This is an optimization exercise on Yosys and OpenROAD, whose aim is small area, not a production implementation. The RTL was checked by simulation tests, not by an equivalence proof against the original design. Not every run is shown, and edits may drop behaviour that the tests do not exercise. Power is estimated from default activity; no workload was simulated.

`design.v`:
```
module test_full_add  #(
  parameter DataWidth = 16
) (
  input  [DataWidth-1:0]        a,
  input  [DataWidth-1:0]        b,
  input                         c_in,
  output logic [DataWidth-1:0]  res,
  output logic                  c_out
);
assign {c_out, res} = a + b + c_in;
endmodule
module  test_cmpr(
  input  a_msb,
  input  b_msb,
  input  diff_msb,
  input  is_signed,
  input  eq,
  output lte,
  output gte
);
logic lte_signed;
logic lte_unsigned;
logic gte_signed;
logic gte_unsigned;
assign lte_unsigned = (~(a_msb ^ b_msb) & diff_msb) |
                      (~a_msb & b_msb) |
                      eq;
assign lte_signed   = (~(a_msb ^ b_msb) & diff_msb) |
                      (a_msb & ~b_msb) |
                      eq;
assign gte_unsigned = (~(a_msb ^ b_msb) & ~diff_msb) |
                      (a_msb & ~b_msb);
assign gte_signed   = (~(a_msb ^ b_msb) & ~diff_msb) |
                      (~a_msb & b_msb);
assign lte = is_signed ? lte_signed : lte_unsigned;
assign gte = is_signed ? gte_signed : gte_unsigned;
endmodule
module  test_mult_add  #(
  parameter DataWidth = 16
) (
  input                  is_signed,
  input  [DataWidth-1:0] a,
  input  [DataWidth-1:0] b,
  output logic [2*DataWidth-1:0] res,
  output logic                   c_out
);
  logic signed [2*(DataWidth+1)-1:0] res_signed;
  logic [1:0] nc_res_signed_msb;
  assign nc_res_signed_msb = res_signed[2*(DataWidth+1)-1:2*(DataWidth+1)-2];
  logic signed [DataWidth:0] a_ext;
  logic signed [DataWidth:0] b_ext;
  assign a_ext = $signed({is_signed & a[DataWidth-1], a});
  assign b_ext = $signed({is_signed & b[DataWidth-1], b});
  assign res_signed = a_ext*b_ext;
  assign res = $unsigned(res_signed[2*DataWidth-1:0]);
  assign c_out = 1'b0;
endmodule
module  test_shifter_unq1  #(
  parameter DataWidth = 16,
  parameter B_MSB = $clog2(DataWidth)-1+0
) (
  input                  is_signed,
  input                  dir_left,
  input  [DataWidth-1:0] a,
  input  [B_MSB:0]       b,
  output logic [DataWidth-1:0] res
);
logic [DataWidth-1:0] lshift_val;
logic [DataWidth-1:0] rshift_val;
logic [DataWidth-1:0] shift_inp;
logic [DataWidth-1:0] shift_res;
logic [DataWidth-1:0] a_reverse;
assign shift_inp = dir_left ? a_reverse : a;
assign shift_res =  is_signed ? (shift_inp >>> b): (shift_inp >> b); 
assign rshift_val = shift_res; 
genvar g_i;
generate
  for(g_i = 0; g_i < DataWidth; g_i++) begin: GEN_L_SHIFT
    assign a_reverse[g_i]  = a[DataWidth-1-g_i];
    assign lshift_val[g_i] = shift_res[DataWidth-1-g_i];
  end
endgenerate
assign res = dir_left ? lshift_val: rshift_val;
endmodule
module   test_pe_comp_unq1  #(
  parameter DataWidth = 16
) (
  input [7:0]                    op_code,
  input  [DataWidth-1:0]         op_a,
  input  [DataWidth-1:0]         op_b,
  input                          op_d_p,
  output logic [0:0]             carry_out,
  output logic [DataWidth-1:0]   res,
  output logic                   ovfl,
  output logic                   res_p
);
localparam DATA_MSB      = DataWidth - 1;
localparam PE_ADD_OP     = 6'h0;
localparam PE_SUB_OP     = 6'h1;
localparam PE_ABS_OP     = 6'h3;
localparam PE_GTE_MAX_OP = 6'h4;
localparam PE_LTE_MIN_OP = 6'h5;
localparam PE_SEL_OP     = 6'h8;
localparam PE_RSHFT_OP   = 6'hF;
localparam PE_LSHFT_OP   = 6'h11;
localparam PE_MULT_0_OP  = 6'hB;
localparam PE_MULT_1_OP  = 6'hC;
localparam PE_MULT_2_OP  = 6'hD;
localparam PE_OR_OP      = 6'h12;
localparam PE_AND_OP     = 6'h13;
localparam PE_XOR_OP     = 6'h14;
logic [2*DataWidth-1:0] mult_res;
logic [7:0]        nc_op_code;
assign             nc_op_code = op_code;
logic [DATA_MSB:0] res_w;
logic              res_p_w;
logic                 is_signed;
logic                 cmpr_lte;
logic                 cmpr_gte;
logic                 cmpr_eq;
localparam NUM_ADDERS = 1;
localparam ADD_MSB = NUM_ADDERS - 1;
logic [DATA_MSB:0]  add_a     [ADD_MSB:0];
logic [DATA_MSB:0]  add_b     [ADD_MSB:0];
logic               add_c_in  [ADD_MSB:0];
wire  [DATA_MSB:0]  add_res   [ADD_MSB:0];
wire                add_c_out [ADD_MSB:0];
genvar ggg;
generate
  for(ggg=0;ggg<NUM_ADDERS;ggg=ggg+1) begin : GEN_ADD
  test_full_add #(.DataWidth(DataWidth)) full_add
    (
      .a     (add_a[ggg]),
      .b     (add_b[ggg]),
      .c_in  (add_c_in[ggg]),
      .res   (add_res[ggg]),
      .c_out (add_c_out[ggg])
    );
  assign carry_out[ggg] = add_c_out[ggg];
  end
endgenerate
assign cmpr_eq   =  ~|(op_a ^ op_b);
test_cmpr  cmpr
(
  .a_msb     (op_a[DATA_MSB]),
  .b_msb     (op_b[DATA_MSB]),
  .diff_msb  (add_res[0][DATA_MSB]),
  .is_signed (is_signed),
  .eq        (cmpr_eq),
  .lte       (cmpr_lte),
  .gte       (cmpr_gte)
);
logic                 mult_c_out;
test_mult_add #(.DataWidth(DataWidth)) test_mult_add
(
  .is_signed (is_signed),
  .a  (op_a),
  .b  (op_b),
  .res   (mult_res),
  .c_out (mult_c_out)
);
logic [DATA_MSB:0] shift_res;
test_shifter_unq1 #(.DataWidth(DataWidth)) test_shifter
(
  .is_signed (is_signed),
  .dir_left(op_code[5:0]==PE_LSHFT_OP),
  .a  (op_a),
  .b   (op_b[$clog2(DataWidth)-1+0:0]),
  .res (shift_res)
);
assign is_signed   = op_code[6];
logic diff_sign;
assign diff_sign = add_res[0][DATA_MSB];
localparam DataMSB = DataWidth-1;
logic [ADD_MSB:0] ovfl_add_signed;
assign ovfl_add_signed[0] = (op_a[DataMSB] == op_b[DataMSB]) &
                            (op_a[DataMSB] != add_res[0][DataMSB]);
logic  ovfl_sub_signed;
always_comb begin
  ovfl_sub_signed = ((op_a[DataMSB] != op_b[DataMSB]) & (op_a[DataMSB] != add_res[0][DataMSB]));
end
always_comb begin : proc_alu
  add_a[0] = op_a;
  add_b[0] = op_b;
  add_c_in[0] = 1'b0;
  res_w   = add_res[ADD_MSB];
  res_p_w = add_c_out[ADD_MSB];
  ovfl = 1'b0;
  unique case (op_code[5:0])
    PE_ADD_OP: begin
        add_c_in[0] = op_d_p;
        res_p_w     = add_c_out[0];
        ovfl        = (is_signed) ? (|ovfl_add_signed) : res_p_w;
      end
    PE_SUB_OP: begin
        add_b[0]    = ~op_b;
        add_c_in[0] = 1'b1;
        ovfl        = (is_signed) ? ovfl_sub_signed : 1'b0;
      end
    PE_ABS_OP: begin
        add_a[0]    = ~op_a;
        add_b[0]    = 0;
        add_c_in[0] = 1'b1;
        res_p_w     = op_a[DATA_MSB];
        res_w       = (diff_sign | !is_signed) ? op_a : add_res[0];
        ovfl        = res_w[DATA_MSB];
    end
    PE_GTE_MAX_OP: begin
        add_b[0]    = ~op_b;
        add_c_in[0] = 1'b1;
        res_p_w     = cmpr_gte;
        res_w       = res_p_w ? op_a : op_b;
      end
    PE_LTE_MIN_OP: begin
        add_b[0]    = ~op_b;
        add_c_in[0] = 1'b1;
        res_p_w     = cmpr_lte;
        res_w       = res_p_w ? op_a : op_b;
      end
      PE_SEL_OP: begin
        res_w = op_d_p ? op_a : op_b;
      end
    PE_RSHFT_OP: begin
        res_w = shift_res;
      end
    PE_LSHFT_OP: begin
        res_w = shift_res;
      end
    PE_MULT_0_OP: begin
        res_w   = mult_res[DATA_MSB:0];
        res_p_w = mult_c_out;
        if (is_signed) begin
          ovfl = (op_a[DATA_MSB] == op_b[DATA_MSB]) ?
                                    mult_res[DATA_MSB] :
                                    ~mult_res[DATA_MSB] & |{op_a, op_b};
        end else begin
          ovfl = |mult_res[2*DataWidth-1:DataWidth];
        end
      end
    PE_MULT_1_OP: begin
        res_w   = mult_res[3*DataWidth/2-1:DataWidth/2];
        res_p_w = mult_c_out;
        if (is_signed) begin
          ovfl = (op_a[DATA_MSB] == op_b[DATA_MSB]) ?
                                    mult_res[DATA_MSB] :
                                    ~mult_res[DATA_MSB] & |{op_a, op_b};
        end else begin
          ovfl = |mult_res[2*DataWidth-1:3*DataWidth/2];
        end
      end
    PE_MULT_2_OP: begin
        res_w   = mult_res[2*DataWidth-1:DataWidth];
        res_p_w = mult_c_out;
        ovfl = 1'b0;
      end
    PE_OR_OP: begin
        res_w = op_a | op_b;
      end
    PE_AND_OP: begin
        res_w = op_a & op_b;
      end
    PE_XOR_OP: begin
        res_w = op_a ^ op_b;
      end
    default: begin
        res_w   = op_a;
        res_p_w = op_d_p;
      end
  endcase
end
assign res   = res_w;
assign res_p = res_p_w;
endmodule
module  test_opt_reg  #(
  parameter DataWidth = 16
) (
  input                  clk,
  input                  clk_en,
  input                  rst_n,
  input                  load,
  input  [DataWidth-1:0] val,
  input  [1:0]           mode,
  input        [DataWidth-1:0] data_in,
  output logic [DataWidth-1:0] res,
  output logic [DataWidth-1:0] reg_data
);
logic [DataWidth-1:0] data_in_reg;
logic [DataWidth-1:0] data_in_reg_next;
logic                 data_in_le;
localparam REG_VALID  = 2'h1;  
localparam REG_BYPASS = 2'h2;  
localparam REG_DELAY  = 2'h3;  
assign data_in_reg_next = load ? val : data_in;
assign data_in_le       = load | (mode == REG_DELAY) |
                          ((mode == REG_VALID) & clk_en);
always_ff @(posedge clk or negedge rst_n) begin
  if(~rst_n) begin
    data_in_reg <= 'h0;
  end else if(data_in_le) begin
    data_in_reg <= data_in_reg_next;
  end
end
assign res = (mode == REG_BYPASS) ? data_in : data_in_reg;
assign reg_data = data_in_reg;
endmodule
module  test_opt_reg_file  #(
  parameter DataWidth = 16
) (
  input                  clk,
  input                  clk_en,
  input                  rst_n,
  input                  load,
  input  [DataWidth-1:0] val,
  input  [2:0]           mode,
  input        [DataWidth-1:0] data_in,
  output logic [DataWidth-1:0] res,
  output logic [DataWidth-1:0] reg_data
);
logic [DataWidth-1:0] data_in_reg [0:0];
logic [DataWidth-1:0] data_in_reg_next;
logic                 data_in_le;
localparam REG_CONST  = 3'h0;  
localparam REG_VALID  = 3'h1;  
localparam REG_BYPASS = 3'h2;  
localparam REG_DELAY  = 3'h3;  
localparam REG_FILE   = 3'h4;
assign data_in_reg_next = load ? val : data_in;
assign data_in_le       = load | (mode == REG_DELAY) |
                          ((mode == REG_VALID) & clk_en);
always_ff @(posedge clk or negedge rst_n) begin
  if(~rst_n) begin
    data_in_reg[0] <= 'h0;
  end else if(data_in_le) begin
    data_in_reg[0] <= data_in_reg_next;
  end
end
assign res = (mode == REG_BYPASS) ? data_in : data_in_reg[0];
assign reg_data = data_in_reg[0];
endmodule
module  test_lut  #(
  parameter DataWidth = 16
) (
  input                  cfg_clk,
  input                  cfg_rst_n,
  input  [31:0]          cfg_d,
  input  [7:0]           cfg_a,
  input                  cfg_en,
  input  [DataWidth-1:0] op_a_in,
  input  [DataWidth-1:0] op_b_in,
  input               op_c_in,
  output logic [31:0] read_data,
  output logic [DataWidth-1:0] res
);
genvar ggg;
generate
  for (ggg = 0; ggg < DataWidth; ggg = ggg +1) begin : GEN_LUT
    logic [7:0] lut;
    always_ff @(posedge cfg_clk or negedge cfg_rst_n) begin
      if(~cfg_rst_n) begin
        lut   <= 8'h0;
      end else if(cfg_en && (cfg_a == $unsigned(ggg/4)) ) begin
        lut   <= cfg_d[7: 0];
      end
    end
    assign res[ggg] = lut[{op_c_in, op_b_in[ggg], op_a_in[ggg]}];
    assign read_data = {24'b0, lut};
  end
endgenerate
logic [31:0] nc_cfg_d;
assign nc_cfg_d = cfg_d;
endmodule
module  test_debug_reg  #(
  parameter DataWidth = 16
) (
  input                  cfg_clk,
  input                  cfg_rst_n,
  input  [DataWidth-1:0] cfg_d,
  input                  cfg_en,
  input  [DataWidth-1:0] data_in,
  output logic           debug_irq,
  output [31:0]          read_data
);
logic [DataWidth-1:0] debug_val;
always_ff @(posedge cfg_clk or negedge cfg_rst_n) begin
  if(~cfg_rst_n) begin
    debug_val <= {DataWidth{1'b0}};
  end else if(cfg_en) begin
    debug_val <= cfg_d[DataWidth-1:0];
  end
end
assign read_data = debug_val;
assign debug_irq = (data_in != debug_val);
logic [15:0] nc_cfg_d;
assign nc_cfg_d = cfg_d;
endmodule
module   test_pe_unq1  #(
  parameter DataWidth = 16
) (
  input                clk,
  input                rst_n,
  input                clk_en,
  input         [31:0] cfg_d,
  input         [7:0]  cfg_a,
  input                cfg_en,
  input  [DataWidth-1:0]        data0, 
  input  [DataWidth-1:0]        data1, 
  input                         bit0, 
  input                         bit1, 
  input                         bit2, 
  output logic [DataWidth-1:0]  res,
  output logic                   irq,
  output logic                   res_p,
  output logic [31:0]  read_data
);
logic  [DataWidth-1:0]        op_a;
logic  [DataWidth-1:0]        op_a_reg;
logic  [DataWidth-1:0]        op_b;
logic  [DataWidth-1:0]        op_b_reg;
logic                         op_d_p;
logic                         op_d_p_reg;
logic                         op_e_p;
logic                         op_e_p_reg;
logic                         op_f_p;
logic                         op_f_p_reg;
logic [DataWidth-1:0] comp_res;
logic                 comp_res_p;
logic                 res_p_w;
  logic [0:0]             carry_out;
logic [15:0] inp_code;
logic [15:0] op_code;
always_ff @(posedge clk or negedge rst_n) begin
  if(~rst_n) begin
    inp_code <= 'h0;
    op_code  <= 'h0;
  end else if(cfg_en && (&cfg_a)) begin  
    inp_code <= cfg_d[31:16];
    op_code  <= cfg_d[15:0];
  end
end
logic [15:0] nc_inp_code;
assign nc_inp_code = inp_code;
logic [15:0] nc_op_code;
assign nc_op_code = op_code;
test_opt_reg #(.DataWidth(DataWidth)) test_opt_reg_a
(
  .clk        (clk),
  .clk_en     (clk_en),
  .rst_n      (rst_n),
  .load       (cfg_en && (cfg_a == 8'hF0)),
  .val        (cfg_d[DataWidth-1:0]),
  .mode       (inp_code[1:0]),
  .data_in    (data0), 
  .res        (op_a),
  .reg_data   (op_a_reg)
);
logic                 op_b_ld;
logic [DataWidth-1:0] op_b_val;
logic en_acc;
assign en_acc = op_code[9:9];
  assign op_b_ld  = (cfg_en && (cfg_a == 8'hF1)) | (clk_en & (en_acc));
  assign op_b_val = (cfg_en && (cfg_a == 8'hF1)) ?
                    cfg_d[DataWidth-1:0] :
                    ((en_acc & op_d_p) ? {DataWidth{1'b0}}: comp_res);
test_opt_reg_file #(.DataWidth(DataWidth)) test_opt_reg_file
(
  .clk        (clk),
  .clk_en     (clk_en),
  .rst_n      (rst_n),
  .load       (op_b_ld),
  .val        (op_b_val),
  .mode       (inp_code[4:2]),
  .data_in    (data1), 
  .res        (op_b),
  .reg_data   (op_b_reg)
);
test_opt_reg #(.DataWidth(1)) test_opt_reg_d
(
  .clk        (clk),
  .clk_en     (clk_en),
  .rst_n      (rst_n),
  .load       (cfg_en && (cfg_a == 8'hF3)),
  .val        (cfg_d[0]),
  .mode       (inp_code[9:8]),
  .data_in    (bit0), 
  .res        (op_d_p),
  .reg_data        (op_d_p_reg)
);
test_opt_reg #(.DataWidth(1)) test_opt_reg_e
(
  .clk        (clk),
  .clk_en     (clk_en),
  .rst_n      (rst_n),
  .load       (cfg_en && (cfg_a == 8'hF4)),
  .val        (cfg_d[0]),
  .mode       (inp_code[11:10]),
  .data_in    (bit1), 
  .res        (op_e_p),
  .reg_data        (op_e_p_reg)
);
test_opt_reg #(.DataWidth(1)) test_opt_reg_f
(
  .clk        (clk),
  .clk_en     (clk_en),
  .rst_n      (rst_n),
  .load       (cfg_en && (cfg_a == 8'hF5)),
  .val        (cfg_d[0]),
  .mode       (inp_code[13:12]),
  .data_in    (bit2), 
  .res        (op_f_p),
  .reg_data        (op_f_p_reg)
);
logic V;
test_pe_comp_unq1  test_pe_comp
(
  .op_code (op_code[7:0]),
  .op_a     (op_a),
  .op_b     (op_b),
  .op_d_p   (op_d_p),
  .carry_out   (carry_out  ),
  .res      (comp_res),
  .ovfl     (V),
  .res_p    (comp_res_p)
);
logic result_flag;
logic res_lut;
    logic Z;
    logic N;
    logic C;
    logic [3:0] flag_sel;
    assign flag_sel = op_code[15: 12];
    assign C = carry_out[0];
    assign Z = ~|comp_res;
    assign N = comp_res[DataWidth-1];
    localparam PE_FLAG_EQ = 4'h0;
    localparam PE_FLAG_NE = 4'h1;
    localparam PE_FLAG_CS = 4'h2;
    localparam PE_FLAG_CC = 4'h3;
    localparam PE_FLAG_MI = 4'h4;
    localparam PE_FLAG_PL = 4'h5;
    localparam PE_FLAG_VS = 4'h6;
    localparam PE_FLAG_VC = 4'h7;
    localparam PE_FLAG_HI = 4'h8;
    localparam PE_FLAG_LS = 4'h9;
    localparam PE_FLAG_GE = 4'hA;
    localparam PE_FLAG_LT = 4'hB;
    localparam PE_FLAG_GT = 4'hC;
    localparam PE_FLAG_LE = 4'hD;
    localparam PE_FLAG_LUT = 4'hE;
    localparam PE_FLAG_PE  = 4'hF;
    always_comb begin
        case (flag_sel)
            PE_FLAG_EQ  : result_flag = Z;
            PE_FLAG_NE  : result_flag = ~Z;
            PE_FLAG_CS  : result_flag = C;
            PE_FLAG_CC  : result_flag = ~C;
            PE_FLAG_MI  : result_flag = N;
            PE_FLAG_PL  : result_flag = ~N;
            PE_FLAG_VS  : result_flag = V;
            PE_FLAG_VC  : result_flag = ~V;
            PE_FLAG_HI  : result_flag = C & ~Z;
            PE_FLAG_LS  : result_flag = ~C | Z;
            PE_FLAG_GE  : result_flag = (N == V);
            PE_FLAG_LT  : result_flag = (N != V);
            PE_FLAG_GT  : result_flag = ~Z & (N == V);
            PE_FLAG_LE  : result_flag = Z | (N != V);
            PE_FLAG_LUT : result_flag = res_lut;
            PE_FLAG_PE  : result_flag = comp_res_p;
            default     : result_flag = comp_res_p;
        endcase
    end
    logic [31:0] read_data_lut;
test_lut #(.DataWidth(1)) test_lut
(
  .cfg_clk  (clk),
  .cfg_rst_n(rst_n),
  .cfg_d    (cfg_d),
  .cfg_a    (cfg_a),
  .cfg_en   (cfg_en),
  .op_a_in  (op_d_p),
  .op_b_in  (op_e_p),
  .op_c_in  (op_f_p),
  .res      (res_lut),
  .read_data (read_data_lut)
);
    assign res   = (en_acc) ? op_b : comp_res;
    always_comb begin
        res_p_w = result_flag;
        res_p = res_p_w;
    end
logic irq_data;
logic irq_bit;
logic [31:0] read_data_debug_data;
test_debug_reg #(.DataWidth(DataWidth)) test_debug_data
(
  .cfg_clk   (clk),
  .cfg_rst_n (rst_n),
  .cfg_d     (cfg_d[DataWidth-1:0]),
  .cfg_en    (cfg_en && (cfg_a == 8'hE0)),
  .data_in   (res),
  .debug_irq (irq_data),
  .read_data (read_data_debug_data)
);
logic [31:0] read_data_debug_bit;
test_debug_reg #(.DataWidth(1)) test_debug_bit
(
  .cfg_clk   (clk),
  .cfg_rst_n (rst_n),
  .cfg_d     (cfg_d[0]),
  .cfg_en    (cfg_en && (cfg_a == 8'hE1)),
  .data_in   (res_p),
  .debug_irq (irq_bit),
  .read_data (read_data_debug_bit)
);
logic [1:0] irq_en;
assign irq_en = op_code[11 :10 ];
assign irq = |({irq_data,irq_bit} & irq_en);
always_comb begin
    case (cfg_a)
        8'h00 : read_data = read_data_lut;
        8'hE0 : read_data = read_data_debug_data;
        8'hE1 : read_data = read_data_debug_bit;
        8'hF0 : read_data = op_a_reg;
        8'hF1 : read_data = op_b_reg;
        8'hF3 : read_data = op_d_p_reg;
        8'hF4 : read_data = op_e_p_reg;
        8'hF5 : read_data = op_f_p_reg;
        8'hFF : read_data = {inp_code, op_code};
        default : read_data = 'h0;
    endcase
end
endmodule
module cb_unq1 (
clk, reset,
in_0,
in_1,
in_2,
in_3,
in_4,
in_5,
in_6,
in_7,
in_8,
in_9,
out,
config_addr,
config_data,
config_en,
read_data
);
  input  clk;
  input  reset;
  input  config_en;
  input [31:0] config_data;
  /*verilator lint_off UNUSED*/
  input [31:0] config_addr;
  /*verilator lint_on UNUSED*/
  output reg [15:0] out;
  input [15:0] in_0;
  input [15:0] in_1;
  input [15:0] in_2;
  input [15:0] in_3;
  input [15:0] in_4;
  input [15:0] in_5;
  input [15:0] in_6;
  input [15:0] in_7;
  input [15:0] in_8;
  input [15:0] in_9;
  output reg [31:0] read_data;
  /*verilator lint_off UNUSED*/
  reg [31:0] config_cb;
  /*verilator lint_on UNUSED*/
  always @(posedge clk or posedge reset) begin
    if (reset==1'b1) begin
        config_cb <= 4'd13;
    end else begin
      if (config_en==1'b1) begin
         case (config_addr[31:24])
           8'd0: config_cb[31:0] <= config_data;
         endcase
      end
    end
  end
  always @(*) begin
    case (config_addr[31:24])
      8'd0: read_data = config_cb[31:0];
      default: read_data = 'h0;
    endcase
  end
  always @(*) begin
    case (config_cb[3:0])
        4'd0: out = in_0;
        4'd1: out = in_1;
        4'd2: out = in_2;
        4'd3: out = in_3;
        4'd4: out = in_4;
        4'd5: out = in_5;
        4'd6: out = in_6;
        4'd7: out = in_7;
        4'd8: out = in_8;
        4'd9: out = in_9;
        default: out = 16'd0;
    endcase
  end
endmodule
module cb_unq2 (
clk, reset,
in_0,
in_1,
in_2,
in_3,
in_4,
in_5,
in_6,
in_7,
in_8,
in_9,
in_10,
in_11,
in_12,
in_13,
out,
config_addr,
config_data,
config_en,
read_data
);
  input  clk;
  input  reset;
  input  config_en;
  input [31:0] config_data;
  /*verilator lint_off UNUSED*/
  input [31:0] config_addr;
  /*verilator lint_on UNUSED*/
  output reg [0:0] out;
  input [0:0] in_0;
  input [0:0] in_1;
  input [0:0] in_2;
  input [0:0] in_3;
  input [0:0] in_4;
  input [0:0] in_5;
  input [0:0] in_6;
  input [0:0] in_7;
  input [0:0] in_8;
  input [0:0] in_9;
  input [0:0] in_10;
  input [0:0] in_11;
  input [0:0] in_12;
  input [0:0] in_13;
  output reg [31:0] read_data;
  /*verilator lint_off UNUSED*/
  reg [31:0] config_cb;
  /*verilator lint_on UNUSED*/
  always @(posedge clk or posedge reset) begin
    if (reset==1'b1) begin
        config_cb <= 4'd13;
    end else begin
      if (config_en==1'b1) begin
         case (config_addr[31:24])
           8'd0: config_cb[31:0] <= config_data;
         endcase
      end
    end
  end
  always @(*) begin
    case (config_addr[31:24])
      8'd0: read_data = config_cb[31:0];
      default: read_data = 'h0;
    endcase
  end
  always @(*) begin
    case (config_cb[3:0])
        4'd0: out = in_0;
        4'd1: out = in_1;
        4'd2: out = in_2;
        4'd3: out = in_3;
        4'd4: out = in_4;
        4'd5: out = in_5;
        4'd6: out = in_6;
        4'd7: out = in_7;
        4'd8: out = in_8;
        4'd9: out = in_9;
        4'd10: out = in_10;
        4'd11: out = in_11;
        4'd12: out = in_12;
        4'd13: out = in_13;
        default: out = 1'd0;
    endcase
  end
endmodule
module sb_unq1 (
clk, clk_en, reset, 
pe_output_0,
out_0_0,
in_0_0,
out_0_1,
in_0_1,
out_0_2,
in_0_2,
out_0_3,
in_0_3,
out_0_4,
in_0_4,
out_1_0,
in_1_0,
out_1_1,
in_1_1,
out_1_2,
in_1_2,
out_1_3,
in_1_3,
out_1_4,
in_1_4,
out_2_0,
in_2_0,
out_2_1,
in_2_1,
out_2_2,
in_2_2,
out_2_3,
in_2_3,
out_2_4,
in_2_4,
out_3_0,
in_3_0,
out_3_1,
in_3_1,
out_3_2,
in_3_2,
out_3_3,
in_3_3,
out_3_4,
in_3_4,
config_addr,
config_data,
config_en,
read_data
);
  input  clk;
  input  clk_en;
  input  reset;
  input  config_en;
  input [31:0] config_data;
  /*verilator lint_off UNUSED*/
  input [31:0] config_addr;
  /*verilator lint_on UNUSED*/
  input [15:0] pe_output_0;
  output [15:0] out_0_0;
  input [15:0] in_0_0;
  output [15:0] out_0_1;
  input [15:0] in_0_1;
  output [15:0] out_0_2;
  input [15:0] in_0_2;
  output [15:0] out_0_3;
  input [15:0] in_0_3;
  output [15:0] out_0_4;
  input [15:0] in_0_4;
  output [15:0] out_1_0;
  input [15:0] in_1_0;
  output [15:0] out_1_1;
  input [15:0] in_1_1;
  output [15:0] out_1_2;
  input [15:0] in_1_2;
  output [15:0] out_1_3;
  input [15:0] in_1_3;
  output [15:0] out_1_4;
  input [15:0] in_1_4;
  output [15:0] out_2_0;
  input [15:0] in_2_0;
  output [15:0] out_2_1;
  input [15:0] in_2_1;
  output [15:0] out_2_2;
  input [15:0] in_2_2;
  output [15:0] out_2_3;
  input [15:0] in_2_3;
  output [15:0] out_2_4;
  input [15:0] in_2_4;
  output [15:0] out_3_0;
  input [15:0] in_3_0;
  output [15:0] out_3_1;
  input [15:0] in_3_1;
  output [15:0] out_3_2;
  input [15:0] in_3_2;
  output [15:0] out_3_3;
  input [15:0] in_3_3;
  output [15:0] out_3_4;
  input [15:0] in_3_4;
  output reg [31:0] read_data;
  reg [63:0] config_sb;
  always @(posedge clk or posedge reset) begin
    if (reset==1'b1) begin
      config_sb <= 64'h000000FFFFFFFFFF;
    end else begin
      if (config_en==1'b1) begin
         case (config_addr[31:24])
           8'd0: config_sb[31:0] <= config_data;
           8'd1: config_sb[63:32] <= config_data;
           default: ;
         endcase
      end
    end
  end
  reg [31:0] config_ungate;
  always @(posedge clk or posedge reset) begin
    if (reset==1'b1) begin
      config_ungate <= 32'h0;
    end else begin
      if (config_en==1'b1) begin
         case (config_addr[31:24])
           8'd2: config_ungate[31:0] <= config_data;
           default: ;
         endcase
      end
    end
  end
  reg [15:0] out_0_0_i;
  always @(*) begin
    case (config_sb[1:0])
        2'd0: out_0_0_i = in_1_0;
        2'd1: out_0_0_i = in_2_0;
        2'd2: out_0_0_i = in_3_0;
        2'd3: out_0_0_i = pe_output_0;
        default: out_0_0_i = 0;
    endcase
  end
  reg [15:0] out_0_0_id1;
  wire out_0_0_le;
  assign out_0_0_le = clk_en | (config_ungate[0]); 
  always @(posedge clk) begin
    if (out_0_0_le)
      out_0_0_id1 <= out_0_0_i;
  end
  assign out_0_0 = config_sb[40]?out_0_0_id1:out_0_0_i; 
  reg [15:0] out_0_1_i;
  always @(*) begin
    case (config_sb[3:2])
        2'd0: out_0_1_i = in_1_1;
        2'd1: out_0_1_i = in_2_1;
        2'd2: out_0_1_i = in_3_1;
        2'd3: out_0_1_i = pe_output_0;
        default: out_0_1_i = 0;
    endcase
  end
  reg [15:0] out_0_1_id1;
  wire out_0_1_le;
  assign out_0_1_le = clk_en | (config_ungate[1]); 
  always @(posedge clk) begin
    if (out_0_1_le)
      out_0_1_id1 <= out_0_1_i;
  end
  assign out_0_1 = config_sb[41]?out_0_1_id1:out_0_1_i; 
  reg [15:0] out_0_2_i;
  always @(*) begin
    case (config_sb[5:4])
        2'd0: out_0_2_i = in_1_2;
        2'd1: out_0_2_i = in_2_2;
        2'd2: out_0_2_i = in_3_2;
        2'd3: out_0_2_i = pe_output_0;
        default: out_0_2_i = 0;
    endcase
  end
  reg [15:0] out_0_2_id1;
  wire out_0_2_le;
  assign out_0_2_le = clk_en | (config_ungate[2]); 
  always @(posedge clk) begin
    if (out_0_2_le)
      out_0_2_id1 <= out_0_2_i;
  end
  assign out_0_2 = config_sb[42]?out_0_2_id1:out_0_2_i; 
  reg [15:0] out_0_3_i;
  always @(*) begin
    case (config_sb[7:6])
        2'd0: out_0_3_i = in_1_3;
        2'd1: out_0_3_i = in_2_3;
        2'd2: out_0_3_i = in_3_3;
        2'd3: out_0_3_i = pe_output_0;
        default: out_0_3_i = 0;
    endcase
  end
  reg [15:0] out_0_3_id1;
  wire out_0_3_le;
  assign out_0_3_le = clk_en | (config_ungate[3]); 
  always @(posedge clk) begin
    if (out_0_3_le)
      out_0_3_id1 <= out_0_3_i;
  end
  assign out_0_3 = config_sb[43]?out_0_3_id1:out_0_3_i; 
  reg [15:0] out_0_4_i;
  always @(*) begin
    case (config_sb[9:8])
        2'd0: out_0_4_i = in_1_4;
        2'd1: out_0_4_i = in_2_4;
        2'd2: out_0_4_i = in_3_4;
        2'd3: out_0_4_i = pe_output_0;
        default: out_0_4_i = 0;
    endcase
  end
  reg [15:0] out_0_4_id1;
  wire out_0_4_le;
  assign out_0_4_le = clk_en | (config_ungate[4]); 
  always @(posedge clk) begin
    if (out_0_4_le)
      out_0_4_id1 <= out_0_4_i;
  end
  assign out_0_4 = config_sb[44]?out_0_4_id1:out_0_4_i; 
  reg [15:0] out_1_0_i;
  always @(*) begin
    case (config_sb[11:10])
        2'd0: out_1_0_i = in_0_0;
        2'd1: out_1_0_i = in_2_0;
        2'd2: out_1_0_i = in_3_0;
        2'd3: out_1_0_i = pe_output_0;
        default: out_1_0_i = 0;
    endcase
  end
  reg [15:0] out_1_0_id1;
  wire out_1_0_le;
  assign out_1_0_le = clk_en | (config_ungate[5]); 
  always @(posedge clk) begin
    if (out_1_0_le)
      out_1_0_id1 <= out_1_0_i;
  end
  assign out_1_0 = config_sb[45]?out_1_0_id1:out_1_0_i; 
  reg [15:0] out_1_1_i;
  always @(*) begin
    case (config_sb[13:12])
        2'd0: out_1_1_i = in_0_1;
        2'd1: out_1_1_i = in_2_1;
        2'd2: out_1_1_i = in_3_1;
        2'd3: out_1_1_i = pe_output_0;
        default: out_1_1_i = 0;
    endcase
  end
  reg [15:0] out_1_1_id1;
  wire out_1_1_le;
  assign out_1_1_le = clk_en | (config_ungate[6]); 
  always @(posedge clk) begin
    if (out_1_1_le)
      out_1_1_id1 <= out_1_1_i;
  end
  assign out_1_1 = config_sb[46]?out_1_1_id1:out_1_1_i; 
  reg [15:0] out_1_2_i;
  always @(*) begin
    case (config_sb[15:14])
        2'd0: out_1_2_i = in_0_2;
        2'd1: out_1_2_i = in_2_2;
        2'd2: out_1_2_i = in_3_2;
        2'd3: out_1_2_i = pe_output_0;
        default: out_1_2_i = 0;
    endcase
  end
  reg [15:0] out_1_2_id1;
  wire out_1_2_le;
  assign out_1_2_le = clk_en | (config_ungate[7]); 
  always @(posedge clk) begin
    if (out_1_2_le)
      out_1_2_id1 <= out_1_2_i;
  end
  assign out_1_2 = config_sb[47]?out_1_2_id1:out_1_2_i; 
  reg [15:0] out_1_3_i;
  always @(*) begin
    case (config_sb[17:16])
        2'd0: out_1_3_i = in_0_3;
        2'd1: out_1_3_i = in_2_3;
        2'd2: out_1_3_i = in_3_3;
        2'd3: out_1_3_i = pe_output_0;
        default: out_1_3_i = 0;
    endcase
  end
  reg [15:0] out_1_3_id1;
  wire out_1_3_le;
  assign out_1_3_le = clk_en | (config_ungate[8]); 
  always @(posedge clk) begin
    if (out_1_3_le)
      out_1_3_id1 <= out_1_3_i;
  end
  assign out_1_3 = config_sb[48]?out_1_3_id1:out_1_3_i; 
  reg [15:0] out_1_4_i;
  always @(*) begin
    case (config_sb[19:18])
        2'd0: out_1_4_i = in_0_4;
        2'd1: out_1_4_i = in_2_4;
        2'd2: out_1_4_i = in_3_4;
        2'd3: out_1_4_i = pe_output_0;
        default: out_1_4_i = 0;
    endcase
  end
  reg [15:0] out_1_4_id1;
  wire out_1_4_le;
  assign out_1_4_le = clk_en | (config_ungate[9]); 
  always @(posedge clk) begin
    if (out_1_4_le)
      out_1_4_id1 <= out_1_4_i;
  end
  assign out_1_4 = config_sb[49]?out_1_4_id1:out_1_4_i; 
  reg [15:0] out_2_0_i;
  always @(*) begin
    case (config_sb[21:20])
        2'd0: out_2_0_i = in_0_0;
        2'd1: out_2_0_i = in_1_0;
        2'd2: out_2_0_i = in_3_0;
        2'd3: out_2_0_i = pe_output_0;
        default: out_2_0_i = 0;
    endcase
  end
  reg [15:0] out_2_0_id1;
  wire out_2_0_le;
  assign out_2_0_le = clk_en | (config_ungate[10]); 
  always @(posedge clk) begin
    if (out_2_0_le)
      out_2_0_id1 <= out_2_0_i;
  end
  assign out_2_0 = config_sb[50]?out_2_0_id1:out_2_0_i; 
  reg [15:0] out_2_1_i;
  always @(*) begin
    case (config_sb[23:22])
        2'd0: out_2_1_i = in_0_1;
        2'd1: out_2_1_i = in_1_1;
        2'd2: out_2_1_i = in_3_1;
        2'd3: out_2_1_i = pe_output_0;
        default: out_2_1_i = 0;
    endcase
  end
  reg [15:0] out_2_1_id1;
  wire out_2_1_le;
  assign out_2_1_le = clk_en | (config_ungate[11]); 
  always @(posedge clk) begin
    if (out_2_1_le)
      out_2_1_id1 <= out_2_1_i;
  end
  assign out_2_1 = config_sb[51]?out_2_1_id1:out_2_1_i; 
  reg [15:0] out_2_2_i;
  always @(*) begin
    case (config_sb[25:24])
        2'd0: out_2_2_i = in_0_2;
        2'd1: out_2_2_i = in_1_2;
        2'd2: out_2_2_i = in_3_2;
        2'd3: out_2_2_i = pe_output_0;
        default: out_2_2_i = 0;
    endcase
  end
  reg [15:0] out_2_2_id1;
  wire out_2_2_le;
  assign out_2_2_le = clk_en | (config_ungate[12]); 
  always @(posedge clk) begin
    if (out_2_2_le)
      out_2_2_id1 <= out_2_2_i;
  end
  assign out_2_2 = config_sb[52]?out_2_2_id1:out_2_2_i; 
  reg [15:0] out_2_3_i;
  always @(*) begin
    case (config_sb[27:26])
        2'd0: out_2_3_i = in_0_3;
        2'd1: out_2_3_i = in_1_3;
        2'd2: out_2_3_i = in_3_3;
        2'd3: out_2_3_i = pe_output_0;
        default: out_2_3_i = 0;
    endcase
  end
  reg [15:0] out_2_3_id1;
  wire out_2_3_le;
  assign out_2_3_le = clk_en | (config_ungate[13]); 
  always @(posedge clk) begin
    if (out_2_3_le)
      out_2_3_id1 <= out_2_3_i;
  end
  assign out_2_3 = config_sb[53]?out_2_3_id1:out_2_3_i; 
  reg [15:0] out_2_4_i;
  always @(*) begin
    case (config_sb[29:28])
        2'd0: out_2_4_i = in_0_4;
        2'd1: out_2_4_i = in_1_4;
        2'd2: out_2_4_i = in_3_4;
        2'd3: out_2_4_i = pe_output_0;
        default: out_2_4_i = 0;
    endcase
  end
  reg [15:0] out_2_4_id1;
  wire out_2_4_le;
  assign out_2_4_le = clk_en | (config_ungate[14]); 
  always @(posedge clk) begin
    if (out_2_4_le)
      out_2_4_id1 <= out_2_4_i;
  end
  assign out_2_4 = config_sb[54]?out_2_4_id1:out_2_4_i; 
  reg [15:0] out_3_0_i;
  always @(*) begin
    case (config_sb[31:30])
        2'd0: out_3_0_i = in_0_0;
        2'd1: out_3_0_i = in_1_0;
        2'd2: out_3_0_i = in_2_0;
        2'd3: out_3_0_i = pe_output_0;
        default: out_3_0_i = 0;
    endcase
  end
  reg [15:0] out_3_0_id1;
  wire out_3_0_le;
  assign out_3_0_le = clk_en | (config_ungate[15]); 
  always @(posedge clk) begin
    if (out_3_0_le)
      out_3_0_id1 <= out_3_0_i;
  end
  assign out_3_0 = config_sb[55]?out_3_0_id1:out_3_0_i; 
  reg [15:0] out_3_1_i;
  always @(*) begin
    case (config_sb[33:32])
        2'd0: out_3_1_i = in_0_1;
        2'd1: out_3_1_i = in_1_1;
        2'd2: out_3_1_i = in_2_1;
        2'd3: out_3_1_i = pe_output_0;
        default: out_3_1_i = 0;
    endcase
  end
  reg [15:0] out_3_1_id1;
  wire out_3_1_le;
  assign out_3_1_le = clk_en | (config_ungate[16]); 
  always @(posedge clk) begin
    if (out_3_1_le)
      out_3_1_id1 <= out_3_1_i;
  end
  assign out_3_1 = config_sb[56]?out_3_1_id1:out_3_1_i; 
  reg [15:0] out_3_2_i;
  always @(*) begin
    case (config_sb[35:34])
        2'd0: out_3_2_i = in_0_2;
        2'd1: out_3_2_i = in_1_2;
        2'd2: out_3_2_i = in_2_2;
        2'd3: out_3_2_i = pe_output_0;
        default: out_3_2_i = 0;
    endcase
  end
  reg [15:0] out_3_2_id1;
  wire out_3_2_le;
  assign out_3_2_le = clk_en | (config_ungate[17]); 
  always @(posedge clk) begin
    if (out_3_2_le)
      out_3_2_id1 <= out_3_2_i;
  end
  assign out_3_2 = config_sb[57]?out_3_2_id1:out_3_2_i; 
  reg [15:0] out_3_3_i;
  always @(*) begin
    case (config_sb[37:36])
        2'd0: out_3_3_i = in_0_3;
        2'd1: out_3_3_i = in_1_3;
        2'd2: out_3_3_i = in_2_3;
        2'd3: out_3_3_i = pe_output_0;
        default: out_3_3_i = 0;
    endcase
  end
  reg [15:0] out_3_3_id1;
  wire out_3_3_le;
  assign out_3_3_le = clk_en | (config_ungate[18]); 
  always @(posedge clk) begin
    if (out_3_3_le)
      out_3_3_id1 <= out_3_3_i;
  end
  assign out_3_3 = config_sb[58]?out_3_3_id1:out_3_3_i; 
  reg [15:0] out_3_4_i;
  always @(*) begin
    case (config_sb[39:38])
        2'd0: out_3_4_i = in_0_4;
        2'd1: out_3_4_i = in_1_4;
        2'd2: out_3_4_i = in_2_4;
        2'd3: out_3_4_i = pe_output_0;
        default: out_3_4_i = 0;
    endcase
  end
  reg [15:0] out_3_4_id1;
  wire out_3_4_le;
  assign out_3_4_le = clk_en | (config_ungate[19]); 
  always @(posedge clk) begin
    if (out_3_4_le)
      out_3_4_id1 <= out_3_4_i;
  end
  assign out_3_4 = config_sb[59]?out_3_4_id1:out_3_4_i; 
  always @ (*) begin
    case (config_addr[31:24])    
         8'd0: read_data = config_sb[31:0];
         8'd1: read_data = config_sb[63:32];
         8'd2: read_data = config_ungate[31:0];
         8'd3 : read_data = out_0_0_id1;
         8'd4 : read_data = out_0_1_id1;
         8'd5 : read_data = out_0_2_id1;
         8'd6 : read_data = out_0_3_id1;
         8'd7 : read_data = out_0_4_id1;
         8'd8 : read_data = out_1_0_id1;
         8'd9 : read_data = out_1_1_id1;
         8'd10 : read_data = out_1_2_id1;
         8'd11 : read_data = out_1_3_id1;
         8'd12 : read_data = out_1_4_id1;
         8'd13 : read_data = out_2_0_id1;
         8'd14 : read_data = out_2_1_id1;
         8'd15 : read_data = out_2_2_id1;
         8'd16 : read_data = out_2_3_id1;
         8'd17 : read_data = out_2_4_id1;
         8'd18 : read_data = out_3_0_id1;
         8'd19 : read_data = out_3_1_id1;
         8'd20 : read_data = out_3_2_id1;
         8'd21 : read_data = out_3_3_id1;
         8'd22 : read_data = out_3_4_id1;
        default : read_data = 'h0;
    endcase
  end
endmodule
module sb_unq2 (
clk, clk_en, reset, 
pe_output_0,
out_0_0,
in_0_0,
out_0_1,
in_0_1,
out_0_2,
in_0_2,
out_0_3,
in_0_3,
out_0_4,
in_0_4,
out_1_0,
in_1_0,
out_1_1,
in_1_1,
out_1_2,
in_1_2,
out_1_3,
in_1_3,
out_1_4,
in_1_4,
out_2_0,
in_2_0,
out_2_1,
in_2_1,
out_2_2,
in_2_2,
out_2_3,
in_2_3,
out_2_4,
in_2_4,
out_3_0,
in_3_0,
out_3_1,
in_3_1,
out_3_2,
in_3_2,
out_3_3,
in_3_3,
out_3_4,
in_3_4,
config_addr,
config_data,
config_en,
read_data
);
  input  clk;
  input  clk_en;
  input  reset;
  input  config_en;
  input [31:0] config_data;
  /*verilator lint_off UNUSED*/
  input [31:0] config_addr;
  /*verilator lint_on UNUSED*/
  input [0:0] pe_output_0;
  output [0:0] out_0_0;
  input [0:0] in_0_0;
  output [0:0] out_0_1;
  input [0:0] in_0_1;
  output [0:0] out_0_2;
  input [0:0] in_0_2;
  output [0:0] out_0_3;
  input [0:0] in_0_3;
  output [0:0] out_0_4;
  input [0:0] in_0_4;
  output [0:0] out_1_0;
  input [0:0] in_1_0;
  output [0:0] out_1_1;
  input [0:0] in_1_1;
  output [0:0] out_1_2;
  input [0:0] in_1_2;
  output [0:0] out_1_3;
  input [0:0] in_1_3;
  output [0:0] out_1_4;
  input [0:0] in_1_4;
  output [0:0] out_2_0;
  input [0:0] in_2_0;
  output [0:0] out_2_1;
  input [0:0] in_2_1;
  output [0:0] out_2_2;
  input [0:0] in_2_2;
  output [0:0] out_2_3;
  input [0:0] in_2_3;
  output [0:0] out_2_4;
  input [0:0] in_2_4;
  output [0:0] out_3_0;
  input [0:0] in_3_0;
  output [0:0] out_3_1;
  input [0:0] in_3_1;
  output [0:0] out_3_2;
  input [0:0] in_3_2;
  output [0:0] out_3_3;
  input [0:0] in_3_3;
  output [0:0] out_3_4;
  input [0:0] in_3_4;
  output reg [31:0] read_data;
  reg [63:0] config_sb;
  always @(posedge clk or posedge reset) begin
    if (reset==1'b1) begin
      config_sb <= 64'h000000FFFFFFFFFF;
    end else begin
      if (config_en==1'b1) begin
         case (config_addr[31:24])
           8'd0: config_sb[31:0] <= config_data;
           8'd1: config_sb[63:32] <= config_data;
           default: ;
         endcase
      end
    end
  end
  reg [31:0] config_ungate;
  always @(posedge clk or posedge reset) begin
    if (reset==1'b1) begin
      config_ungate <= 32'h0;
    end else begin
      if (config_en==1'b1) begin
         case (config_addr[31:24])
           8'd2: config_ungate[31:0] <= config_data;
           default: ;
         endcase
      end
    end
  end
  reg [0:0] out_0_0_i;
  always @(*) begin
    case (config_sb[1:0])
        2'd0: out_0_0_i = in_1_0;
        2'd1: out_0_0_i = in_2_0;
        2'd2: out_0_0_i = in_3_0;
        2'd3: out_0_0_i = pe_output_0;
        default: out_0_0_i = 0;
    endcase
  end
  reg [0:0] out_0_0_id1;
  wire out_0_0_le;
  assign out_0_0_le = clk_en | (config_ungate[0]); 
  always @(posedge clk) begin
    if (out_0_0_le)
      out_0_0_id1 <= out_0_0_i;
  end
  assign out_0_0 = config_sb[40]?out_0_0_id1:out_0_0_i; 
  reg [0:0] out_0_1_i;
  always @(*) begin
    case (config_sb[3:2])
        2'd0: out_0_1_i = in_1_1;
        2'd1: out_0_1_i = in_2_1;
        2'd2: out_0_1_i = in_3_1;
        2'd3: out_0_1_i = pe_output_0;
        default: out_0_1_i = 0;
    endcase
  end
  reg [0:0] out_0_1_id1;
  wire out_0_1_le;
  assign out_0_1_le = clk_en | (config_ungate[1]); 
  always @(posedge clk) begin
    if (out_0_1_le)
      out_0_1_id1 <= out_0_1_i;
  end
  assign out_0_1 = config_sb[41]?out_0_1_id1:out_0_1_i; 
  reg [0:0] out_0_2_i;
  always @(*) begin
    case (config_sb[5:4])
        2'd0: out_0_2_i = in_1_2;
        2'd1: out_0_2_i = in_2_2;
        2'd2: out_0_2_i = in_3_2;
        2'd3: out_0_2_i = pe_output_0;
        default: out_0_2_i = 0;
    endcase
  end
  reg [0:0] out_0_2_id1;
  wire out_0_2_le;
  assign out_0_2_le = clk_en | (config_ungate[2]); 
  always @(posedge clk) begin
    if (out_0_2_le)
      out_0_2_id1 <= out_0_2_i;
  end
  assign out_0_2 = config_sb[42]?out_0_2_id1:out_0_2_i; 
  reg [0:0] out_0_3_i;
  always @(*) begin
    case (config_sb[7:6])
        2'd0: out_0_3_i = in_1_3;
        2'd1: out_0_3_i = in_2_3;
        2'd2: out_0_3_i = in_3_3;
        2'd3: out_0_3_i = pe_output_0;
        default: out_0_3_i = 0;
    endcase
  end
  reg [0:0] out_0_3_id1;
  wire out_0_3_le;
  assign out_0_3_le = clk_en | (config_ungate[3]); 
  always @(posedge clk) begin
    if (out_0_3_le)
      out_0_3_id1 <= out_0_3_i;
  end
  assign out_0_3 = config_sb[43]?out_0_3_id1:out_0_3_i; 
  reg [0:0] out_0_4_i;
  always @(*) begin
    case (config_sb[9:8])
        2'd0: out_0_4_i = in_1_4;
        2'd1: out_0_4_i = in_2_4;
        2'd2: out_0_4_i = in_3_4;
        2'd3: out_0_4_i = pe_output_0;
        default: out_0_4_i = 0;
    endcase
  end
  reg [0:0] out_0_4_id1;
  wire out_0_4_le;
  assign out_0_4_le = clk_en | (config_ungate[4]); 
  always @(posedge clk) begin
    if (out_0_4_le)
      out_0_4_id1 <= out_0_4_i;
  end
  assign out_0_4 = config_sb[44]?out_0_4_id1:out_0_4_i; 
  reg [0:0] out_1_0_i;
  always @(*) begin
    case (config_sb[11:10])
        2'd0: out_1_0_i = in_0_0;
        2'd1: out_1_0_i = in_2_0;
        2'd2: out_1_0_i = in_3_0;
        2'd3: out_1_0_i = pe_output_0;
        default: out_1_0_i = 0;
    endcase
  end
  reg [0:0] out_1_0_id1;
  wire out_1_0_le;
  assign out_1_0_le = clk_en | (config_ungate[5]); 
  always @(posedge clk) begin
    if (out_1_0_le)
      out_1_0_id1 <= out_1_0_i;
  end
  assign out_1_0 = config_sb[45]?out_1_0_id1:out_1_0_i; 
  reg [0:0] out_1_1_i;
  always @(*) begin
    case (config_sb[13:12])
        2'd0: out_1_1_i = in_0_1;
        2'd1: out_1_1_i = in_2_1;
        2'd2: out_1_1_i = in_3_1;
        2'd3: out_1_1_i = pe_output_0;
        default: out_1_1_i = 0;
    endcase
  end
  reg [0:0] out_1_1_id1;
  wire out_1_1_le;
  assign out_1_1_le = clk_en | (config_ungate[6]); 
  always @(posedge clk) begin
    if (out_1_1_le)
      out_1_1_id1 <= out_1_1_i;
  end
  assign out_1_1 = config_sb[46]?out_1_1_id1:out_1_1_i; 
  reg [0:0] out_1_2_i;
  always @(*) begin
    case (config_sb[15:14])
        2'd0: out_1_2_i = in_0_2;
        2'd1: out_1_2_i = in_2_2;
        2'd2: out_1_2_i = in_3_2;
        2'd3: out_1_2_i = pe_output_0;
        default: out_1_2_i = 0;
    endcase
  end
  reg [0:0] out_1_2_id1;
  wire out_1_2_le;
  assign out_1_2_le = clk_en | (config_ungate[7]); 
  always @(posedge clk) begin
    if (out_1_2_le)
      out_1_2_id1 <= out_1_2_i;
  end
  assign out_1_2 = config_sb[47]?out_1_2_id1:out_1_2_i; 
  reg [0:0] out_1_3_i;
  always @(*) begin
    case (config_sb[17:16])
        2'd0: out_1_3_i = in_0_3;
        2'd1: out_1_3_i = in_2_3;
        2'd2: out_1_3_i = in_3_3;
        2'd3: out_1_3_i = pe_output_0;
        default: out_1_3_i = 0;
    endcase
  end
  reg [0:0] out_1_3_id1;
  wire out_1_3_le;
  assign out_1_3_le = clk_en | (config_ungate[8]); 
  always @(posedge clk) begin
    if (out_1_3_le)
      out_1_3_id1 <= out_1_3_i;
  end
  assign out_1_3 = config_sb[48]?out_1_3_id1:out_1_3_i; 
  reg [0:0] out_1_4_i;
  always @(*) begin
    case (config_sb[19:18])
        2'd0: out_1_4_i = in_0_4;
        2'd1: out_1_4_i = in_2_4;
        2'd2: out_1_4_i = in_3_4;
        2'd3: out_1_4_i = pe_output_0;
        default: out_1_4_i = 0;
    endcase
  end
  reg [0:0] out_1_4_id1;
  wire out_1_4_le;
  assign out_1_4_le = clk_en | (config_ungate[9]); 
  always @(posedge clk) begin
    if (out_1_4_le)
      out_1_4_id1 <= out_1_4_i;
  end
  assign out_1_4 = config_sb[49]?out_1_4_id1:out_1_4_i; 
  reg [0:0] out_2_0_i;
  always @(*) begin
    case (config_sb[21:20])
        2'd0: out_2_0_i = in_0_0;
        2'd1: out_2_0_i = in_1_0;
        2'd2: out_2_0_i = in_3_0;
        2'd3: out_2_0_i = pe_output_0;
        default: out_2_0_i = 0;
    endcase
  end
  reg [0:0] out_2_0_id1;
  wire out_2_0_le;
  assign out_2_0_le = clk_en | (config_ungate[10]); 
  always @(posedge clk) begin
    if (out_2_0_le)
      out_2_0_id1 <= out_2_0_i;
  end
  assign out_2_0 = config_sb[50]?out_2_0_id1:out_2_0_i; 
  reg [0:0] out_2_1_i;
  always @(*) begin
    case (config_sb[23:22])
        2'd0: out_2_1_i = in_0_1;
        2'd1: out_2_1_i = in_1_1;
        2'd2: out_2_1_i = in_3_1;
        2'd3: out_2_1_i = pe_output_0;
        default: out_2_1_i = 0;
    endcase
  end
  reg [0:0] out_2_1_id1;
  wire out_2_1_le;
  assign out_2_1_le = clk_en | (config_ungate[11]); 
  always @(posedge clk) begin
    if (out_2_1_le)
      out_2_1_id1 <= out_2_1_i;
  end
  assign out_2_1 = config_sb[51]?out_2_1_id1:out_2_1_i; 
  reg [0:0] out_2_2_i;
  always @(*) begin
    case (config_sb[25:24])
        2'd0: out_2_2_i = in_0_2;
        2'd1: out_2_2_i = in_1_2;
        2'd2: out_2_2_i = in_3_2;
        2'd3: out_2_2_i = pe_output_0;
        default: out_2_2_i = 0;
    endcase
  end
  reg [0:0] out_2_2_id1;
  wire out_2_2_le;
  assign out_2_2_le = clk_en | (config_ungate[12]); 
  always @(posedge clk) begin
    if (out_2_2_le)
      out_2_2_id1 <= out_2_2_i;
  end
  assign out_2_2 = config_sb[52]?out_2_2_id1:out_2_2_i; 
  reg [0:0] out_2_3_i;
  always @(*) begin
    case (config_sb[27:26])
        2'd0: out_2_3_i = in_0_3;
        2'd1: out_2_3_i = in_1_3;
        2'd2: out_2_3_i = in_3_3;
        2'd3: out_2_3_i = pe_output_0;
        default: out_2_3_i = 0;
    endcase
  end
  reg [0:0] out_2_3_id1;
  wire out_2_3_le;
  assign out_2_3_le = clk_en | (config_ungate[13]); 
  always @(posedge clk) begin
    if (out_2_3_le)
      out_2_3_id1 <= out_2_3_i;
  end
  assign out_2_3 = config_sb[53]?out_2_3_id1:out_2_3_i; 
  reg [0:0] out_2_4_i;
  always @(*) begin
    case (config_sb[29:28])
        2'd0: out_2_4_i = in_0_4;
        2'd1: out_2_4_i = in_1_4;
        2'd2: out_2_4_i = in_3_4;
        2'd3: out_2_4_i = pe_output_0;
        default: out_2_4_i = 0;
    endcase
  end
  reg [0:0] out_2_4_id1;
  wire out_2_4_le;
  assign out_2_4_le = clk_en | (config_ungate[14]); 
  always @(posedge clk) begin
    if (out_2_4_le)
      out_2_4_id1 <= out_2_4_i;
  end
  assign out_2_4 = config_sb[54]?out_2_4_id1:out_2_4_i; 
  reg [0:0] out_3_0_i;
  always @(*) begin
    case (config_sb[31:30])
        2'd0: out_3_0_i = in_0_0;
        2'd1: out_3_0_i = in_1_0;
        2'd2: out_3_0_i = in_2_0;
        2'd3: out_3_0_i = pe_output_0;
        default: out_3_0_i = 0;
    endcase
  end
  reg [0:0] out_3_0_id1;
  wire out_3_0_le;
  assign out_3_0_le = clk_en | (config_ungate[15]); 
  always @(posedge clk) begin
    if (out_3_0_le)
      out_3_0_id1 <= out_3_0_i;
  end
  assign out_3_0 = config_sb[55]?out_3_0_id1:out_3_0_i; 
  reg [0:0] out_3_1_i;
  always @(*) begin
    case (config_sb[33:32])
        2'd0: out_3_1_i = in_0_1;
        2'd1: out_3_1_i = in_1_1;
        2'd2: out_3_1_i = in_2_1;
        2'd3: out_3_1_i = pe_output_0;
        default: out_3_1_i = 0;
    endcase
  end
  reg [0:0] out_3_1_id1;
  wire out_3_1_le;
  assign out_3_1_le = clk_en | (config_ungate[16]); 
  always @(posedge clk) begin
    if (out_3_1_le)
      out_3_1_id1 <= out_3_1_i;
  end
  assign out_3_1 = config_sb[56]?out_3_1_id1:out_3_1_i; 
  reg [0:0] out_3_2_i;
  always @(*) begin
    case (config_sb[35:34])
        2'd0: out_3_2_i = in_0_2;
        2'd1: out_3_2_i = in_1_2;
        2'd2: out_3_2_i = in_2_2;
        2'd3: out_3_2_i = pe_output_0;
        default: out_3_2_i = 0;
    endcase
  end
  reg [0:0] out_3_2_id1;
  wire out_3_2_le;
  assign out_3_2_le = clk_en | (config_ungate[17]); 
  always @(posedge clk) begin
    if (out_3_2_le)
      out_3_2_id1 <= out_3_2_i;
  end
  assign out_3_2 = config_sb[57]?out_3_2_id1:out_3_2_i; 
  reg [0:0] out_3_3_i;
  always @(*) begin
    case (config_sb[37:36])
        2'd0: out_3_3_i = in_0_3;
        2'd1: out_3_3_i = in_1_3;
        2'd2: out_3_3_i = in_2_3;
        2'd3: out_3_3_i = pe_output_0;
        default: out_3_3_i = 0;
    endcase
  end
  reg [0:0] out_3_3_id1;
  wire out_3_3_le;
  assign out_3_3_le = clk_en | (config_ungate[18]); 
  always @(posedge clk) begin
    if (out_3_3_le)
      out_3_3_id1 <= out_3_3_i;
  end
  assign out_3_3 = config_sb[58]?out_3_3_id1:out_3_3_i; 
  reg [0:0] out_3_4_i;
  always @(*) begin
    case (config_sb[39:38])
        2'd0: out_3_4_i = in_0_4;
        2'd1: out_3_4_i = in_1_4;
        2'd2: out_3_4_i = in_2_4;
        2'd3: out_3_4_i = pe_output_0;
        default: out_3_4_i = 0;
    endcase
  end
  reg [0:0] out_3_4_id1;
  wire out_3_4_le;
  assign out_3_4_le = clk_en | (config_ungate[19]); 
  always @(posedge clk) begin
    if (out_3_4_le)
      out_3_4_id1 <= out_3_4_i;
  end
  assign out_3_4 = config_sb[59]?out_3_4_id1:out_3_4_i; 
  always @ (*) begin
    case (config_addr[31:24])    
         8'd0: read_data = config_sb[31:0];
         8'd1: read_data = config_sb[63:32];
         8'd2: read_data = config_ungate[31:0];
         8'd3 : read_data = out_0_0_id1;
         8'd4 : read_data = out_0_1_id1;
         8'd5 : read_data = out_0_2_id1;
         8'd6 : read_data = out_0_3_id1;
         8'd7 : read_data = out_0_4_id1;
         8'd8 : read_data = out_1_0_id1;
         8'd9 : read_data = out_1_1_id1;
         8'd10 : read_data = out_1_2_id1;
         8'd11 : read_data = out_1_3_id1;
         8'd12 : read_data = out_1_4_id1;
         8'd13 : read_data = out_2_0_id1;
         8'd14 : read_data = out_2_1_id1;
         8'd15 : read_data = out_2_2_id1;
         8'd16 : read_data = out_2_3_id1;
         8'd17 : read_data = out_2_4_id1;
         8'd18 : read_data = out_3_0_id1;
         8'd19 : read_data = out_3_1_id1;
         8'd20 : read_data = out_3_2_id1;
         8'd21 : read_data = out_3_3_id1;
         8'd22 : read_data = out_3_4_id1;
        default : read_data = 'h0;
    endcase
  end
endmodule
module pe_tile_new_unq1 (
clk_in,
config_addr,
config_data,
config_read,
config_write,
out_BUS1_S0_T0,
in_BUS1_S0_T0,
out_BUS1_S0_T1,
in_BUS1_S0_T1,
out_BUS1_S0_T2,
in_BUS1_S0_T2,
out_BUS1_S0_T3,
in_BUS1_S0_T3,
out_BUS1_S0_T4,
in_BUS1_S0_T4,
out_BUS1_S1_T0,
in_BUS1_S1_T0,
out_BUS1_S1_T1,
in_BUS1_S1_T1,
out_BUS1_S1_T2,
in_BUS1_S1_T2,
out_BUS1_S1_T3,
in_BUS1_S1_T3,
out_BUS1_S1_T4,
in_BUS1_S1_T4,
out_BUS1_S2_T0,
in_BUS1_S2_T0,
out_BUS1_S2_T1,
in_BUS1_S2_T1,
out_BUS1_S2_T2,
in_BUS1_S2_T2,
out_BUS1_S2_T3,
in_BUS1_S2_T3,
out_BUS1_S2_T4,
in_BUS1_S2_T4,
out_BUS1_S3_T0,
in_BUS1_S3_T0,
out_BUS1_S3_T1,
in_BUS1_S3_T1,
out_BUS1_S3_T2,
in_BUS1_S3_T2,
out_BUS1_S3_T3,
in_BUS1_S3_T3,
out_BUS1_S3_T4,
in_BUS1_S3_T4,
out_BUS16_S0_T0,
in_BUS16_S0_T0,
out_BUS16_S0_T1,
in_BUS16_S0_T1,
out_BUS16_S0_T2,
in_BUS16_S0_T2,
out_BUS16_S0_T3,
in_BUS16_S0_T3,
out_BUS16_S0_T4,
in_BUS16_S0_T4,
out_BUS16_S1_T0,
in_BUS16_S1_T0,
out_BUS16_S1_T1,
in_BUS16_S1_T1,
out_BUS16_S1_T2,
in_BUS16_S1_T2,
out_BUS16_S1_T3,
in_BUS16_S1_T3,
out_BUS16_S1_T4,
in_BUS16_S1_T4,
out_BUS16_S2_T0,
in_BUS16_S2_T0,
out_BUS16_S2_T1,
in_BUS16_S2_T1,
out_BUS16_S2_T2,
in_BUS16_S2_T2,
out_BUS16_S2_T3,
in_BUS16_S2_T3,
out_BUS16_S2_T4,
in_BUS16_S2_T4,
out_BUS16_S3_T0,
in_BUS16_S3_T0,
out_BUS16_S3_T1,
in_BUS16_S3_T1,
out_BUS16_S3_T2,
in_BUS16_S3_T2,
out_BUS16_S3_T3,
in_BUS16_S3_T3,
out_BUS16_S3_T4,
in_BUS16_S3_T4,
gin_0,
gin_1,
gin_2,
gin_3,
gout,
reset,
tile_id,
read_data
);
  input clk_in;
  input [31:0] config_addr;
  input [31:0] config_data;
  input config_read;
  input config_write;
  output [0:0] out_BUS1_S0_T0;
  input [0:0] in_BUS1_S0_T0;
  output [0:0] out_BUS1_S0_T1;
  input [0:0] in_BUS1_S0_T1;
  output [0:0] out_BUS1_S0_T2;
  input [0:0] in_BUS1_S0_T2;
  output [0:0] out_BUS1_S0_T3;
  input [0:0] in_BUS1_S0_T3;
  output [0:0] out_BUS1_S0_T4;
  input [0:0] in_BUS1_S0_T4;
  output [0:0] out_BUS1_S1_T0;
  input [0:0] in_BUS1_S1_T0;
  output [0:0] out_BUS1_S1_T1;
  input [0:0] in_BUS1_S1_T1;
  output [0:0] out_BUS1_S1_T2;
  input [0:0] in_BUS1_S1_T2;
  output [0:0] out_BUS1_S1_T3;
  input [0:0] in_BUS1_S1_T3;
  output [0:0] out_BUS1_S1_T4;
  input [0:0] in_BUS1_S1_T4;
  output [0:0] out_BUS1_S2_T0;
  input [0:0] in_BUS1_S2_T0;
  output [0:0] out_BUS1_S2_T1;
  input [0:0] in_BUS1_S2_T1;
  output [0:0] out_BUS1_S2_T2;
  input [0:0] in_BUS1_S2_T2;
  output [0:0] out_BUS1_S2_T3;
  input [0:0] in_BUS1_S2_T3;
  output [0:0] out_BUS1_S2_T4;
  input [0:0] in_BUS1_S2_T4;
  output [0:0] out_BUS1_S3_T0;
  input [0:0] in_BUS1_S3_T0;
  output [0:0] out_BUS1_S3_T1;
  input [0:0] in_BUS1_S3_T1;
  output [0:0] out_BUS1_S3_T2;
  input [0:0] in_BUS1_S3_T2;
  output [0:0] out_BUS1_S3_T3;
  input [0:0] in_BUS1_S3_T3;
  output [0:0] out_BUS1_S3_T4;
  input [0:0] in_BUS1_S3_T4;
  output [15:0] out_BUS16_S0_T0;
  input [15:0] in_BUS16_S0_T0;
  output [15:0] out_BUS16_S0_T1;
  input [15:0] in_BUS16_S0_T1;
  output [15:0] out_BUS16_S0_T2;
  input [15:0] in_BUS16_S0_T2;
  output [15:0] out_BUS16_S0_T3;
  input [15:0] in_BUS16_S0_T3;
  output [15:0] out_BUS16_S0_T4;
  input [15:0] in_BUS16_S0_T4;
  output [15:0] out_BUS16_S1_T0;
  input [15:0] in_BUS16_S1_T0;
  output [15:0] out_BUS16_S1_T1;
  input [15:0] in_BUS16_S1_T1;
  output [15:0] out_BUS16_S1_T2;
  input [15:0] in_BUS16_S1_T2;
  output [15:0] out_BUS16_S1_T3;
  input [15:0] in_BUS16_S1_T3;
  output [15:0] out_BUS16_S1_T4;
  input [15:0] in_BUS16_S1_T4;
  output [15:0] out_BUS16_S2_T0;
  input [15:0] in_BUS16_S2_T0;
  output [15:0] out_BUS16_S2_T1;
  input [15:0] in_BUS16_S2_T1;
  output [15:0] out_BUS16_S2_T2;
  input [15:0] in_BUS16_S2_T2;
  output [15:0] out_BUS16_S2_T3;
  input [15:0] in_BUS16_S2_T3;
  output [15:0] out_BUS16_S2_T4;
  input [15:0] in_BUS16_S2_T4;
  output [15:0] out_BUS16_S3_T0;
  input [15:0] in_BUS16_S3_T0;
  output [15:0] out_BUS16_S3_T1;
  input [15:0] in_BUS16_S3_T1;
  output [15:0] out_BUS16_S3_T2;
  input [15:0] in_BUS16_S3_T2;
  output [15:0] out_BUS16_S3_T3;
  input [15:0] in_BUS16_S3_T3;
  output [15:0] out_BUS16_S3_T4;
  input [15:0] in_BUS16_S3_T4;
  input gin_0;
  input gin_1;
  input gin_2;
  input gin_3;
  output reg gout;
  input [15:0] tile_id;
  input reset;
  output reg [31:0] read_data;
  wire clk_en;
   reg config_en_pe;
   always @(*) begin
     if (reset) begin
        config_en_pe = 1'b0;
     end else begin
        if ((config_addr[15:0]==tile_id)&&(config_addr[23:16]==8'd0)&&config_write) begin
          config_en_pe = 1'b1;
        end else begin
          config_en_pe = 1'b0;
        end
     end
   end
     logic [31:0] read_data_pe;
  reg config_en_cb_data0;
  always @(*) begin
    if (reset) begin
       config_en_cb_data0 = 1'b0;
    end else begin
       if ((config_addr[15:0]==tile_id)&&(config_addr[23:16]==8'd2)&&config_write) begin
         config_en_cb_data0 = 1'b1;
       end else begin
         config_en_cb_data0 = 1'b0;
       end
    end
  end
  logic [31:0] read_data_cb_data0;
  wire [15:0] data0;
  cb_unq1  cb_data0
  (
    .clk(clk_in),
    .reset(reset),
    .out(data0),
    .in_0(in_BUS16_S2_T0),
    .in_1(in_BUS16_S2_T1),
    .in_2(in_BUS16_S2_T2),
    .in_3(in_BUS16_S2_T3),
    .in_4(in_BUS16_S2_T4),
    .in_5(16'd0),
    .in_6(16'd0),
    .in_7(16'd0),
    .in_8(16'd0),
    .in_9(16'd0),
    .config_addr(config_addr),
    .config_data(config_data),
    .config_en(config_en_cb_data0),
    .read_data(read_data_cb_data0)
  );
  reg config_en_cb_data1;
  always @(*) begin
    if (reset) begin
       config_en_cb_data1 = 1'b0;
    end else begin
       if ((config_addr[15:0]==tile_id)&&(config_addr[23:16]==8'd3)&&config_write) begin
         config_en_cb_data1 = 1'b1;
       end else begin
         config_en_cb_data1 = 1'b0;
       end
    end
  end
  logic [31:0] read_data_cb_data1;
  wire [15:0] data1;
  cb_unq1  cb_data1
  (
    .clk(clk_in),
    .reset(reset),
    .out(data1),
    .in_0(in_BUS16_S1_T0),
    .in_1(in_BUS16_S1_T1),
    .in_2(in_BUS16_S1_T2),
    .in_3(in_BUS16_S1_T3),
    .in_4(in_BUS16_S1_T4),
    .in_5(16'd0),
    .in_6(16'd0),
    .in_7(16'd0),
    .in_8(16'd0),
    .in_9(16'd0),
    .config_addr(config_addr),
    .config_data(config_data),
    .config_en(config_en_cb_data1),
    .read_data(read_data_cb_data1)
  );
  reg config_en_cb_bit0;
  always @(*) begin
    if (reset) begin
       config_en_cb_bit0 = 1'b0;
    end else begin
       if ((config_addr[15:0]==tile_id)&&(config_addr[23:16]==8'd4)&&config_write) begin
         config_en_cb_bit0 = 1'b1;
       end else begin
         config_en_cb_bit0 = 1'b0;
       end
    end
  end
  logic [31:0] read_data_cb_bit0;
  wire bit0;
  cb_unq2  cb_bit0
  (
    .clk(clk_in),
    .reset(reset),
    .out(bit0),
    .in_0(in_BUS1_S2_T0),
    .in_1(in_BUS1_S2_T1),
    .in_2(in_BUS1_S2_T2),
    .in_3(in_BUS1_S2_T3),
    .in_4(in_BUS1_S2_T4),
    .in_5(1'b0),
    .in_6(1'b0),
    .in_7(1'b0),
    .in_8(1'b0),
    .in_9(1'b0),
    .in_10(gin_0),
    .in_11(gin_1),
    .in_12(gin_2),
    .in_13(gin_3),
    .config_addr(config_addr),
    .config_data(config_data),
    .config_en(config_en_cb_bit0),
    .read_data(read_data_cb_bit0)
  );
  reg config_en_cb_bit1;
  always @(*) begin
    if (reset) begin
       config_en_cb_bit1 = 1'b0;
    end else begin
       if ((config_addr[15:0]==tile_id)&&(config_addr[23:16]==8'd5)&&config_write) begin
         config_en_cb_bit1 = 1'b1;
       end else begin
         config_en_cb_bit1 = 1'b0;
       end
    end
  end
  logic [31:0] read_data_cb_bit1;
  wire bit1;
  cb_unq2  cb_bit1
  (
    .clk(clk_in),
    .reset(reset),
    .out(bit1),
    .in_0(in_BUS1_S1_T0),
    .in_1(in_BUS1_S1_T1),
    .in_2(in_BUS1_S1_T2),
    .in_3(in_BUS1_S1_T3),
    .in_4(in_BUS1_S1_T4),
    .in_5(1'b0),
    .in_6(1'b0),
    .in_7(1'b0),
    .in_8(1'b0),
    .in_9(1'b0),
    .in_10(gin_0),
    .in_11(gin_1),
    .in_12(gin_2),
    .in_13(gin_3),
    .config_addr(config_addr),
    .config_data(config_data),
    .config_en(config_en_cb_bit1),
    .read_data(read_data_cb_bit1)
  );
  reg config_en_cb_bit2;
  always @(*) begin
    if (reset) begin
       config_en_cb_bit2 = 1'b0;
    end else begin
       if ((config_addr[15:0]==tile_id)&&(config_addr[23:16]==8'd6)&&config_write) begin
         config_en_cb_bit2 = 1'b1;
       end else begin
         config_en_cb_bit2 = 1'b0;
       end
    end
  end
  logic [31:0] read_data_cb_bit2;
  wire bit2;
  cb_unq2  cb_bit2
  (
    .clk(clk_in),
    .reset(reset),
    .out(bit2),
    .in_0(in_BUS1_S2_T0),
    .in_1(in_BUS1_S2_T1),
    .in_2(in_BUS1_S2_T2),
    .in_3(in_BUS1_S2_T3),
    .in_4(in_BUS1_S2_T4),
    .in_5(1'b0),
    .in_6(1'b0),
    .in_7(1'b0),
    .in_8(1'b0),
    .in_9(1'b0),
    .in_10(gin_0),
    .in_11(gin_1),
    .in_12(gin_2),
    .in_13(gin_3),
    .config_addr(config_addr),
    .config_data(config_data),
    .config_en(config_en_cb_bit2),
    .read_data(read_data_cb_bit2)
  );
  reg config_en_cb_cg_en;
  always @(*) begin
    if (reset) begin
       config_en_cb_cg_en = 1'b0;
    end else begin
       if ((config_addr[15:0]==tile_id)&&(config_addr[23:16]==8'd7)&&config_write) begin
         config_en_cb_cg_en = 1'b1;
       end else begin
         config_en_cb_cg_en = 1'b0;
       end
    end
  end
  logic [31:0] read_data_cb_cg_en;
  wire cg_en;
  cb_unq2  cb_cg_en
  (
    .clk(clk_in),
    .reset(reset),
    .out(cg_en),
    .in_0(in_BUS1_S1_T0),
    .in_1(in_BUS1_S1_T1),
    .in_2(in_BUS1_S1_T2),
    .in_3(in_BUS1_S1_T3),
    .in_4(in_BUS1_S1_T4),
    .in_5(out_BUS1_S1_T0),
    .in_6(out_BUS1_S1_T1),
    .in_7(out_BUS1_S1_T2),
    .in_8(out_BUS1_S1_T3),
    .in_9(out_BUS1_S1_T4),
    .in_10(gin_0),
    .in_11(gin_1),
    .in_12(gin_2),
    .in_13(gin_3),
    .config_addr(config_addr),
    .config_data(config_data),
    .config_en(config_en_cb_cg_en),
    .read_data(read_data_cb_cg_en)
  );
    wire pe_out_irq;
  assign clk_en = ~cg_en;
  reg config_en_sb_wide;
  always @(*) begin
    if (reset) begin
       config_en_sb_wide = 1'b0;
    end else begin
       if ((config_addr[15:0]==tile_id)&&(config_addr[23:16]==8'd8)&&config_write) begin
         config_en_sb_wide = 1'b1;
       end else begin
         config_en_sb_wide = 1'b0;
       end
    end
  end
  logic [31:0] read_data_sb_wide;
  wire [15:0] pe_out_res;
  sb_unq1  sb_wide
  (
    .clk(clk_in),
    .clk_en(clk_en),
    .reset(reset),
    .pe_output_0(pe_out_res),
    .out_0_0(out_BUS16_S0_T0),
    .in_0_0(in_BUS16_S0_T0),
    .out_0_1(out_BUS16_S0_T1),
    .in_0_1(in_BUS16_S0_T1),
    .out_0_2(out_BUS16_S0_T2),
    .in_0_2(in_BUS16_S0_T2),
    .out_0_3(out_BUS16_S0_T3),
    .in_0_3(in_BUS16_S0_T3),
    .out_0_4(out_BUS16_S0_T4),
    .in_0_4(in_BUS16_S0_T4),
    .out_1_0(out_BUS16_S1_T0),
    .in_1_0(in_BUS16_S1_T0),
    .out_1_1(out_BUS16_S1_T1),
    .in_1_1(in_BUS16_S1_T1),
    .out_1_2(out_BUS16_S1_T2),
    .in_1_2(in_BUS16_S1_T2),
    .out_1_3(out_BUS16_S1_T3),
    .in_1_3(in_BUS16_S1_T3),
    .out_1_4(out_BUS16_S1_T4),
    .in_1_4(in_BUS16_S1_T4),
    .out_2_0(out_BUS16_S2_T0),
    .in_2_0(in_BUS16_S2_T0),
    .out_2_1(out_BUS16_S2_T1),
    .in_2_1(in_BUS16_S2_T1),
    .out_2_2(out_BUS16_S2_T2),
    .in_2_2(in_BUS16_S2_T2),
    .out_2_3(out_BUS16_S2_T3),
    .in_2_3(in_BUS16_S2_T3),
    .out_2_4(out_BUS16_S2_T4),
    .in_2_4(in_BUS16_S2_T4),
    .out_3_0(out_BUS16_S3_T0),
    .in_3_0(in_BUS16_S3_T0),
    .out_3_1(out_BUS16_S3_T1),
    .in_3_1(in_BUS16_S3_T1),
    .out_3_2(out_BUS16_S3_T2),
    .in_3_2(in_BUS16_S3_T2),
    .out_3_3(out_BUS16_S3_T3),
    .in_3_3(in_BUS16_S3_T3),
    .out_3_4(out_BUS16_S3_T4),
    .in_3_4(in_BUS16_S3_T4),
    .config_addr(config_addr),
    .config_data(config_data),
    .config_en(config_en_sb_wide),
    .read_data(read_data_sb_wide)
  );
  reg config_en_sb_1bit;
  always @(*) begin
    if (reset) begin
       config_en_sb_1bit = 1'b0;
    end else begin
       if ((config_addr[15:0]==tile_id)&&(config_addr[23:16]==8'd9)&&config_write) begin
         config_en_sb_1bit = 1'b1;
       end else begin
         config_en_sb_1bit = 1'b0;
       end
    end
  end
  logic [31:0] read_data_sb_1bit;
  wire pe_out_res_p;
  sb_unq2  sb_1b
  (
    .clk(clk_in),
    .clk_en(clk_en),
    .reset(reset),
    .pe_output_0(pe_out_res_p),
    .out_0_0(out_BUS1_S0_T0),
    .in_0_0(in_BUS1_S0_T0),
    .out_0_1(out_BUS1_S0_T1),
    .in_0_1(in_BUS1_S0_T1),
    .out_0_2(out_BUS1_S0_T2),
    .in_0_2(in_BUS1_S0_T2),
    .out_0_3(out_BUS1_S0_T3),
    .in_0_3(in_BUS1_S0_T3),
    .out_0_4(out_BUS1_S0_T4),
    .in_0_4(in_BUS1_S0_T4),
    .out_1_0(out_BUS1_S1_T0),
    .in_1_0(in_BUS1_S1_T0),
    .out_1_1(out_BUS1_S1_T1),
    .in_1_1(in_BUS1_S1_T1),
    .out_1_2(out_BUS1_S1_T2),
    .in_1_2(in_BUS1_S1_T2),
    .out_1_3(out_BUS1_S1_T3),
    .in_1_3(in_BUS1_S1_T3),
    .out_1_4(out_BUS1_S1_T4),
    .in_1_4(in_BUS1_S1_T4),
    .out_2_0(out_BUS1_S2_T0),
    .in_2_0(in_BUS1_S2_T0),
    .out_2_1(out_BUS1_S2_T1),
    .in_2_1(in_BUS1_S2_T1),
    .out_2_2(out_BUS1_S2_T2),
    .in_2_2(in_BUS1_S2_T2),
    .out_2_3(out_BUS1_S2_T3),
    .in_2_3(in_BUS1_S2_T3),
    .out_2_4(out_BUS1_S2_T4),
    .in_2_4(in_BUS1_S2_T4),
    .out_3_0(out_BUS1_S3_T0),
    .in_3_0(in_BUS1_S3_T0),
    .out_3_1(out_BUS1_S3_T1),
    .in_3_1(in_BUS1_S3_T1),
    .out_3_2(out_BUS1_S3_T2),
    .in_3_2(in_BUS1_S3_T2),
    .out_3_3(out_BUS1_S3_T3),
    .in_3_3(in_BUS1_S3_T3),
    .out_3_4(out_BUS1_S3_T4),
    .in_3_4(in_BUS1_S3_T4),
    .config_addr(config_addr),
    .config_data(config_data),
    .config_en(config_en_sb_1bit),
    .read_data(read_data_sb_1bit)
  );
  reg [0:0] gout_sel;
  always @(posedge clk_in or posedge reset) begin
    if (reset==1'b1) begin
       gout_sel <= 1'd0;
    end else begin
       if ((config_addr[15:0]==tile_id)&&(config_addr[23:16]==8'd10)) begin
         gout_sel  <= config_data[0:0];
       end
    end
  end
  always @(*) begin
    case (gout_sel)
      default: gout = 1'b0;
      1'd0: gout = 1'b0;
      1'd1: gout = pe_out_irq;
    endcase
  end
test_pe_unq1  test_pe
 (
  .clk(clk_in),
  .rst_n(~reset),
  .clk_en(clk_en),
  .cfg_d(config_data[31:0]),
  .cfg_a(config_addr[31:24]),
  .cfg_en(config_en_pe),
  .data0(data0),
  .data1(data1),
  .bit0(bit0),
  .bit1(bit1),
  .bit2(bit2),
  .res(pe_out_res),
  .res_p(pe_out_res_p),
      .irq(pe_out_irq),
  .read_data(read_data_pe)
);
always_comb begin
    if (config_read && (config_addr[15:0]==tile_id)) begin
        case (config_addr[23:16])
          8'd0 : read_data = read_data_pe;
               8'd10 : read_data = gout_sel;
          8'd2 : read_data = read_data_cb_data0;
          8'd3 : read_data = read_data_cb_data1;
          8'd4 : read_data = read_data_cb_bit0;
          8'd5 : read_data = read_data_cb_bit1;
          8'd6 : read_data = read_data_cb_bit2;
          8'd7 : read_data = read_data_cb_cg_en;
          8'd8 : read_data = read_data_sb_wide;
          8'd9 : read_data = read_data_sb_1bit;
          default : read_data = 'd0;
        endcase
    end 
    else
        read_data = 'd0;
end
endmodule
```
`run.sh`:
```
#!/bin/bash
# synth_recipe.tcl (not shown) runs the flow's synth.tcl, then flattens the netlist and writes it again
# the make line also repeats each setting of config.mk as NAME=value (left out here)
make -C /OpenROAD-flow-scripts/flow DESIGN_CONFIG=/design/flow/config.mk WORK_HOME=/design/flow/orfs CLKGATE_MAP_FILE= SYNTH_SCRIPT=/design/flow/synth_recipe.tcl finish
```
`config.mk`:
```
export PLATFORM = sky130hd
export DESIGN_NAME = pe_tile_new_unq1
export DESIGN_NICKNAME = pe_tile_new_unq1
export VERILOG_FILES = /design/flow/design.v
export SDC_FILE = /design/flow/constraint.sdc
export NUM_CORES = 4
export LEC_CHECK = 0
export CAP_MARGIN = 20
export CORE_MARGIN = 2
export CORE_UTILIZATION = 40
export SLEW_MARGIN = 20
```
`constraint.sdc`:
```
create_clock -name core_clock -period 30.0 [get_ports {clk_in}]
set_input_delay 6.0000 -clock core_clock [delete_from_list [all_inputs] [get_ports {clk_in}]]
set_output_delay 6.0000 -clock core_clock [all_outputs]
set_load 0.01 [all_outputs]
```
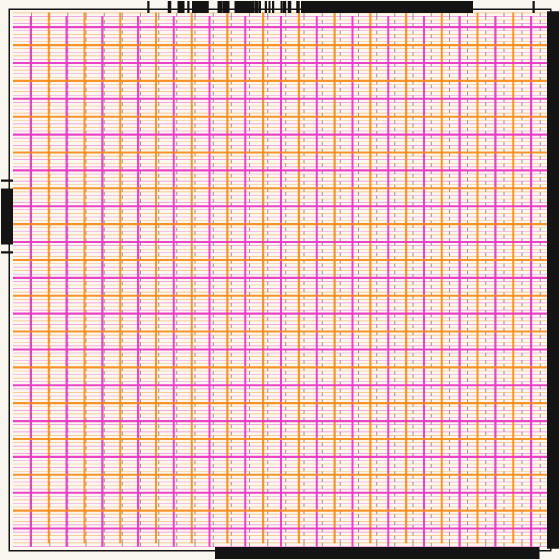
Run 1: floorplan with the power grid
Pins as bars on the die edge. Tap cells in grey.
[magenta] VSS
[orange] VDD
signal pins: 801
met5 straps: 29
met1 rails: 150
rows: 149
met4 straps: 29
core area: 164000 µm²
Max IR drop VDD: 0.0452 mV

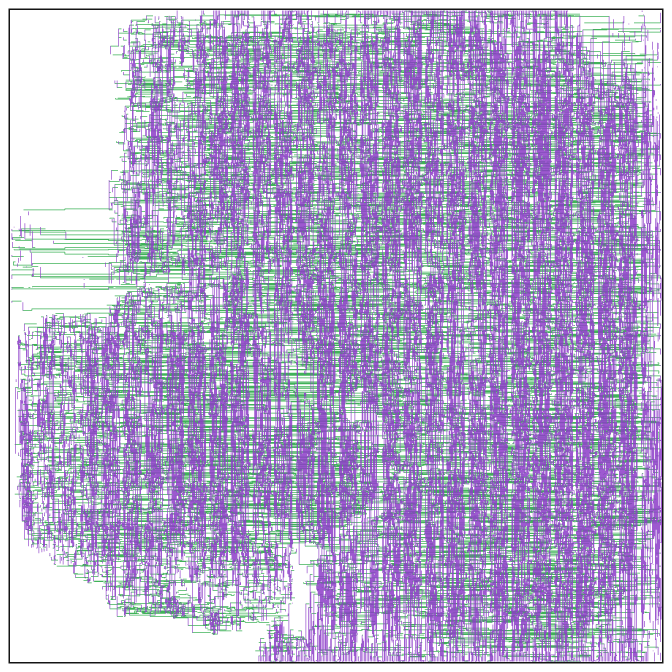
Run 1: metal layers overlaid
Only two layers are drawn.
[purple] met2 | wire length: 161 mm
[green] met1 | wire length: 133 mm
GRT Overall Usage: 44.5%
WL/cell: 44.0 µm
routed wire length: 385 mm
Vias: 62700

==> metrics.csv, run 1 <==
metric;value;unit
run_status;timing/DRC/antenna clean;
avgViaCountPerCell;7.16;
synth_xor_area_share;1.31;%
drc;0;
static-leakage-power;31.4;nW
start_kind;input port;
slew_viol_final;0;
met1_usage;53.1;%
inv_count;410;
clk_pin_slew;60;ps
reg2reg_slack;14380;ps
synth_nets;6686;
postCtsSetupBuffers;0;
end_kind;output port;
ys_ff_latch;817;
syn_area;66000;µm²
tightest_slew;1350;ps
top_usage_layer;met2;
final_nets;7292;
antenna_found_initial;66;
synthToLayoutAreaGrowth;21.3;%
drive_above_1_share;27.0;%
async_flop_share;58.4;%
synth-compound-area-share;13.0;%
seq_share;27.8;%
n_tap_cell;2189;
multiInputGateArea;40600;µm²
required;24000;ps
fill_cells;15000;
htree_num_levels;3;
worst-endpoint-arrival;18280;ps
top_regs;sb_1b.config_sb (64), sb_wide.config_sb (64);
use_met2;64.2;%
dominant_cells;multi-input combinational cells;
multi_input_area_share;50.7;%
worst-setup-path-type;input port to output port;
r2r_end;sb_wide.out_1_0_id1[8];
wl_met2;161;mm
synthMuxAreaShare;26.9;%
setup_violations;0;
worstHoldPathCells;1;
finalCritPeriodShare;80.9;%
first_iter_violations;10700;
crit_path_max_fanout;14;
nClkBuffers;124;
skew;72.9;ps
synth_top_area_share;15.5;%
cts-root-buf;clkbuf_16;
crit_end;out_BUS1_S1_T3[0];
finalSetupTns;0;ps
dp_hpwl;289;mm
cts_buffers;93;
seq_area;22300;µm²
rows;149;
grt_first_pass_wirelength;517;mm
die_x;410;µm
power.total;2.80;mW
n_antenna_cell;34;
syn_inst;5842;
buf_share;12.0;%
dr.max_layer_used;met5;
synth_top_area_cell;edfxtp_1;
critPathSlowestCell;nor2_2;
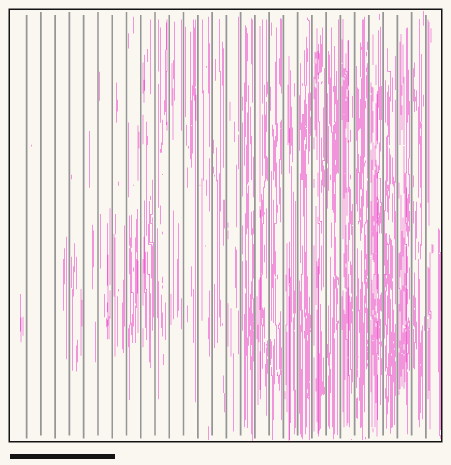
Run 1: signal wires on met4
The bar under the picture is 100 µm long. Supply wires on this layer in grey.
main direction: vertical
share of all routed wire: 9.5%
wire length on this layer: 36.5 mm

-- run 1: worst max-delay path: cells and delay by family --
family / cells / cell delay [ps]
muxes: 1 / 140
buffers and inverters: 7 / 2140
xor gates and xnor gates: 1 / 310
AOI/OAI and AO/OA: 7 / 3620
and+or+nand+nor: 11 / 2840
adders and majority gates: 7 / 3200
-- run 1: power breakdown --
part | total [mW] | internal [mW] | switching [mW]
Sequential | 1.22 | 1.20 | 0.0244
Clock | 1.21 | 0.669 | 0.545
Combinational | 0.360 | 0.154 | 0.206
Total | 2.80 | 2.02 | 0.776
-- run 1: per-stage QoR --
step	hold WS, ps	setup WS (ps)	utilization [%]	instances	instance area [µm²]
finish	503	5720	48.7	8752	80000
floorplan	474	9170	-	5842	66000
global placement	483	6240	46.7	8541	76700
global route	511	5500	48.6	8733	80000
CTS	507	6180	48.6	8717	79900
detailed placement	493	6250	46.7	8541	76700
-- run 1: cells in the final DEF, fill, tap and decap left out, drive strengths merged, types with 95 or more instances in the layout --
master         count
dfstp             98
dfrtp            379
ha               132
edfxtp           340
a221oi            95
a22oi            245
clkbuf           124
o21ai            102
a21oi            196
nor2             389
inv              410
mux2             812
buf              219
fa               284
clkdlybuf4s50    796
nand2            315
mux4             342
==> run 2: too many edits to list; what changed since run 1 <==
design.v: 2426 -> 2522 lines; modules unchanged: 0
  test_mult_add: edited, 20 -> 1768 lines
  test_opt_reg: edited, 32 -> 20 lines
  test_pe_unq1: edited, 236 -> 226 lines
  cb_unq1: edited, 73 -> 31 lines
  cb_unq2: edited, 85 -> 21 lines
  sb_unq1: edited, 514 -> 70 lines
  pe_tile_new_unq1: edited, 609 -> 386 lines
  removed: test_full_add, test_cmpr, test_shifter_unq1, test_pe_comp_unq1, test_opt_reg_file, test_lut, test_debug_reg, sb_unq2
==> module cb_unq2 as of run 2 <==
module cb_unq2 (
  input         clk,
  input         reset,
  input  [4:0]  in_lo,
  input  [4:0]  in_mid,
  input  [3:0]  in_hi,
  output        out,
  input  [7:0]  config_sub,
  input  [31:0] config_data,
  input         config_en,
  output [31:0] read_data
);
  reg [31:0] config_cb;
  always @(posedge clk or posedge reset) begin
    if (reset) config_cb <= 32'd13;
    else if (config_en && config_sub == 8'd0) config_cb <= config_data;
  end
  assign read_data = (config_sub == 8'd0) ? config_cb : 32'd0;
  wire [15:0] all_in = {2'b00, in_hi, in_mid, in_lo};
  assign out = all_in[config_cb[3:0]];
endmodule
==> module test_pe_unq1 as of run 2 <==
module test_pe_unq1 (
  input             clk,
  input             reset,
  input             clk_en,
  input      [31:0] cfg_d,
  input      [7:0]  cfg_a,
  input             cfg_en,
  input      [15:0] data0,
  input      [15:0] data1,
  input             bit0,
  input             bit1,
  input             bit2,
  output     [15:0] res,
  output reg        res_p,
  output            irq,
  output reg [31:0] read_data
);
  reg [15:0] inp_code, op_code;
  always @(posedge clk or posedge reset) begin
    if (reset) begin
      inp_code <= 16'h0;
      op_code  <= 16'h0;
    end else if (cfg_en && cfg_a == 8'hFF) begin
      inp_code <= cfg_d[31:16];
      op_code  <= cfg_d[15:0];
    end
  end
  reg [7:0] lut;
  always @(posedge clk or posedge reset) begin
    if (reset) lut <= 8'h0;
    else if (cfg_en && cfg_a == 8'h00) lut <= cfg_d[7:0];
  end
  reg [15:0] debug_val;
  always @(posedge clk or posedge reset) begin
    if (reset) debug_val <= 16'h0;
    else if (cfg_en && cfg_a == 8'hE0) debug_val <= cfg_d[15:0];
  end
  reg debug_bit;
  always @(posedge clk or posedge reset) begin
    if (reset) debug_bit <= 1'b0;
    else if (cfg_en && cfg_a == 8'hE1) debug_bit <= cfg_d[0];
  end
  wire [5:0] op        = op_code[5:0];
  wire       is_signed = op_code[6];
  wire       en_acc    = op_code[9];
  wire [3:0] flag_sel  = op_code[15:12];
  wire [15:0] op_a, op_a_reg, op_b, op_b_reg;
  wire        op_d_p, op_d_p_reg, op_e_p, op_e_p_reg, op_f_p, op_f_p_reg;
  wire [15:0] comp_res;
  test_opt_reg #(.DataWidth(16)) test_opt_reg_a (
    .clk(clk), .clk_en(clk_en), .reset(reset),
    .load(cfg_en && cfg_a == 8'hF0), .val(cfg_d[15:0]), .mode(inp_code[1:0]),
    .data_in(data0), .res(op_a), .reg_data(op_a_reg));
  wire        ld_b_cfg = cfg_en && cfg_a == 8'hF1;
  wire        ld_b     = ld_b_cfg | (clk_en & en_acc);
  wire [15:0] val_b    = ld_b_cfg ? cfg_d[15:0] : ((en_acc & op_d_p) ? 16'h0 : comp_res);
  wire [2:0]  mode_b   = inp_code[4:2];
  reg  [15:0] op_b_q;
  always @(posedge clk or posedge reset) begin
    if (reset) op_b_q <= 16'h0;
    else if (ld_b | (mode_b == 3'h3) | ((mode_b == 3'h1) & clk_en))
      op_b_q <= ld_b ? val_b : data1;
  end
  assign op_b_reg = op_b_q;
  assign op_b     = (mode_b == 3'h2) ? data1 : op_b_q;
  test_opt_reg #(.DataWidth(1)) test_opt_reg_d (
    .clk(clk), .clk_en(clk_en), .reset(reset),
    .load(cfg_en && cfg_a == 8'hF3), .val(cfg_d[0]), .mode(inp_code[9:8]),
    .data_in(bit0), .res(op_d_p), .reg_data(op_d_p_reg));
  test_opt_reg #(.DataWidth(1)) test_opt_reg_e (
    .clk(clk), .clk_en(clk_en), .reset(reset),
    .load(cfg_en && cfg_a == 8'hF4), .val(cfg_d[0]), .mode(inp_code[11:10]),
    .data_in(bit1), .res(op_e_p), .reg_data(op_e_p_reg));
  test_opt_reg #(.DataWidth(1)) test_opt_reg_f (
    .clk(clk), .clk_en(clk_en), .reset(reset),
    .load(cfg_en && cfg_a == 8'hF5), .val(cfg_d[0]), .mode(inp_code[13:12]),
    .data_in(bit2), .res(op_f_p), .reg_data(op_f_p_reg));
  localparam PE_ADD_OP     = 6'h0;
  localparam PE_SUB_OP     = 6'h1;
  localparam PE_ABS_OP     = 6'h3;
  localparam PE_GTE_MAX_OP = 6'h4;
  localparam PE_LTE_MIN_OP = 6'h5;
  localparam PE_SEL_OP     = 6'h8;
  localparam PE_RSHFT_OP   = 6'hF;
  localparam PE_LSHFT_OP   = 6'h11;
  localparam PE_MULT_0_OP  = 6'hB;
  localparam PE_MULT_1_OP  = 6'hC;
  localparam PE_MULT_2_OP  = 6'hD;
  localparam PE_OR_OP      = 6'h12;
  localparam PE_AND_OP     = 6'h13;
  localparam PE_XOR_OP     = 6'h14;
  wire is_add  = (op == PE_ADD_OP);
  wire is_cmp  = (op == PE_SUB_OP) | (op == PE_GTE_MAX_OP) | (op == PE_LTE_MIN_OP);
  wire is_abs  = (op == PE_ABS_OP);
  wire is_lsh  = (op == PE_LSHFT_OP);
  wire is_rsh  = (op == PE_RSHFT_OP);
  wire is_sh   = is_lsh | is_rsh;
  wire [15:0] add_a = is_abs ? ~op_a : op_a;
  wire [15:0] add_b = is_cmp ? ~op_b : (is_abs ? 16'h0 : op_b);
  wire        add_c = is_add ? op_d_p : (is_cmp | is_abs);
  wire [16:0] cy;
  wire [15:0] sum;
  assign cy[0] = add_c;
  genvar g;
  generate
    for (g = 0; g < 16; g = g + 1) begin : rca
      assign sum[g]  = add_a[g] ^ add_b[g] ^ cy[g];
      assign cy[g+1] = (add_a[g] & add_b[g]) | (add_a[g] & cy[g]) | (add_b[g] & cy[g]);
    end
  endgenerate
  wire c_out = cy[16];
  wire a15 = op_a[15];
  wire b15 = op_b[15];
  wire d15 = sum[15];
  wire eq  = (op_a == op_b);
  wire lte = is_signed ? ((~(a15 ^ b15) & d15) | (a15 & ~b15) | eq)
                       : ((~(a15 ^ b15) & d15) | (~a15 & b15) | eq);
  wire gte = is_signed ? ((~(a15 ^ b15) & ~d15) | (~a15 & b15))
                       : ((~(a15 ^ b15) & ~d15) | (a15 & ~b15));
  wire [3:0]  sh   = op_b[3:0];
  wire [3:0]  shk  = is_lsh ? sh : (4'd0 - sh);
  wire [15:0] shb  = 16'd1 << shk;
  wire [15:0] mul_b = is_sh ? shb : op_b;
  wire        mul_s = is_signed & ~is_sh;
  wire [31:0] mult;
  test_mult_add test_mult_add (
    .a(op_a), .b(mul_b), .sa(mul_s & a15), .sb(mul_s & mul_b[15]), .p(mult));
  wire mul_ovfl_s = (a15 == b15) ? mult[15] : (~mult[15] & |{op_a, op_b});
  reg [15:0] res_w;
  reg        res_pw;
  reg        ovfl;
  always @(*) begin
    res_w  = sum;
    res_pw = c_out;
    ovfl   = 1'b0;
    case (op)
      PE_ADD_OP: begin
        ovfl = is_signed ? ((a15 == b15) & (a15 != d15)) : c_out;
      end
      PE_SUB_OP: begin
        ovfl = is_signed & (a15 != b15) & (a15 != d15);
      end
      PE_ABS_OP: begin
        res_pw = a15;
        res_w  = (d15 | ~is_signed) ? op_a : sum;
        ovfl   = res_w[15];
      end
      PE_GTE_MAX_OP: begin
        res_pw = gte;
        res_w  = gte ? op_a : op_b;
      end
      PE_LTE_MIN_OP: begin
        res_pw = lte;
        res_w  = lte ? op_a : op_b;
      end
      PE_SEL_OP:   res_w = op_d_p ? op_a : op_b;
      PE_RSHFT_OP: res_w = (sh == 4'd0) ? mult[15:0] : mult[31:16];
      PE_LSHFT_OP: res_w = mult[15:0];
      PE_MULT_0_OP: begin
        res_w  = mult[15:0];
        res_pw = 1'b0;
        ovfl   = is_signed ? mul_ovfl_s : |mult[31:16];
      end
      PE_MULT_1_OP: begin
        res_w  = mult[23:8];
        res_pw = 1'b0;
        ovfl   = is_signed ? mul_ovfl_s : |mult[31:24];
      end
      PE_MULT_2_OP: begin
        res_w  = mult[31:16];
        res_pw = 1'b0;
      end
      PE_OR_OP:  res_w = op_a | op_b;
      PE_AND_OP: res_w = op_a & op_b;
      PE_XOR_OP: res_w = op_a ^ op_b;
      default: begin
        res_w  = op_a;
        res_pw = op_d_p;
      end
    endcase
  end
  assign comp_res = res_w;
  wire Z = ~|comp_res;
  wire N = comp_res[15];
  wire C = c_out;
  wire V = ovfl;
  wire res_lut = lut[{op_f_p, op_e_p, op_d_p}];
  always @(*) begin
    case (flag_sel)
      4'h0: res_p = Z;
      4'h1: res_p = ~Z;
      4'h2: res_p = C;
      4'h3: res_p = ~C;
      4'h4: res_p = N;
      4'h5: res_p = ~N;
      4'h6: res_p = V;
      4'h7: res_p = ~V;
      4'h8: res_p = C & ~Z;
      4'h9: res_p = ~C | Z;
      4'hA: res_p = (N == V);
      4'hB: res_p = (N != V);
      4'hC: res_p = ~Z & (N == V);
      4'hD: res_p = Z | (N != V);
      4'hE: res_p = res_lut;
      default: res_p = res_pw;
    endcase
  end
  assign res = en_acc ? op_b : comp_res;
  wire irq_data = (res != debug_val);
  wire irq_bit  = (res_p != debug_bit);
  assign irq = (irq_data & op_code[11]) | (irq_bit & op_code[10]);
  always @(*) begin
    case (cfg_a)
      8'h00:   read_data = {24'h0, lut};
      8'hE0:   read_data = {16'h0, debug_val};
      8'hE1:   read_data = {31'h0, debug_bit};
      8'hF0:   read_data = {16'h0, op_a_reg};
      8'hF1:   read_data = {16'h0, op_b_reg};
      8'hF3:   read_data = {31'h0, op_d_p_reg};
      8'hF4:   read_data = {31'h0, op_e_p_reg};
      8'hF5:   read_data = {31'h0, op_f_p_reg};
      8'hFF:   read_data = {inp_code, op_code};
      default: read_data = 32'h0;
    endcase
  end
endmodule
==> module cb_unq1 as of run 2 <==
module cb_unq1 (
  input             clk,
  input             reset,
  input      [15:0] in_0,
  input      [15:0] in_1,
  input      [15:0] in_2,
  input      [15:0] in_3,
  input      [15:0] in_4,
  output reg [15:0] out,
  input      [7:0]  config_sub,
  input      [31:0] config_data,
  input             config_en,
  output     [31:0] read_data
);
  reg [31:0] config_cb;
  always @(posedge clk or posedge reset) begin
    if (reset) config_cb <= 32'd13;
    else if (config_en && config_sub == 8'd0) config_cb <= config_data;
  end
  assign read_data = (config_sub == 8'd0) ? config_cb : 32'd0;
  always @(*) begin
    case (config_cb[3:0])
      4'd0: out = in_0;
      4'd1: out = in_1;
      4'd2: out = in_2;
      4'd3: out = in_3;
      4'd4: out = in_4;
      default: out = 16'd0;
    endcase
  end
endmodule
==> module sb_unq1 as of run 2 <==
module sb_unq1 #(
  parameter W = 16
) (
  input               clk,
  input               clk_en,
  input               reset,
  input  [W-1:0]      pe_output_0,
  input  [20*W-1:0]   in_flat,
  output [20*W-1:0]   out_flat,
  input  [7:0]        config_sub,
  input  [31:0]       config_data,
  input               config_en,
  output reg [31:0]   read_data
);
  reg [63:0] config_sb;
  reg [31:0] config_ungate;
  always @(posedge clk or posedge reset) begin
    if (reset) begin
      config_sb     <= 64'h000000FFFFFFFFFF;
      config_ungate <= 32'h0;
    end else if (config_en) begin
      if (config_sub == 8'd0) config_sb[31:0]  <= config_data;
      if (config_sub == 8'd1) config_sb[63:32] <= config_data;
      if (config_sub == 8'd2) config_ungate    <= config_data;
    end
  end
  wire [W-1:0] pipe [0:19];
  genvar s, t;
  generate
    for (s = 0; s < 4; s = s + 1) begin : side
      for (t = 0; t < 5; t = t + 1) begin : track
        localparam integer I  = s * 5 + t;
        localparam integer A  = (s == 0) ? 1 : 0;
        localparam integer B  = (s <= 1) ? 2 : 1;
        localparam integer C  = (s <= 2) ? 3 : 2;
        wire [W-1:0] ia = in_flat[(A*5+t)*W +: W];
        wire [W-1:0] ib = in_flat[(B*5+t)*W +: W];
        wire [W-1:0] ic = in_flat[(C*5+t)*W +: W];
        reg  [W-1:0] sel;
        always @(*) begin
          case (config_sb[2*I+1:2*I])
            2'd0: sel = ia;
            2'd1: sel = ib;
            2'd2: sel = ic;
            default: sel = pe_output_0;
          endcase
        end
        reg [W-1:0] id1;
        always @(posedge clk) begin
          if (clk_en | config_ungate[I]) id1 <= sel;
        end
        assign pipe[I] = id1;
        assign out_flat[I*W +: W] = config_sb[40+I] ? id1 : sel;
      end
    end
  endgenerate
  integer k;
  always @(*) begin
    read_data = 32'd0;
    case (config_sub)
      8'd0: read_data = config_sb[31:0];
      8'd1: read_data = config_sb[63:32];
      8'd2: read_data = config_ungate;
      default: begin
        for (k = 0; k < 20; k = k + 1)
          if (config_sub == k + 3) read_data[W-1:0] = pipe[k];
      end
    endcase
  end
endmodule
==> flow/run.sh (new file) <==
#!/bin/bash
# Standard ORFS layout (standard.sh, unchanged synthesis), with two changes:
# the port buffers are buf_1 cells, and clock tree synthesis uses smaller
# clock buffers and no dummy loads. Each tool's output is logged under orfs/logs;
# make's own output goes to make.log here.
set -euo pipefail
export BUFFER_PORTS_ARGS="-buffer_cell sky130_fd_sc_hd__buf_1"
export CTS_ARGS="-sink_clustering_enable -repair_clock_nets -dont_use_dummy_load -buf_list sky130_fd_sc_hd__clkbuf_8"
bash standard.sh "BUFFER_PORTS_ARGS=$BUFFER_PORTS_ARGS" "CTS_ARGS=$CTS_ARGS" finish > make.log 2>&1
==> standard.sh (new file) <==
#!/bin/bash
# synth_recipe.tcl (not shown) runs the flow's synth.tcl, then flattens the netlist and writes it again
# the make line also repeats each setting of config.mk as NAME=value (left out here)
make -C /OpenROAD-flow-scripts/flow DESIGN_CONFIG=/design/flow/config.mk WORK_HOME=/design/flow/orfs CLKGATE_MAP_FILE= SYNTH_SCRIPT=/design/flow/synth_recipe.tcl "${@:-finish}"
removed: run.sh
==> run 2 against run 1 <==
Still clean on timing, DRC and antenna. Setup slack got worse by 3200 ps. Critical path type unchanged. Routed wire length fell by 7.6%. Highest routed layer unchanged. Largest power group unchanged. Combinational power fell by 3%.
==> metrics.csv, run 2 <==
metric;value;unit
seq-power;1.23;mW
skew;142;ps
required;24000;ps
yosysUniqueCellTypes;108;
cts-root-buf;clkbuf_8;
max_freq;0.0363;GHz
synth_xor_area_share;1.01;%
internal-power;1.75;mW
rows;143;
synth_ff_type;dfrtp_1;
grt_pass1_vias;53700;
synth_area_per_cell;11.7;µm²
largest_register_ffs;320;
end_kind;output port;
synthMuxAreaShare;29.5;%
cts_resized;0;
met1_usage;53.8;%
path_delay_family;adder cells;
r2r_end;sb_wide.side[1].track[4].id1[7];
synthTopCellsByCount;mux2_2, nor2_1, dfrtp_1, inv_1;
port_buffers;800;
powerDensity;35.9;nW/µm²
setup_violations;0;
postCtsSetupBuffers;0;
worstHoldStart;cb_bit1.config_cb[22];
holdBufCountCts;0;
grt_first_pass_wirelength;471;mm
start_util;40.4;%
tightest_slew;1360;ps
htree_num_levels;4;
slew_viol_final;0;
power_frac_comb;13.9;%
yosys-top-cells-area;edfxtp_1, dfrtp_1, mux2_2;
p_clk_share;37.0;%
top_register;sb_wide.side.track.id1;
crit_end;out_BUS1_S3_T1[0];
synth-compound-area-share;10.5;%
dieArea;157000;µm²
syn_inst;5257;
finalSetupTns;0;ps
synth_top_area_cell;edfxtp_1;
layout_common_cells;mux2_2, buf_1, nor2_1;
synthSimpleGateAreaFrac;8.13;%
clk_latency;970;ps
cts_tree;done;
peakVddDrop;0.0362;mV
top_usage_layer;met2;
core-area;152000;µm²
gp_congestion;1.07;
worst-setup-path-type;input port to output port;
run_status;timing/DRC/antenna clean;
cts_buffers;152;
power-top-group;sequential cells;
crit_path_max_fanout;19;
hold_end;cb_bit1.config_cb[22];
p_sw_share;30.0;%
first_pass_iters;9;
cts_buffer_depth;3;
start_kind;input port;
hold_viol;0;
slew_headroom;8.85;%
final_nets;6718;
crit_buf_inv;5;
ys_ff_latch;817;
dp_hpwl;266;mm
synth_top_area_share;16.6;%
worst-endpoint-arrival;21530;ps
antenna_left;0;
rr_startpoint;cb_data1.config_cb[2];
drc;0;
wl_met2;149;mm
min_path_type;flip-flop to flip-flop;
cp_common_cell;fa_1;
cap_viol_max_count;0;
seq_power_share;49.0;%
static-leakage-power;26.4;nW
pwr.group.clock;0.925;mW
startpoint;in_BUS16_S1_T0[0];
worstHoldPathCells;1;
pg_comb;0.348;mW
r2r_cells;46;
antenna_found_initial;70;
synth_nets;6008;
cts_sinks;817;
layout_min_cycle_time;27530;ps
grt_util_met3;16.8;%
synth_top_family_by_area;multiplexers;
clk_pin_slew;50;ps
rsz0062_at_grt;false;
drive_above_1_share;30.6;%
critPathSlowestCell;a222oi_1;
die_x;396;µm
synth_warnings;8;
path_depth;44;
yosysMostFrequentCell;mux2_2;
ios;801;
p_switching;0.750;mW
synth_adder_area_share;9.65;%
syn_area;61600;µm²
synth-edff-count;340;
grt-ovfl-total;0;
use_met2;63.3;%
reg2reg_slack;11000;ps
crit_path_max_incr_delay;820;ps
final_common_cell;mux2_2;
finalCritPeriodShare;91.8;%
top_regs;sb_wide.side.track.id1 (320), sb_1b.config_sb (64), sb_wide.config_sb (64);
fp.dieH;396;µm
grt_max_degree;163;
postLayoutCoreUtil;45.6;%
async_flop_share;58.4;%
avgViaCountPerCell;7.14;
ys_seq_area_share;36.2;%
first_iter_violations;9405;
synthToLayoutAreaGrowth;12.9;%
-- run 2: cell types whose count changed after synthesis, moves of 32 or more --
cell      before  now
a21oi_1      188  140
nor2_1       389  431
nand4_1       63   20
or2_2          5   60
inv_1        393  352
o22ai_1       61   29
clkbuf_1     352  314
ha_1         132   70
nand2_1      314  250
a22o_1        67   30
mux2_2       794  839
a211oi_1      55   15
nand3_1       91   54
-- run 2: stage by stage --
| stage | area (µm²) | instances | power (mW) | worst slack [ps] | hold slack (ps) |
|---|---|---|---|---|---|
| finish | 69600 | 8036 | 2.50 | 2470 | 498 |
| CTS | 69400 | 7995 | 2.47 | 2650 | 502 |
| global route | 69500 | 8015 | 2.53 | 1940 | 513 |
| detailed placement | 67300 | 7843 | 1.57 | 2650 | 489 |
| floorplan | 61600 | 5257 | 1.38 | 5030 | 474 |
| global placement | 67300 | 7843 | 1.57 | 2820 | 481 |
-- run 2: area by class of cell --
cell class | count | area [µm²]
Clock buffer | 152 | 2090
Fill cell | 14500 | 82900
Antenna cell | 41 | 103
Multi-Input combinational cell | 3633 | 36600
Timing Repair Buffer | 1009 | 4600
Tap cell | 2030 | 2540
Inverter | 354 | 1340
Sequential cell | 817 | 22300
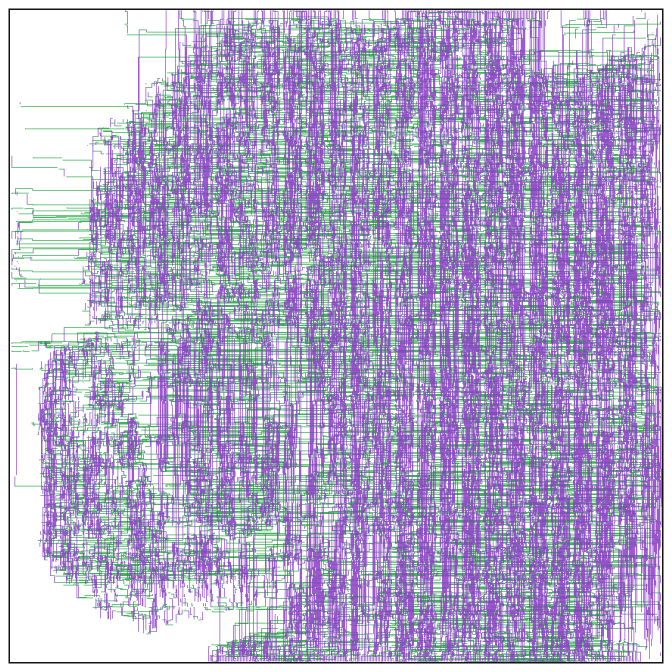
Run 2: metal layers overlaid
Only two layers are drawn.
[green] met1 | wire length: 125 mm
[purple] met2 | wire length: 149 mm
routed wire length: 355 mm
GRT Overall Usage: 44.1%

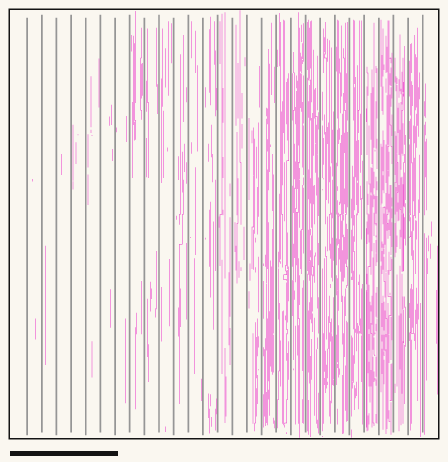
Run 2: signal wires on met4
The bar under the picture is 100 µm long. Supply wires on this layer in grey.
longest straight run: 246 µm
main direction: vertical
share of all routed wire: 9.1%
Vias: 57400

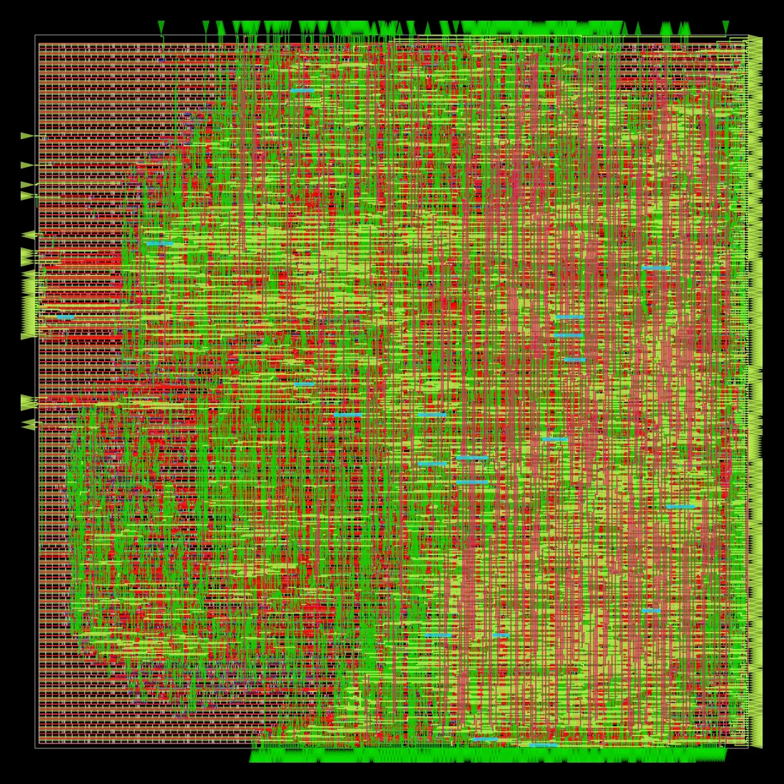
Run 2: signal routing as the flow saved it
WL met3: 49.1 mm
wl on met1: 125 mm
uppermost layer routed: met5
WL/cell: 44.2 µm

==> run 2 -> run 3 <==
==> run.sh (new file) <==
#!/bin/bash
# synth_recipe.tcl (not shown) runs the flow's synth.tcl, then flattens the netlist and writes it again
# the make line also repeats each setting of config.mk as NAME=value (left out here)
make -C /OpenROAD-flow-scripts/flow DESIGN_CONFIG=/design/flow/config.mk WORK_HOME=/design/flow/orfs CLKGATE_MAP_FILE= SYNTH_SCRIPT=/design/flow/synth_recipe.tcl finish
removed: flow/run.sh
removed: standard.sh
==> run 3 against run 2 <==
Synthesized cell count is the same. Critical path type unchanged. Clock power grew about 30%. Clock skew shrank 67 ps. Via count shrank 1.2%. Die area is the same. Global-route usage grew 0.35 points. Sequential share of layout area shrank 2.5 points. Final area grew 8.6%. Maximum frequency shrank 3.3%.
==> metrics.csv, run 3 <==
metric;value;unit
synth_top_area_share;16.6;%
ys_seq_area_share;36.2;%
start_util;40.4;%
multiInputGateArea;36600;µm²
cts_resized;0;
power.total;2.84;mW
synth-compound-area-share;10.5;%
p_sw_share;28.2;%
synth_xor_area_share;1.01;%
worst-setup-path-type;input port to output port;
synth_ff_type;dfrtp_1;
rows;143;
antenna_found_initial;60;
first_pass_iters;9;
start_kind;input port;
port_buffers;800;
crit_end;gout;
worstHoldStart;cb_bit1.config_cb[18];
slew_headroom;14.8;%
run_status;timing/DRC/antenna clean;
path_delay_family;adder cells;
p_clk_share;42.2;%
instances_no_fill;8065;
syn_area;61600;µm²
worst-endpoint-arrival;22480;ps
grt_pass1_vias;53900;
vias;56700;
cts_tree;done;
grt-ovfl-total;0;
synth_nets;6008;
postCtsSetupBuffers;0;
dp_hpwl;266;mm
internal-power;2.04;mW
crit_path_max_fanout;19;
postLayoutCoreUtil;49.6;%
final_nets;6666;
cts_buffer_depth;3;
ys_ff_latch;817;
power_frac_comb;14.7;%
synth_area_per_cell;11.7;µm²
dp_cells;7846;
finish.instance_area;75600;µm²
synth-edff-count;340;
placed_cell_area;72300;µm²
end_kind;output port;
syn_inst;5257;
antenna_left;0;
synth_adder_area_share;9.65;%
powerDensity;37.6;nW/µm²
hold_viol;0;
top_regs;sb_wide.side.track.id1 (320), sb_1b.config_sb (64), sb_wide.config_sb (64);
drive_above_1_share;30.2;%
finalSetupTns;0;ps
synthTopCellsByCount;mux2_2, nor2_1, dfrtp_1, inv_1;
static-leakage-power;29.0;nW
synth_top_area_cell;edfxtp_1;
cts_buffers;95;
gp_congestion;1.05;
top_register;sb_wide.side.track.id1;
seq_power_share;43.1;%
grt_first_pass_wirelength;476;mm
layout_common_cells;mux2_2, clkdlybuf4s50_1, nor2_1;
synthMuxAreaShare;29.5;%
cts-root-buf;clkbuf_16;
startpoint;in_BUS16_S1_T4[0];
finalCritPeriodShare;94.9;%
skew;75.0;ps
dieArea;157000;µm²
finalWorstSetupSlack;1520;ps
drc;0;
slew_viol_final;0;
pre_cts_ws;1830;ps
fill_cells;13700;
clk_pin_slew;60;ps
rsz0062_at_grt;false;
yosysMostFrequentCell;mux2_2;
worstHoldPathCells;1;
synth_top_family_by_area;multiplexers;
synth_warnings;8;
final_common_cell;mux2_2;
yosys-top-cells-area;edfxtp_1, dfrtp_1, mux2_2;
first_iter_violations;9449;
critPathSlowestCell;a222oi_1;
yosysUniqueCellTypes;108;
grt_max_degree;126;
r2r_cells;46;
synthSimpleGateAreaFrac;8.13;%
tightest_slew;1280;ps
max_freq;0.0351;GHz
reg2reg_slack;11870;ps
hold_end;cb_bit1.config_cb[18];
rr_startpoint;cb_data1.config_cb[2];
cap_viol_max_count;0;
cp_common_cell;fa_1;
path_depth;45;
required;24000;ps
holdBufCountCts;0;
min_path_type;flip-flop to flip-flop;
setup_violations;0;
layout_min_cycle_time;28480;ps
async_flop_share;58.4;%
avgViaCountPerCell;7.03;
synthToLayoutAreaGrowth;22.7;%
p_switching;0.801;mW
crit_path_max_incr_delay;820;ps
largest_register_ffs;320;
timing.hold.ws;502;ps
r2r_end;test_pe.op_b_q[8];
crit_buf_inv;5;
ios;801;
clk_latency;760;ps
htree_num_levels;3;
==> run 3: cell counts after synthesis <==
No cell type changed its count.
==> run 3: worst reg2reg max path: cells and delay by family, from the launching register on <==
kind	cells	cell delay, ps
buffers and inverters	4	890
XOR/XNOR	2	360
adder cells (fa/ha/maj)	15	6810
AO/OA/AOI/OAI	11	4480
multiplexers	2	800
AND/OR/NAND/NOR	12	4110
flip-flops	1	520
==> run 3: power groups by stage <==
stage	Combinational, mW	Clock (mW)	Sequential [mW]
after floorplan	0.153	0	1.23
after global placement	0.396	0	1.24
after detailed placement	0.397	0	1.24
after CTS	0.399	1.20	1.22
after global routing	0.418	1.24	1.22
final	0.417	1.20	1.22
==> run 3: layout make-up <==
class                   instances  area share, %
multi-input cells            3633           48.5
flip-flops and latches        817           29.5
repair buffers               1014           12.7
clock buffers                 138           3.57
well taps                    2030           3.36
inverters                     354           1.77
clock inverters                42          0.542
diodes                         37          0.123
==> run 3: metal layers <==
layer	track usage, %	up-vias	wire, µm
met5	0	-	349
met4	31.6	46	30700
met3	15.7	1221	47200
met2	64.7	5180	153000
met1	54.7	29200	127000
li1	-	21000	-
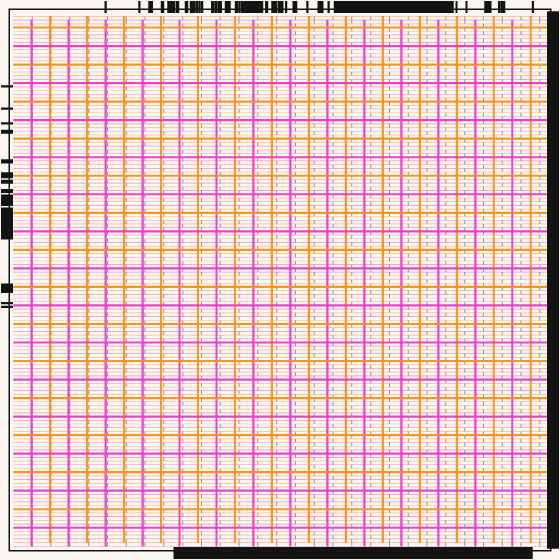
Run 3: floorplan with the power grid
Pins as bars on the die edge. Tap cells in grey.
[magenta] VSS
[orange] VDD
tap cells: 2030
met4 straps: 28
met1 rails: 144
Chip Width: 396 µm
core area: 152000 µm²
Max IR drop VDD: 0.0457 mV

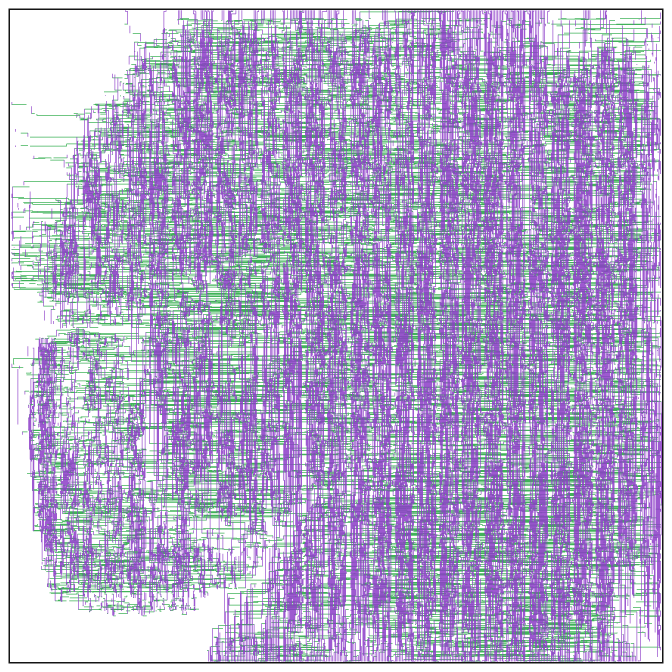
Run 3: metal layers overlaid
Only two layers are drawn.
[green] met1 | wire length: 127 mm
[purple] met2 | wire length: 153 mm
GRT Overall Usage: 44.4%
WL/cell: 44.4 µm
routed wire length: 358 mm

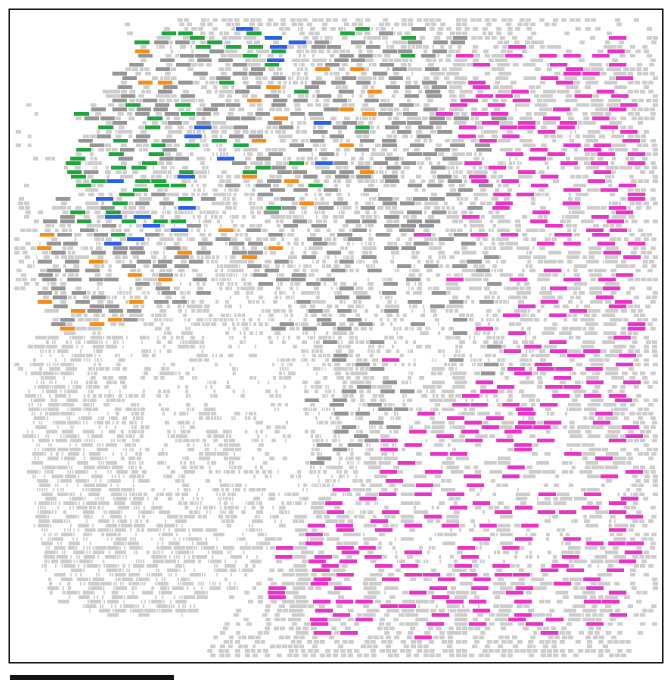
Run 3: sequential cells coloured by netlist name
The bar under the picture is 100 µm long.
[orange] cb_bit2.config_cb | sequential cells: 32
[magenta] sb_wide.side.track.id1 | sequential cells: 320
[green] sb_1b.config_sb | sequential cells: 64
[blue] sb_1b.side.track.id1 | sequential cells: 20
register share of the cell area: 29.5%
seq pwr: 1.22 mW
Storage cell area: 22300 µm²

--- run 4: outline of the changes from run 3 ---
design.v: 2522 -> 1905 lines; modules unchanged: 1
  test_mult_add: edited, 1768 -> 1118 lines
  test_pe_unq1: edited, 226 -> 231 lines
  cb_unq1: edited, 31 -> 37 lines
  cb_unq2: edited, 21 -> 33 lines
  sb_unq1: edited, 70 -> 93 lines
  pe_tile_new_unq1: edited, 386 -> 373 lines
==> module cb_unq2 as of run 4 <==
module cb_unq2 (
  input         clk,
  input         reset,
  input  [4:0]  in_lo,
  input  [4:0]  in_mid,
  input  [3:0]  in_hi,
  output        out,
  input  [7:0]  config_sub,
  input  [31:0] config_data,
  input         config_en,
  input         read_en,
  output [31:0] read_data
);
  wire we = config_en && config_sub == 8'd0;
  reg [3:0]  cb_sel;
  reg [27:0] cb_spare_q;
  reg        cb_spare_set;
  always @(posedge clk or posedge reset) begin
    if (reset) cb_sel <= 4'd13;
    else if (we) cb_sel <= config_data[3:0];
  end
  always @(posedge clk) begin
    if (we) cb_spare_q <= config_data[31:4];
  end
  always @(posedge clk or posedge reset) begin
    if (reset) cb_spare_set <= 1'b0;
    else if (we) cb_spare_set <= 1'b1;
  end
  wire [31:0] config_cb = {cb_spare_set ? cb_spare_q : 28'd0, cb_sel};
  assign read_data = (read_en && config_sub == 8'd0) ? config_cb : 32'd0;
  wire [15:0] all_in = {2'b00, in_hi, in_mid, in_lo};
  assign out = all_in[config_cb[3:0]];
endmodule
==> module sb_unq1 as of run 4 <==
module sb_unq1 #(
  parameter W = 16
) (
  input               clk,
  input               clk_en,
  input               reset,
  input  [W-1:0]      pe_output_0,
  input  [20*W-1:0]   in_flat,
  output [20*W-1:0]   out_flat,
  input  [7:0]        config_sub,
  input  [31:0]       config_data,
  input               config_en,
  input               read_en,
  output reg [31:0]   read_data
);
  wire we_lo = config_en && config_sub == 8'd0;
  wire we_hi = config_en && config_sub == 8'd1;
  wire we_ug = config_en && config_sub == 8'd2;
  reg [59:0] sb_fn;
  reg [19:0] ungate_fn;
  always @(posedge clk or posedge reset) begin
    if (reset) begin
      sb_fn     <= 60'h000000FFFFFFFFFF;
      ungate_fn <= 20'h0;
    end else begin
      if (we_lo) sb_fn[31:0]  <= config_data;
      if (we_hi) sb_fn[59:32] <= config_data[27:0];
      if (we_ug) ungate_fn    <= config_data[19:0];
    end
  end
  reg [3:0]  sb_spare_q;
  reg [11:0] ungate_spare_q;
  reg        sb_spare_set, ungate_spare_set;
  always @(posedge clk) begin
    if (we_hi) sb_spare_q     <= config_data[31:28];
    if (we_ug) ungate_spare_q <= config_data[31:20];
  end
  always @(posedge clk or posedge reset) begin
    if (reset) begin
      sb_spare_set     <= 1'b0;
      ungate_spare_set <= 1'b0;
    end else begin
      if (we_hi) sb_spare_set     <= 1'b1;
      if (we_ug) ungate_spare_set <= 1'b1;
    end
  end
  wire [63:0] config_sb     = {sb_spare_set ? sb_spare_q : 4'h0, sb_fn};
  wire [31:0] config_ungate = {ungate_spare_set ? ungate_spare_q : 12'h0, ungate_fn};
  wire [W-1:0] pipe [0:19];
  genvar s, t;
  generate
    for (s = 0; s < 4; s = s + 1) begin : side
      for (t = 0; t < 5; t = t + 1) begin : track
        localparam integer I  = s * 5 + t;
        localparam integer A  = (s == 0) ? 1 : 0;
        localparam integer B  = (s <= 1) ? 2 : 1;
        localparam integer C  = (s <= 2) ? 3 : 2;
        wire [W-1:0] ia = in_flat[(A*5+t)*W +: W];
        wire [W-1:0] ib = in_flat[(B*5+t)*W +: W];
        wire [W-1:0] ic = in_flat[(C*5+t)*W +: W];
        wire [1:0]   m  = config_sb[2*I+1:2*I];
        wire [W-1:0] sel = ({W{m == 2'd0}} & ia) | ({W{m == 2'd1}} & ib) |
                           ({W{m == 2'd2}} & ic) | ({W{m == 2'd3}} & pe_output_0);
        reg [W-1:0] id1;
        always @(posedge clk) begin
          if (clk_en | config_ungate[I]) id1 <= sel;
        end
        assign pipe[I] = id1;
        assign out_flat[I*W +: W] = config_sb[40+I] ? id1 : sel;
      end
    end
  endgenerate
  wire [22:0] rs;
  genvar r;
  generate
    for (r = 0; r < 23; r = r + 1) begin : rsel
      assign rs[r] = read_en && config_sub == r;
    end
  endgenerate
  wire [31:0] rd_cfg = ({32{rs[0]}} & config_sb[31:0]) | ({32{rs[1]}} & config_sb[63:32]) |
                       ({32{rs[2]}} & config_ungate);
  reg [W-1:0] rd_pipe;
  integer k;
  always @(*) begin
    rd_pipe = {W{1'b0}};
    for (k = 0; k < 20; k = k + 1)
      rd_pipe = rd_pipe | ({W{rs[k+3]}} & pipe[k]);
  end
  always @(*) begin
    read_data = rd_cfg;
    read_data[W-1:0] = rd_cfg[W-1:0] | rd_pipe;
  end
endmodule
==> flow/run.sh (new file) <==
#!/bin/bash
# Standard ORFS layout (standard.sh, unchanged synthesis) with two changes:
# - port buffers are buf_1 cells;
# - clock tree synthesis uses clkbuf_16 buffers, sink clusters of up to 20
#   flip-flops and no dummy loads.
# Each tool's output is logged under orfs/logs; make's own output goes to
# make.log here.
set -euo pipefail
export BUFFER_PORTS_ARGS="-buffer_cell sky130_fd_sc_hd__buf_1"
export CTS_ARGS="-sink_clustering_enable -repair_clock_nets -dont_use_dummy_load -buf_list sky130_fd_sc_hd__clkbuf_16 -sink_clustering_size 20 -sink_clustering_max_diameter 60"
bash standard.sh "BUFFER_PORTS_ARGS=$BUFFER_PORTS_ARGS" "CTS_ARGS=$CTS_ARGS" finish > make.log 2>&1
==> standard.sh (new file) <==
#!/bin/bash
# synth_recipe.tcl (not shown) runs the flow's synth.tcl, then flattens the netlist and writes it again
# the make line also repeats each setting of config.mk as NAME=value (left out here)
make -C /OpenROAD-flow-scripts/flow DESIGN_CONFIG=/design/flow/config.mk WORK_HOME=/design/flow/orfs CLKGATE_MAP_FILE= SYNTH_SCRIPT=/design/flow/synth_recipe.tcl "${@:-finish}"
--- a/config.mk
+++ b/config.mk
@@ -6,6 +6,6 @@
 export NUM_CORES = 4
 export LEC_CHECK = 0
-export CAP_MARGIN = 20
+export CAP_MARGIN = 10
 export CORE_MARGIN = 2
 export CORE_UTILIZATION = 40
-export SLEW_MARGIN = 20
+export SLEW_MARGIN = 10
removed: run.sh
==> run 4 against run 3 <==
The layout now fails its checks (max-capacitance violations, max-slew violations). Clock power fell by about 30%. Via count fell by 1.9%. Final area down 13%. Routed wire length is 4.1% lower. Non-clock buffer count shrank 22. Total power down 16%. Critical endpoint unchanged. Largest cell class unchanged. Largest power group unchanged.
==> metrics.csv, run 4 <==
metric;value;unit
cts_resized;0;
cts_tree;done;
pg_comb;0.264;mW
max_freq;0.0368;GHz
final_nets;6150;
crit_path_max_fanout;21;
pre_cts_ws;2960;ps
seq_power_share;53.5;%
worstHoldPathCells;1;
path_delay_family;adder cells;
final_common_cell;buf_1;
clock_tree_area_fraction;2.58;%
internal-power;1.73;mW
syn_area;58600;µm²
synth_adder_area_share;6.45;%
run_status;complete, but fails checks;
worstHoldStart;cb_bit2.cb_spare_set;
drc;0;
ys_ff_latch;827;
synth_xor_area_share;2.88;%
cp_common_cell;fa_1;
cts_sinks;827;
postCtsSetupBuffers;0;
first_pass_iters;9;
n_antenna_cell;53;
avgViaCountPerCell;7.44;
hold_end;cb_bit2.cb_spare_set;
slew_headroom;-1.34;%
p_sw_share;27.2;%
buffers;992;
synth-edff-count;540;
wirelength_met1;112;mm
holdBufCountCts;0;
worst-endpoint-arrival;21190;ps
setup_violations;0;
end_kind;output port;
syn_inst;4876;
dominant_cells;multi-input combinational cells;
cts_buffers;68;
finalWorstSetupSlack;2810;ps
first_iter_violations;10700;
violatedChecks;max-capacitance violations, max-slew violations;
static-leakage-power;23.4;nW
vias;55600;
yosysUniqueCellTypes;98;
power-top-group;sequential cells;
powerDensity;36.0;nW/µm²
ys_seq_area_share;40.1;%
finalCritPeriodShare;90.6;%
synth_area_per_cell;12.0;µm²
yosysMostFrequentCell;mux2_2;
nFlopsAndLatches;827;
rr_startpoint;cb_data1.cb_sel[1];
multiInputGateArea;32900;µm²
inv_count;226;
wl_met2;140;mm
synthTopCellsByCount;mux2_2, edfxtp_1, nand2_1, mux4_2, clkbuf_1;
yosys-top-cells-area;edfxtp_1, mux4_2, mux2_2;
clk_pin_slew;60;ps
nClkBuffers;68;
hold_viol;0;
cap_viol_max_count;1;
met3WireLength;54.2;mm
worst-setup-path-type;input port to output port;
r2r_cells;49;
power_frac_comb;11.1;%
fill_cells;13600;
rsz0062_at_grt;false;
multi_input_cells;3392;
gp_congestion;1.06;
grt_first_pass_wirelength;457;mm
synth_ff_type;edfxtp_1;
port_buffers;800;
synthSimpleGateAreaFrac;8.07;%
largest_register_ffs;320;
slew_viol_final;18;
ios;801;
tightest_slew;1520;ps
min_path_type;flip-flop to flip-flop;
run 4: stage by stage:
stage | std cells | hold slack (ps) | power, mW | instance area, µm²
CTS | 7421 | 463 | 2.34 | 65800
floorplan | 4876 | 425 | 1.38 | 58600
detailed placement | 7353 | 444 | 1.54 | 64100
finish | 7475 | 458 | 2.38 | 66000
global route | 7447 | 473 | 2.40 | 65900
global placement | 7353 | 441 | 1.53 | 64100
run 4: worst max path at each step:
| stage | start | endpoint | slack [ps] | cells after the start |
|---|---|---|---|---|
| floorplan | in_BUS16_S1_T4[2] | out_BUS1_S0_T0[0] | 5270 | 49 |
| global placement | in_BUS16_S1_T4[2] | gout | 3100 | 48 |
| detailed placement | in_BUS16_S1_T4[2] | gout | 2960 | 48 |
| CTS | in_BUS16_S1_T4[2] | gout | 2950 | 48 |
| global route | in_BUS16_S1_T3[1] | gout | 2000 | 46 |
| finish | in_BUS16_S1_T3[1] | gout | 2810 | 46 |
run 4: routing by layer:
metal / vias to the layer above / global-route usage [%]
li1: 20200 / -
met1: 27800 / 51.5
met2: 5817 / 62.8
met3: 1704 / 21.0
met4: 63 / 35.9
met5: - / 0.415
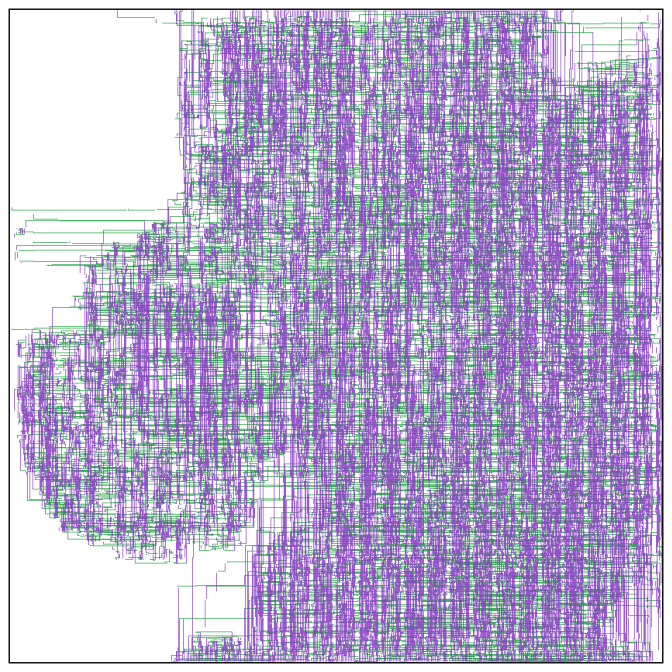
Run 4: metal layers overlaid
Only two layers are drawn.
[purple] met2 | wire length: 140 mm
[green] met1 | wire length: 112 mm
GRT Overall Usage: 44.5%
routed wire length: 343 mm

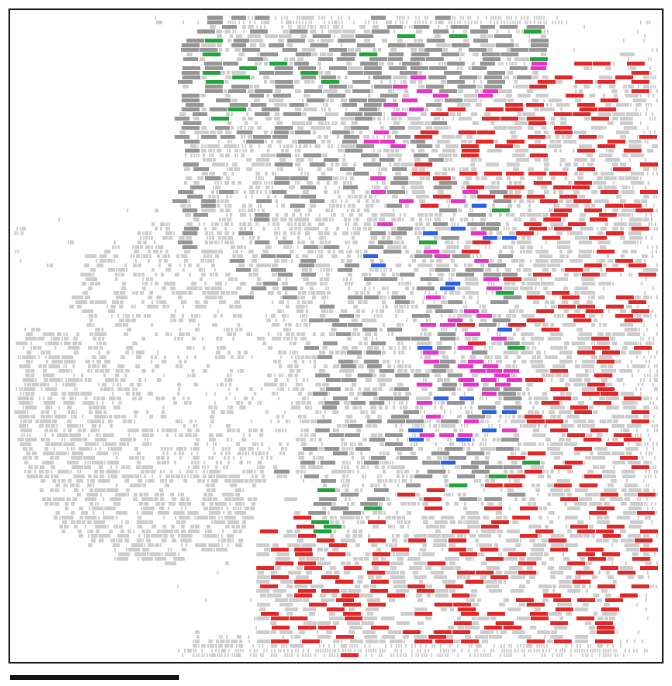
Run 4: sequential cells coloured by netlist name
The bar under the picture is 100 µm long.
[red] sb_wide.side.track.id1 | sequential cells: 320
[blue] sb_wide.ungate_fn | sequential cells: 20
[green] cb_data1.cb_spare_q | sequential cells: 28
[magenta] sb_wide.sb_fn | sequential cells: 60
not coloured: 399
fin util: 45.3%
Storage cell area: 23500 µm²
register share of the cell area: 35.7%
seq pwr: 1.27 mW

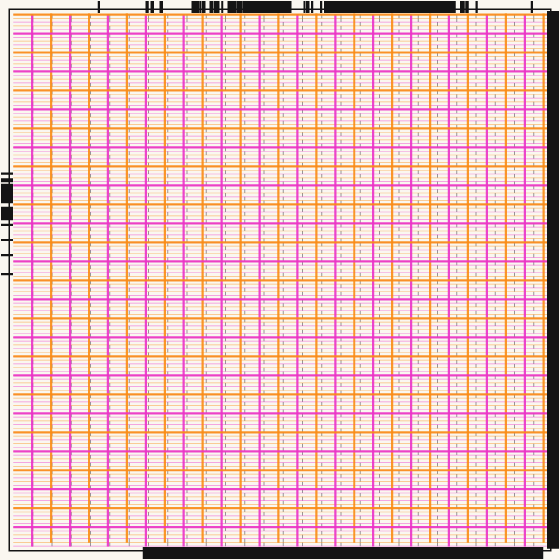
Run 4: floorplan with the power grid
Pins as bars on the die edge. Tap cells in grey.
[magenta] VSS
[orange] VDD
tap cells: 1917
met1 rails: 141
rows: 140
signal pins: 801
met4 straps: 28
Chip Width: 387 µm
core area: 146000 µm²
die height: 387 µm
Max IR drop VDD: 0.0337 mV

==> port drivers added, routing unchanged <==
No port has a modelled driver above. Below, the same layouts with a new extraction and two added sets of constraints. Step 1 assumes that a clkbuf_16 drives the clock port and a buf_2 every other input. Step 2 times the ports against the registers' clock, not the clock port: input delays grow and output delays shrink by t, the midpoint of the rising clock arrivals with the driver on. a / b / c = no drivers / after step 1 / after step 2; a / b = the first two.
run	t (ns)	setup WS [ns]	hold slack, ns
run 1	0.821	5.719 / 5.606 / 5.606	0.503 / 0.503 / 0.503
run 2	0.982	2.471 / 2.437 / 2.437	0.498 / 0.498 / 0.498
run 3	0.811	1.517 / 1.477 / 1.477	0.502 / 0.502 / 0.502
run 4	0.750	2.813 / 2.765 / 2.765	0.458 / 0.458 / 0.458
For run 1, which loses most, drivers alone change the setup slack by -0.113 ns; drivers and shift together by -0.113 ns.
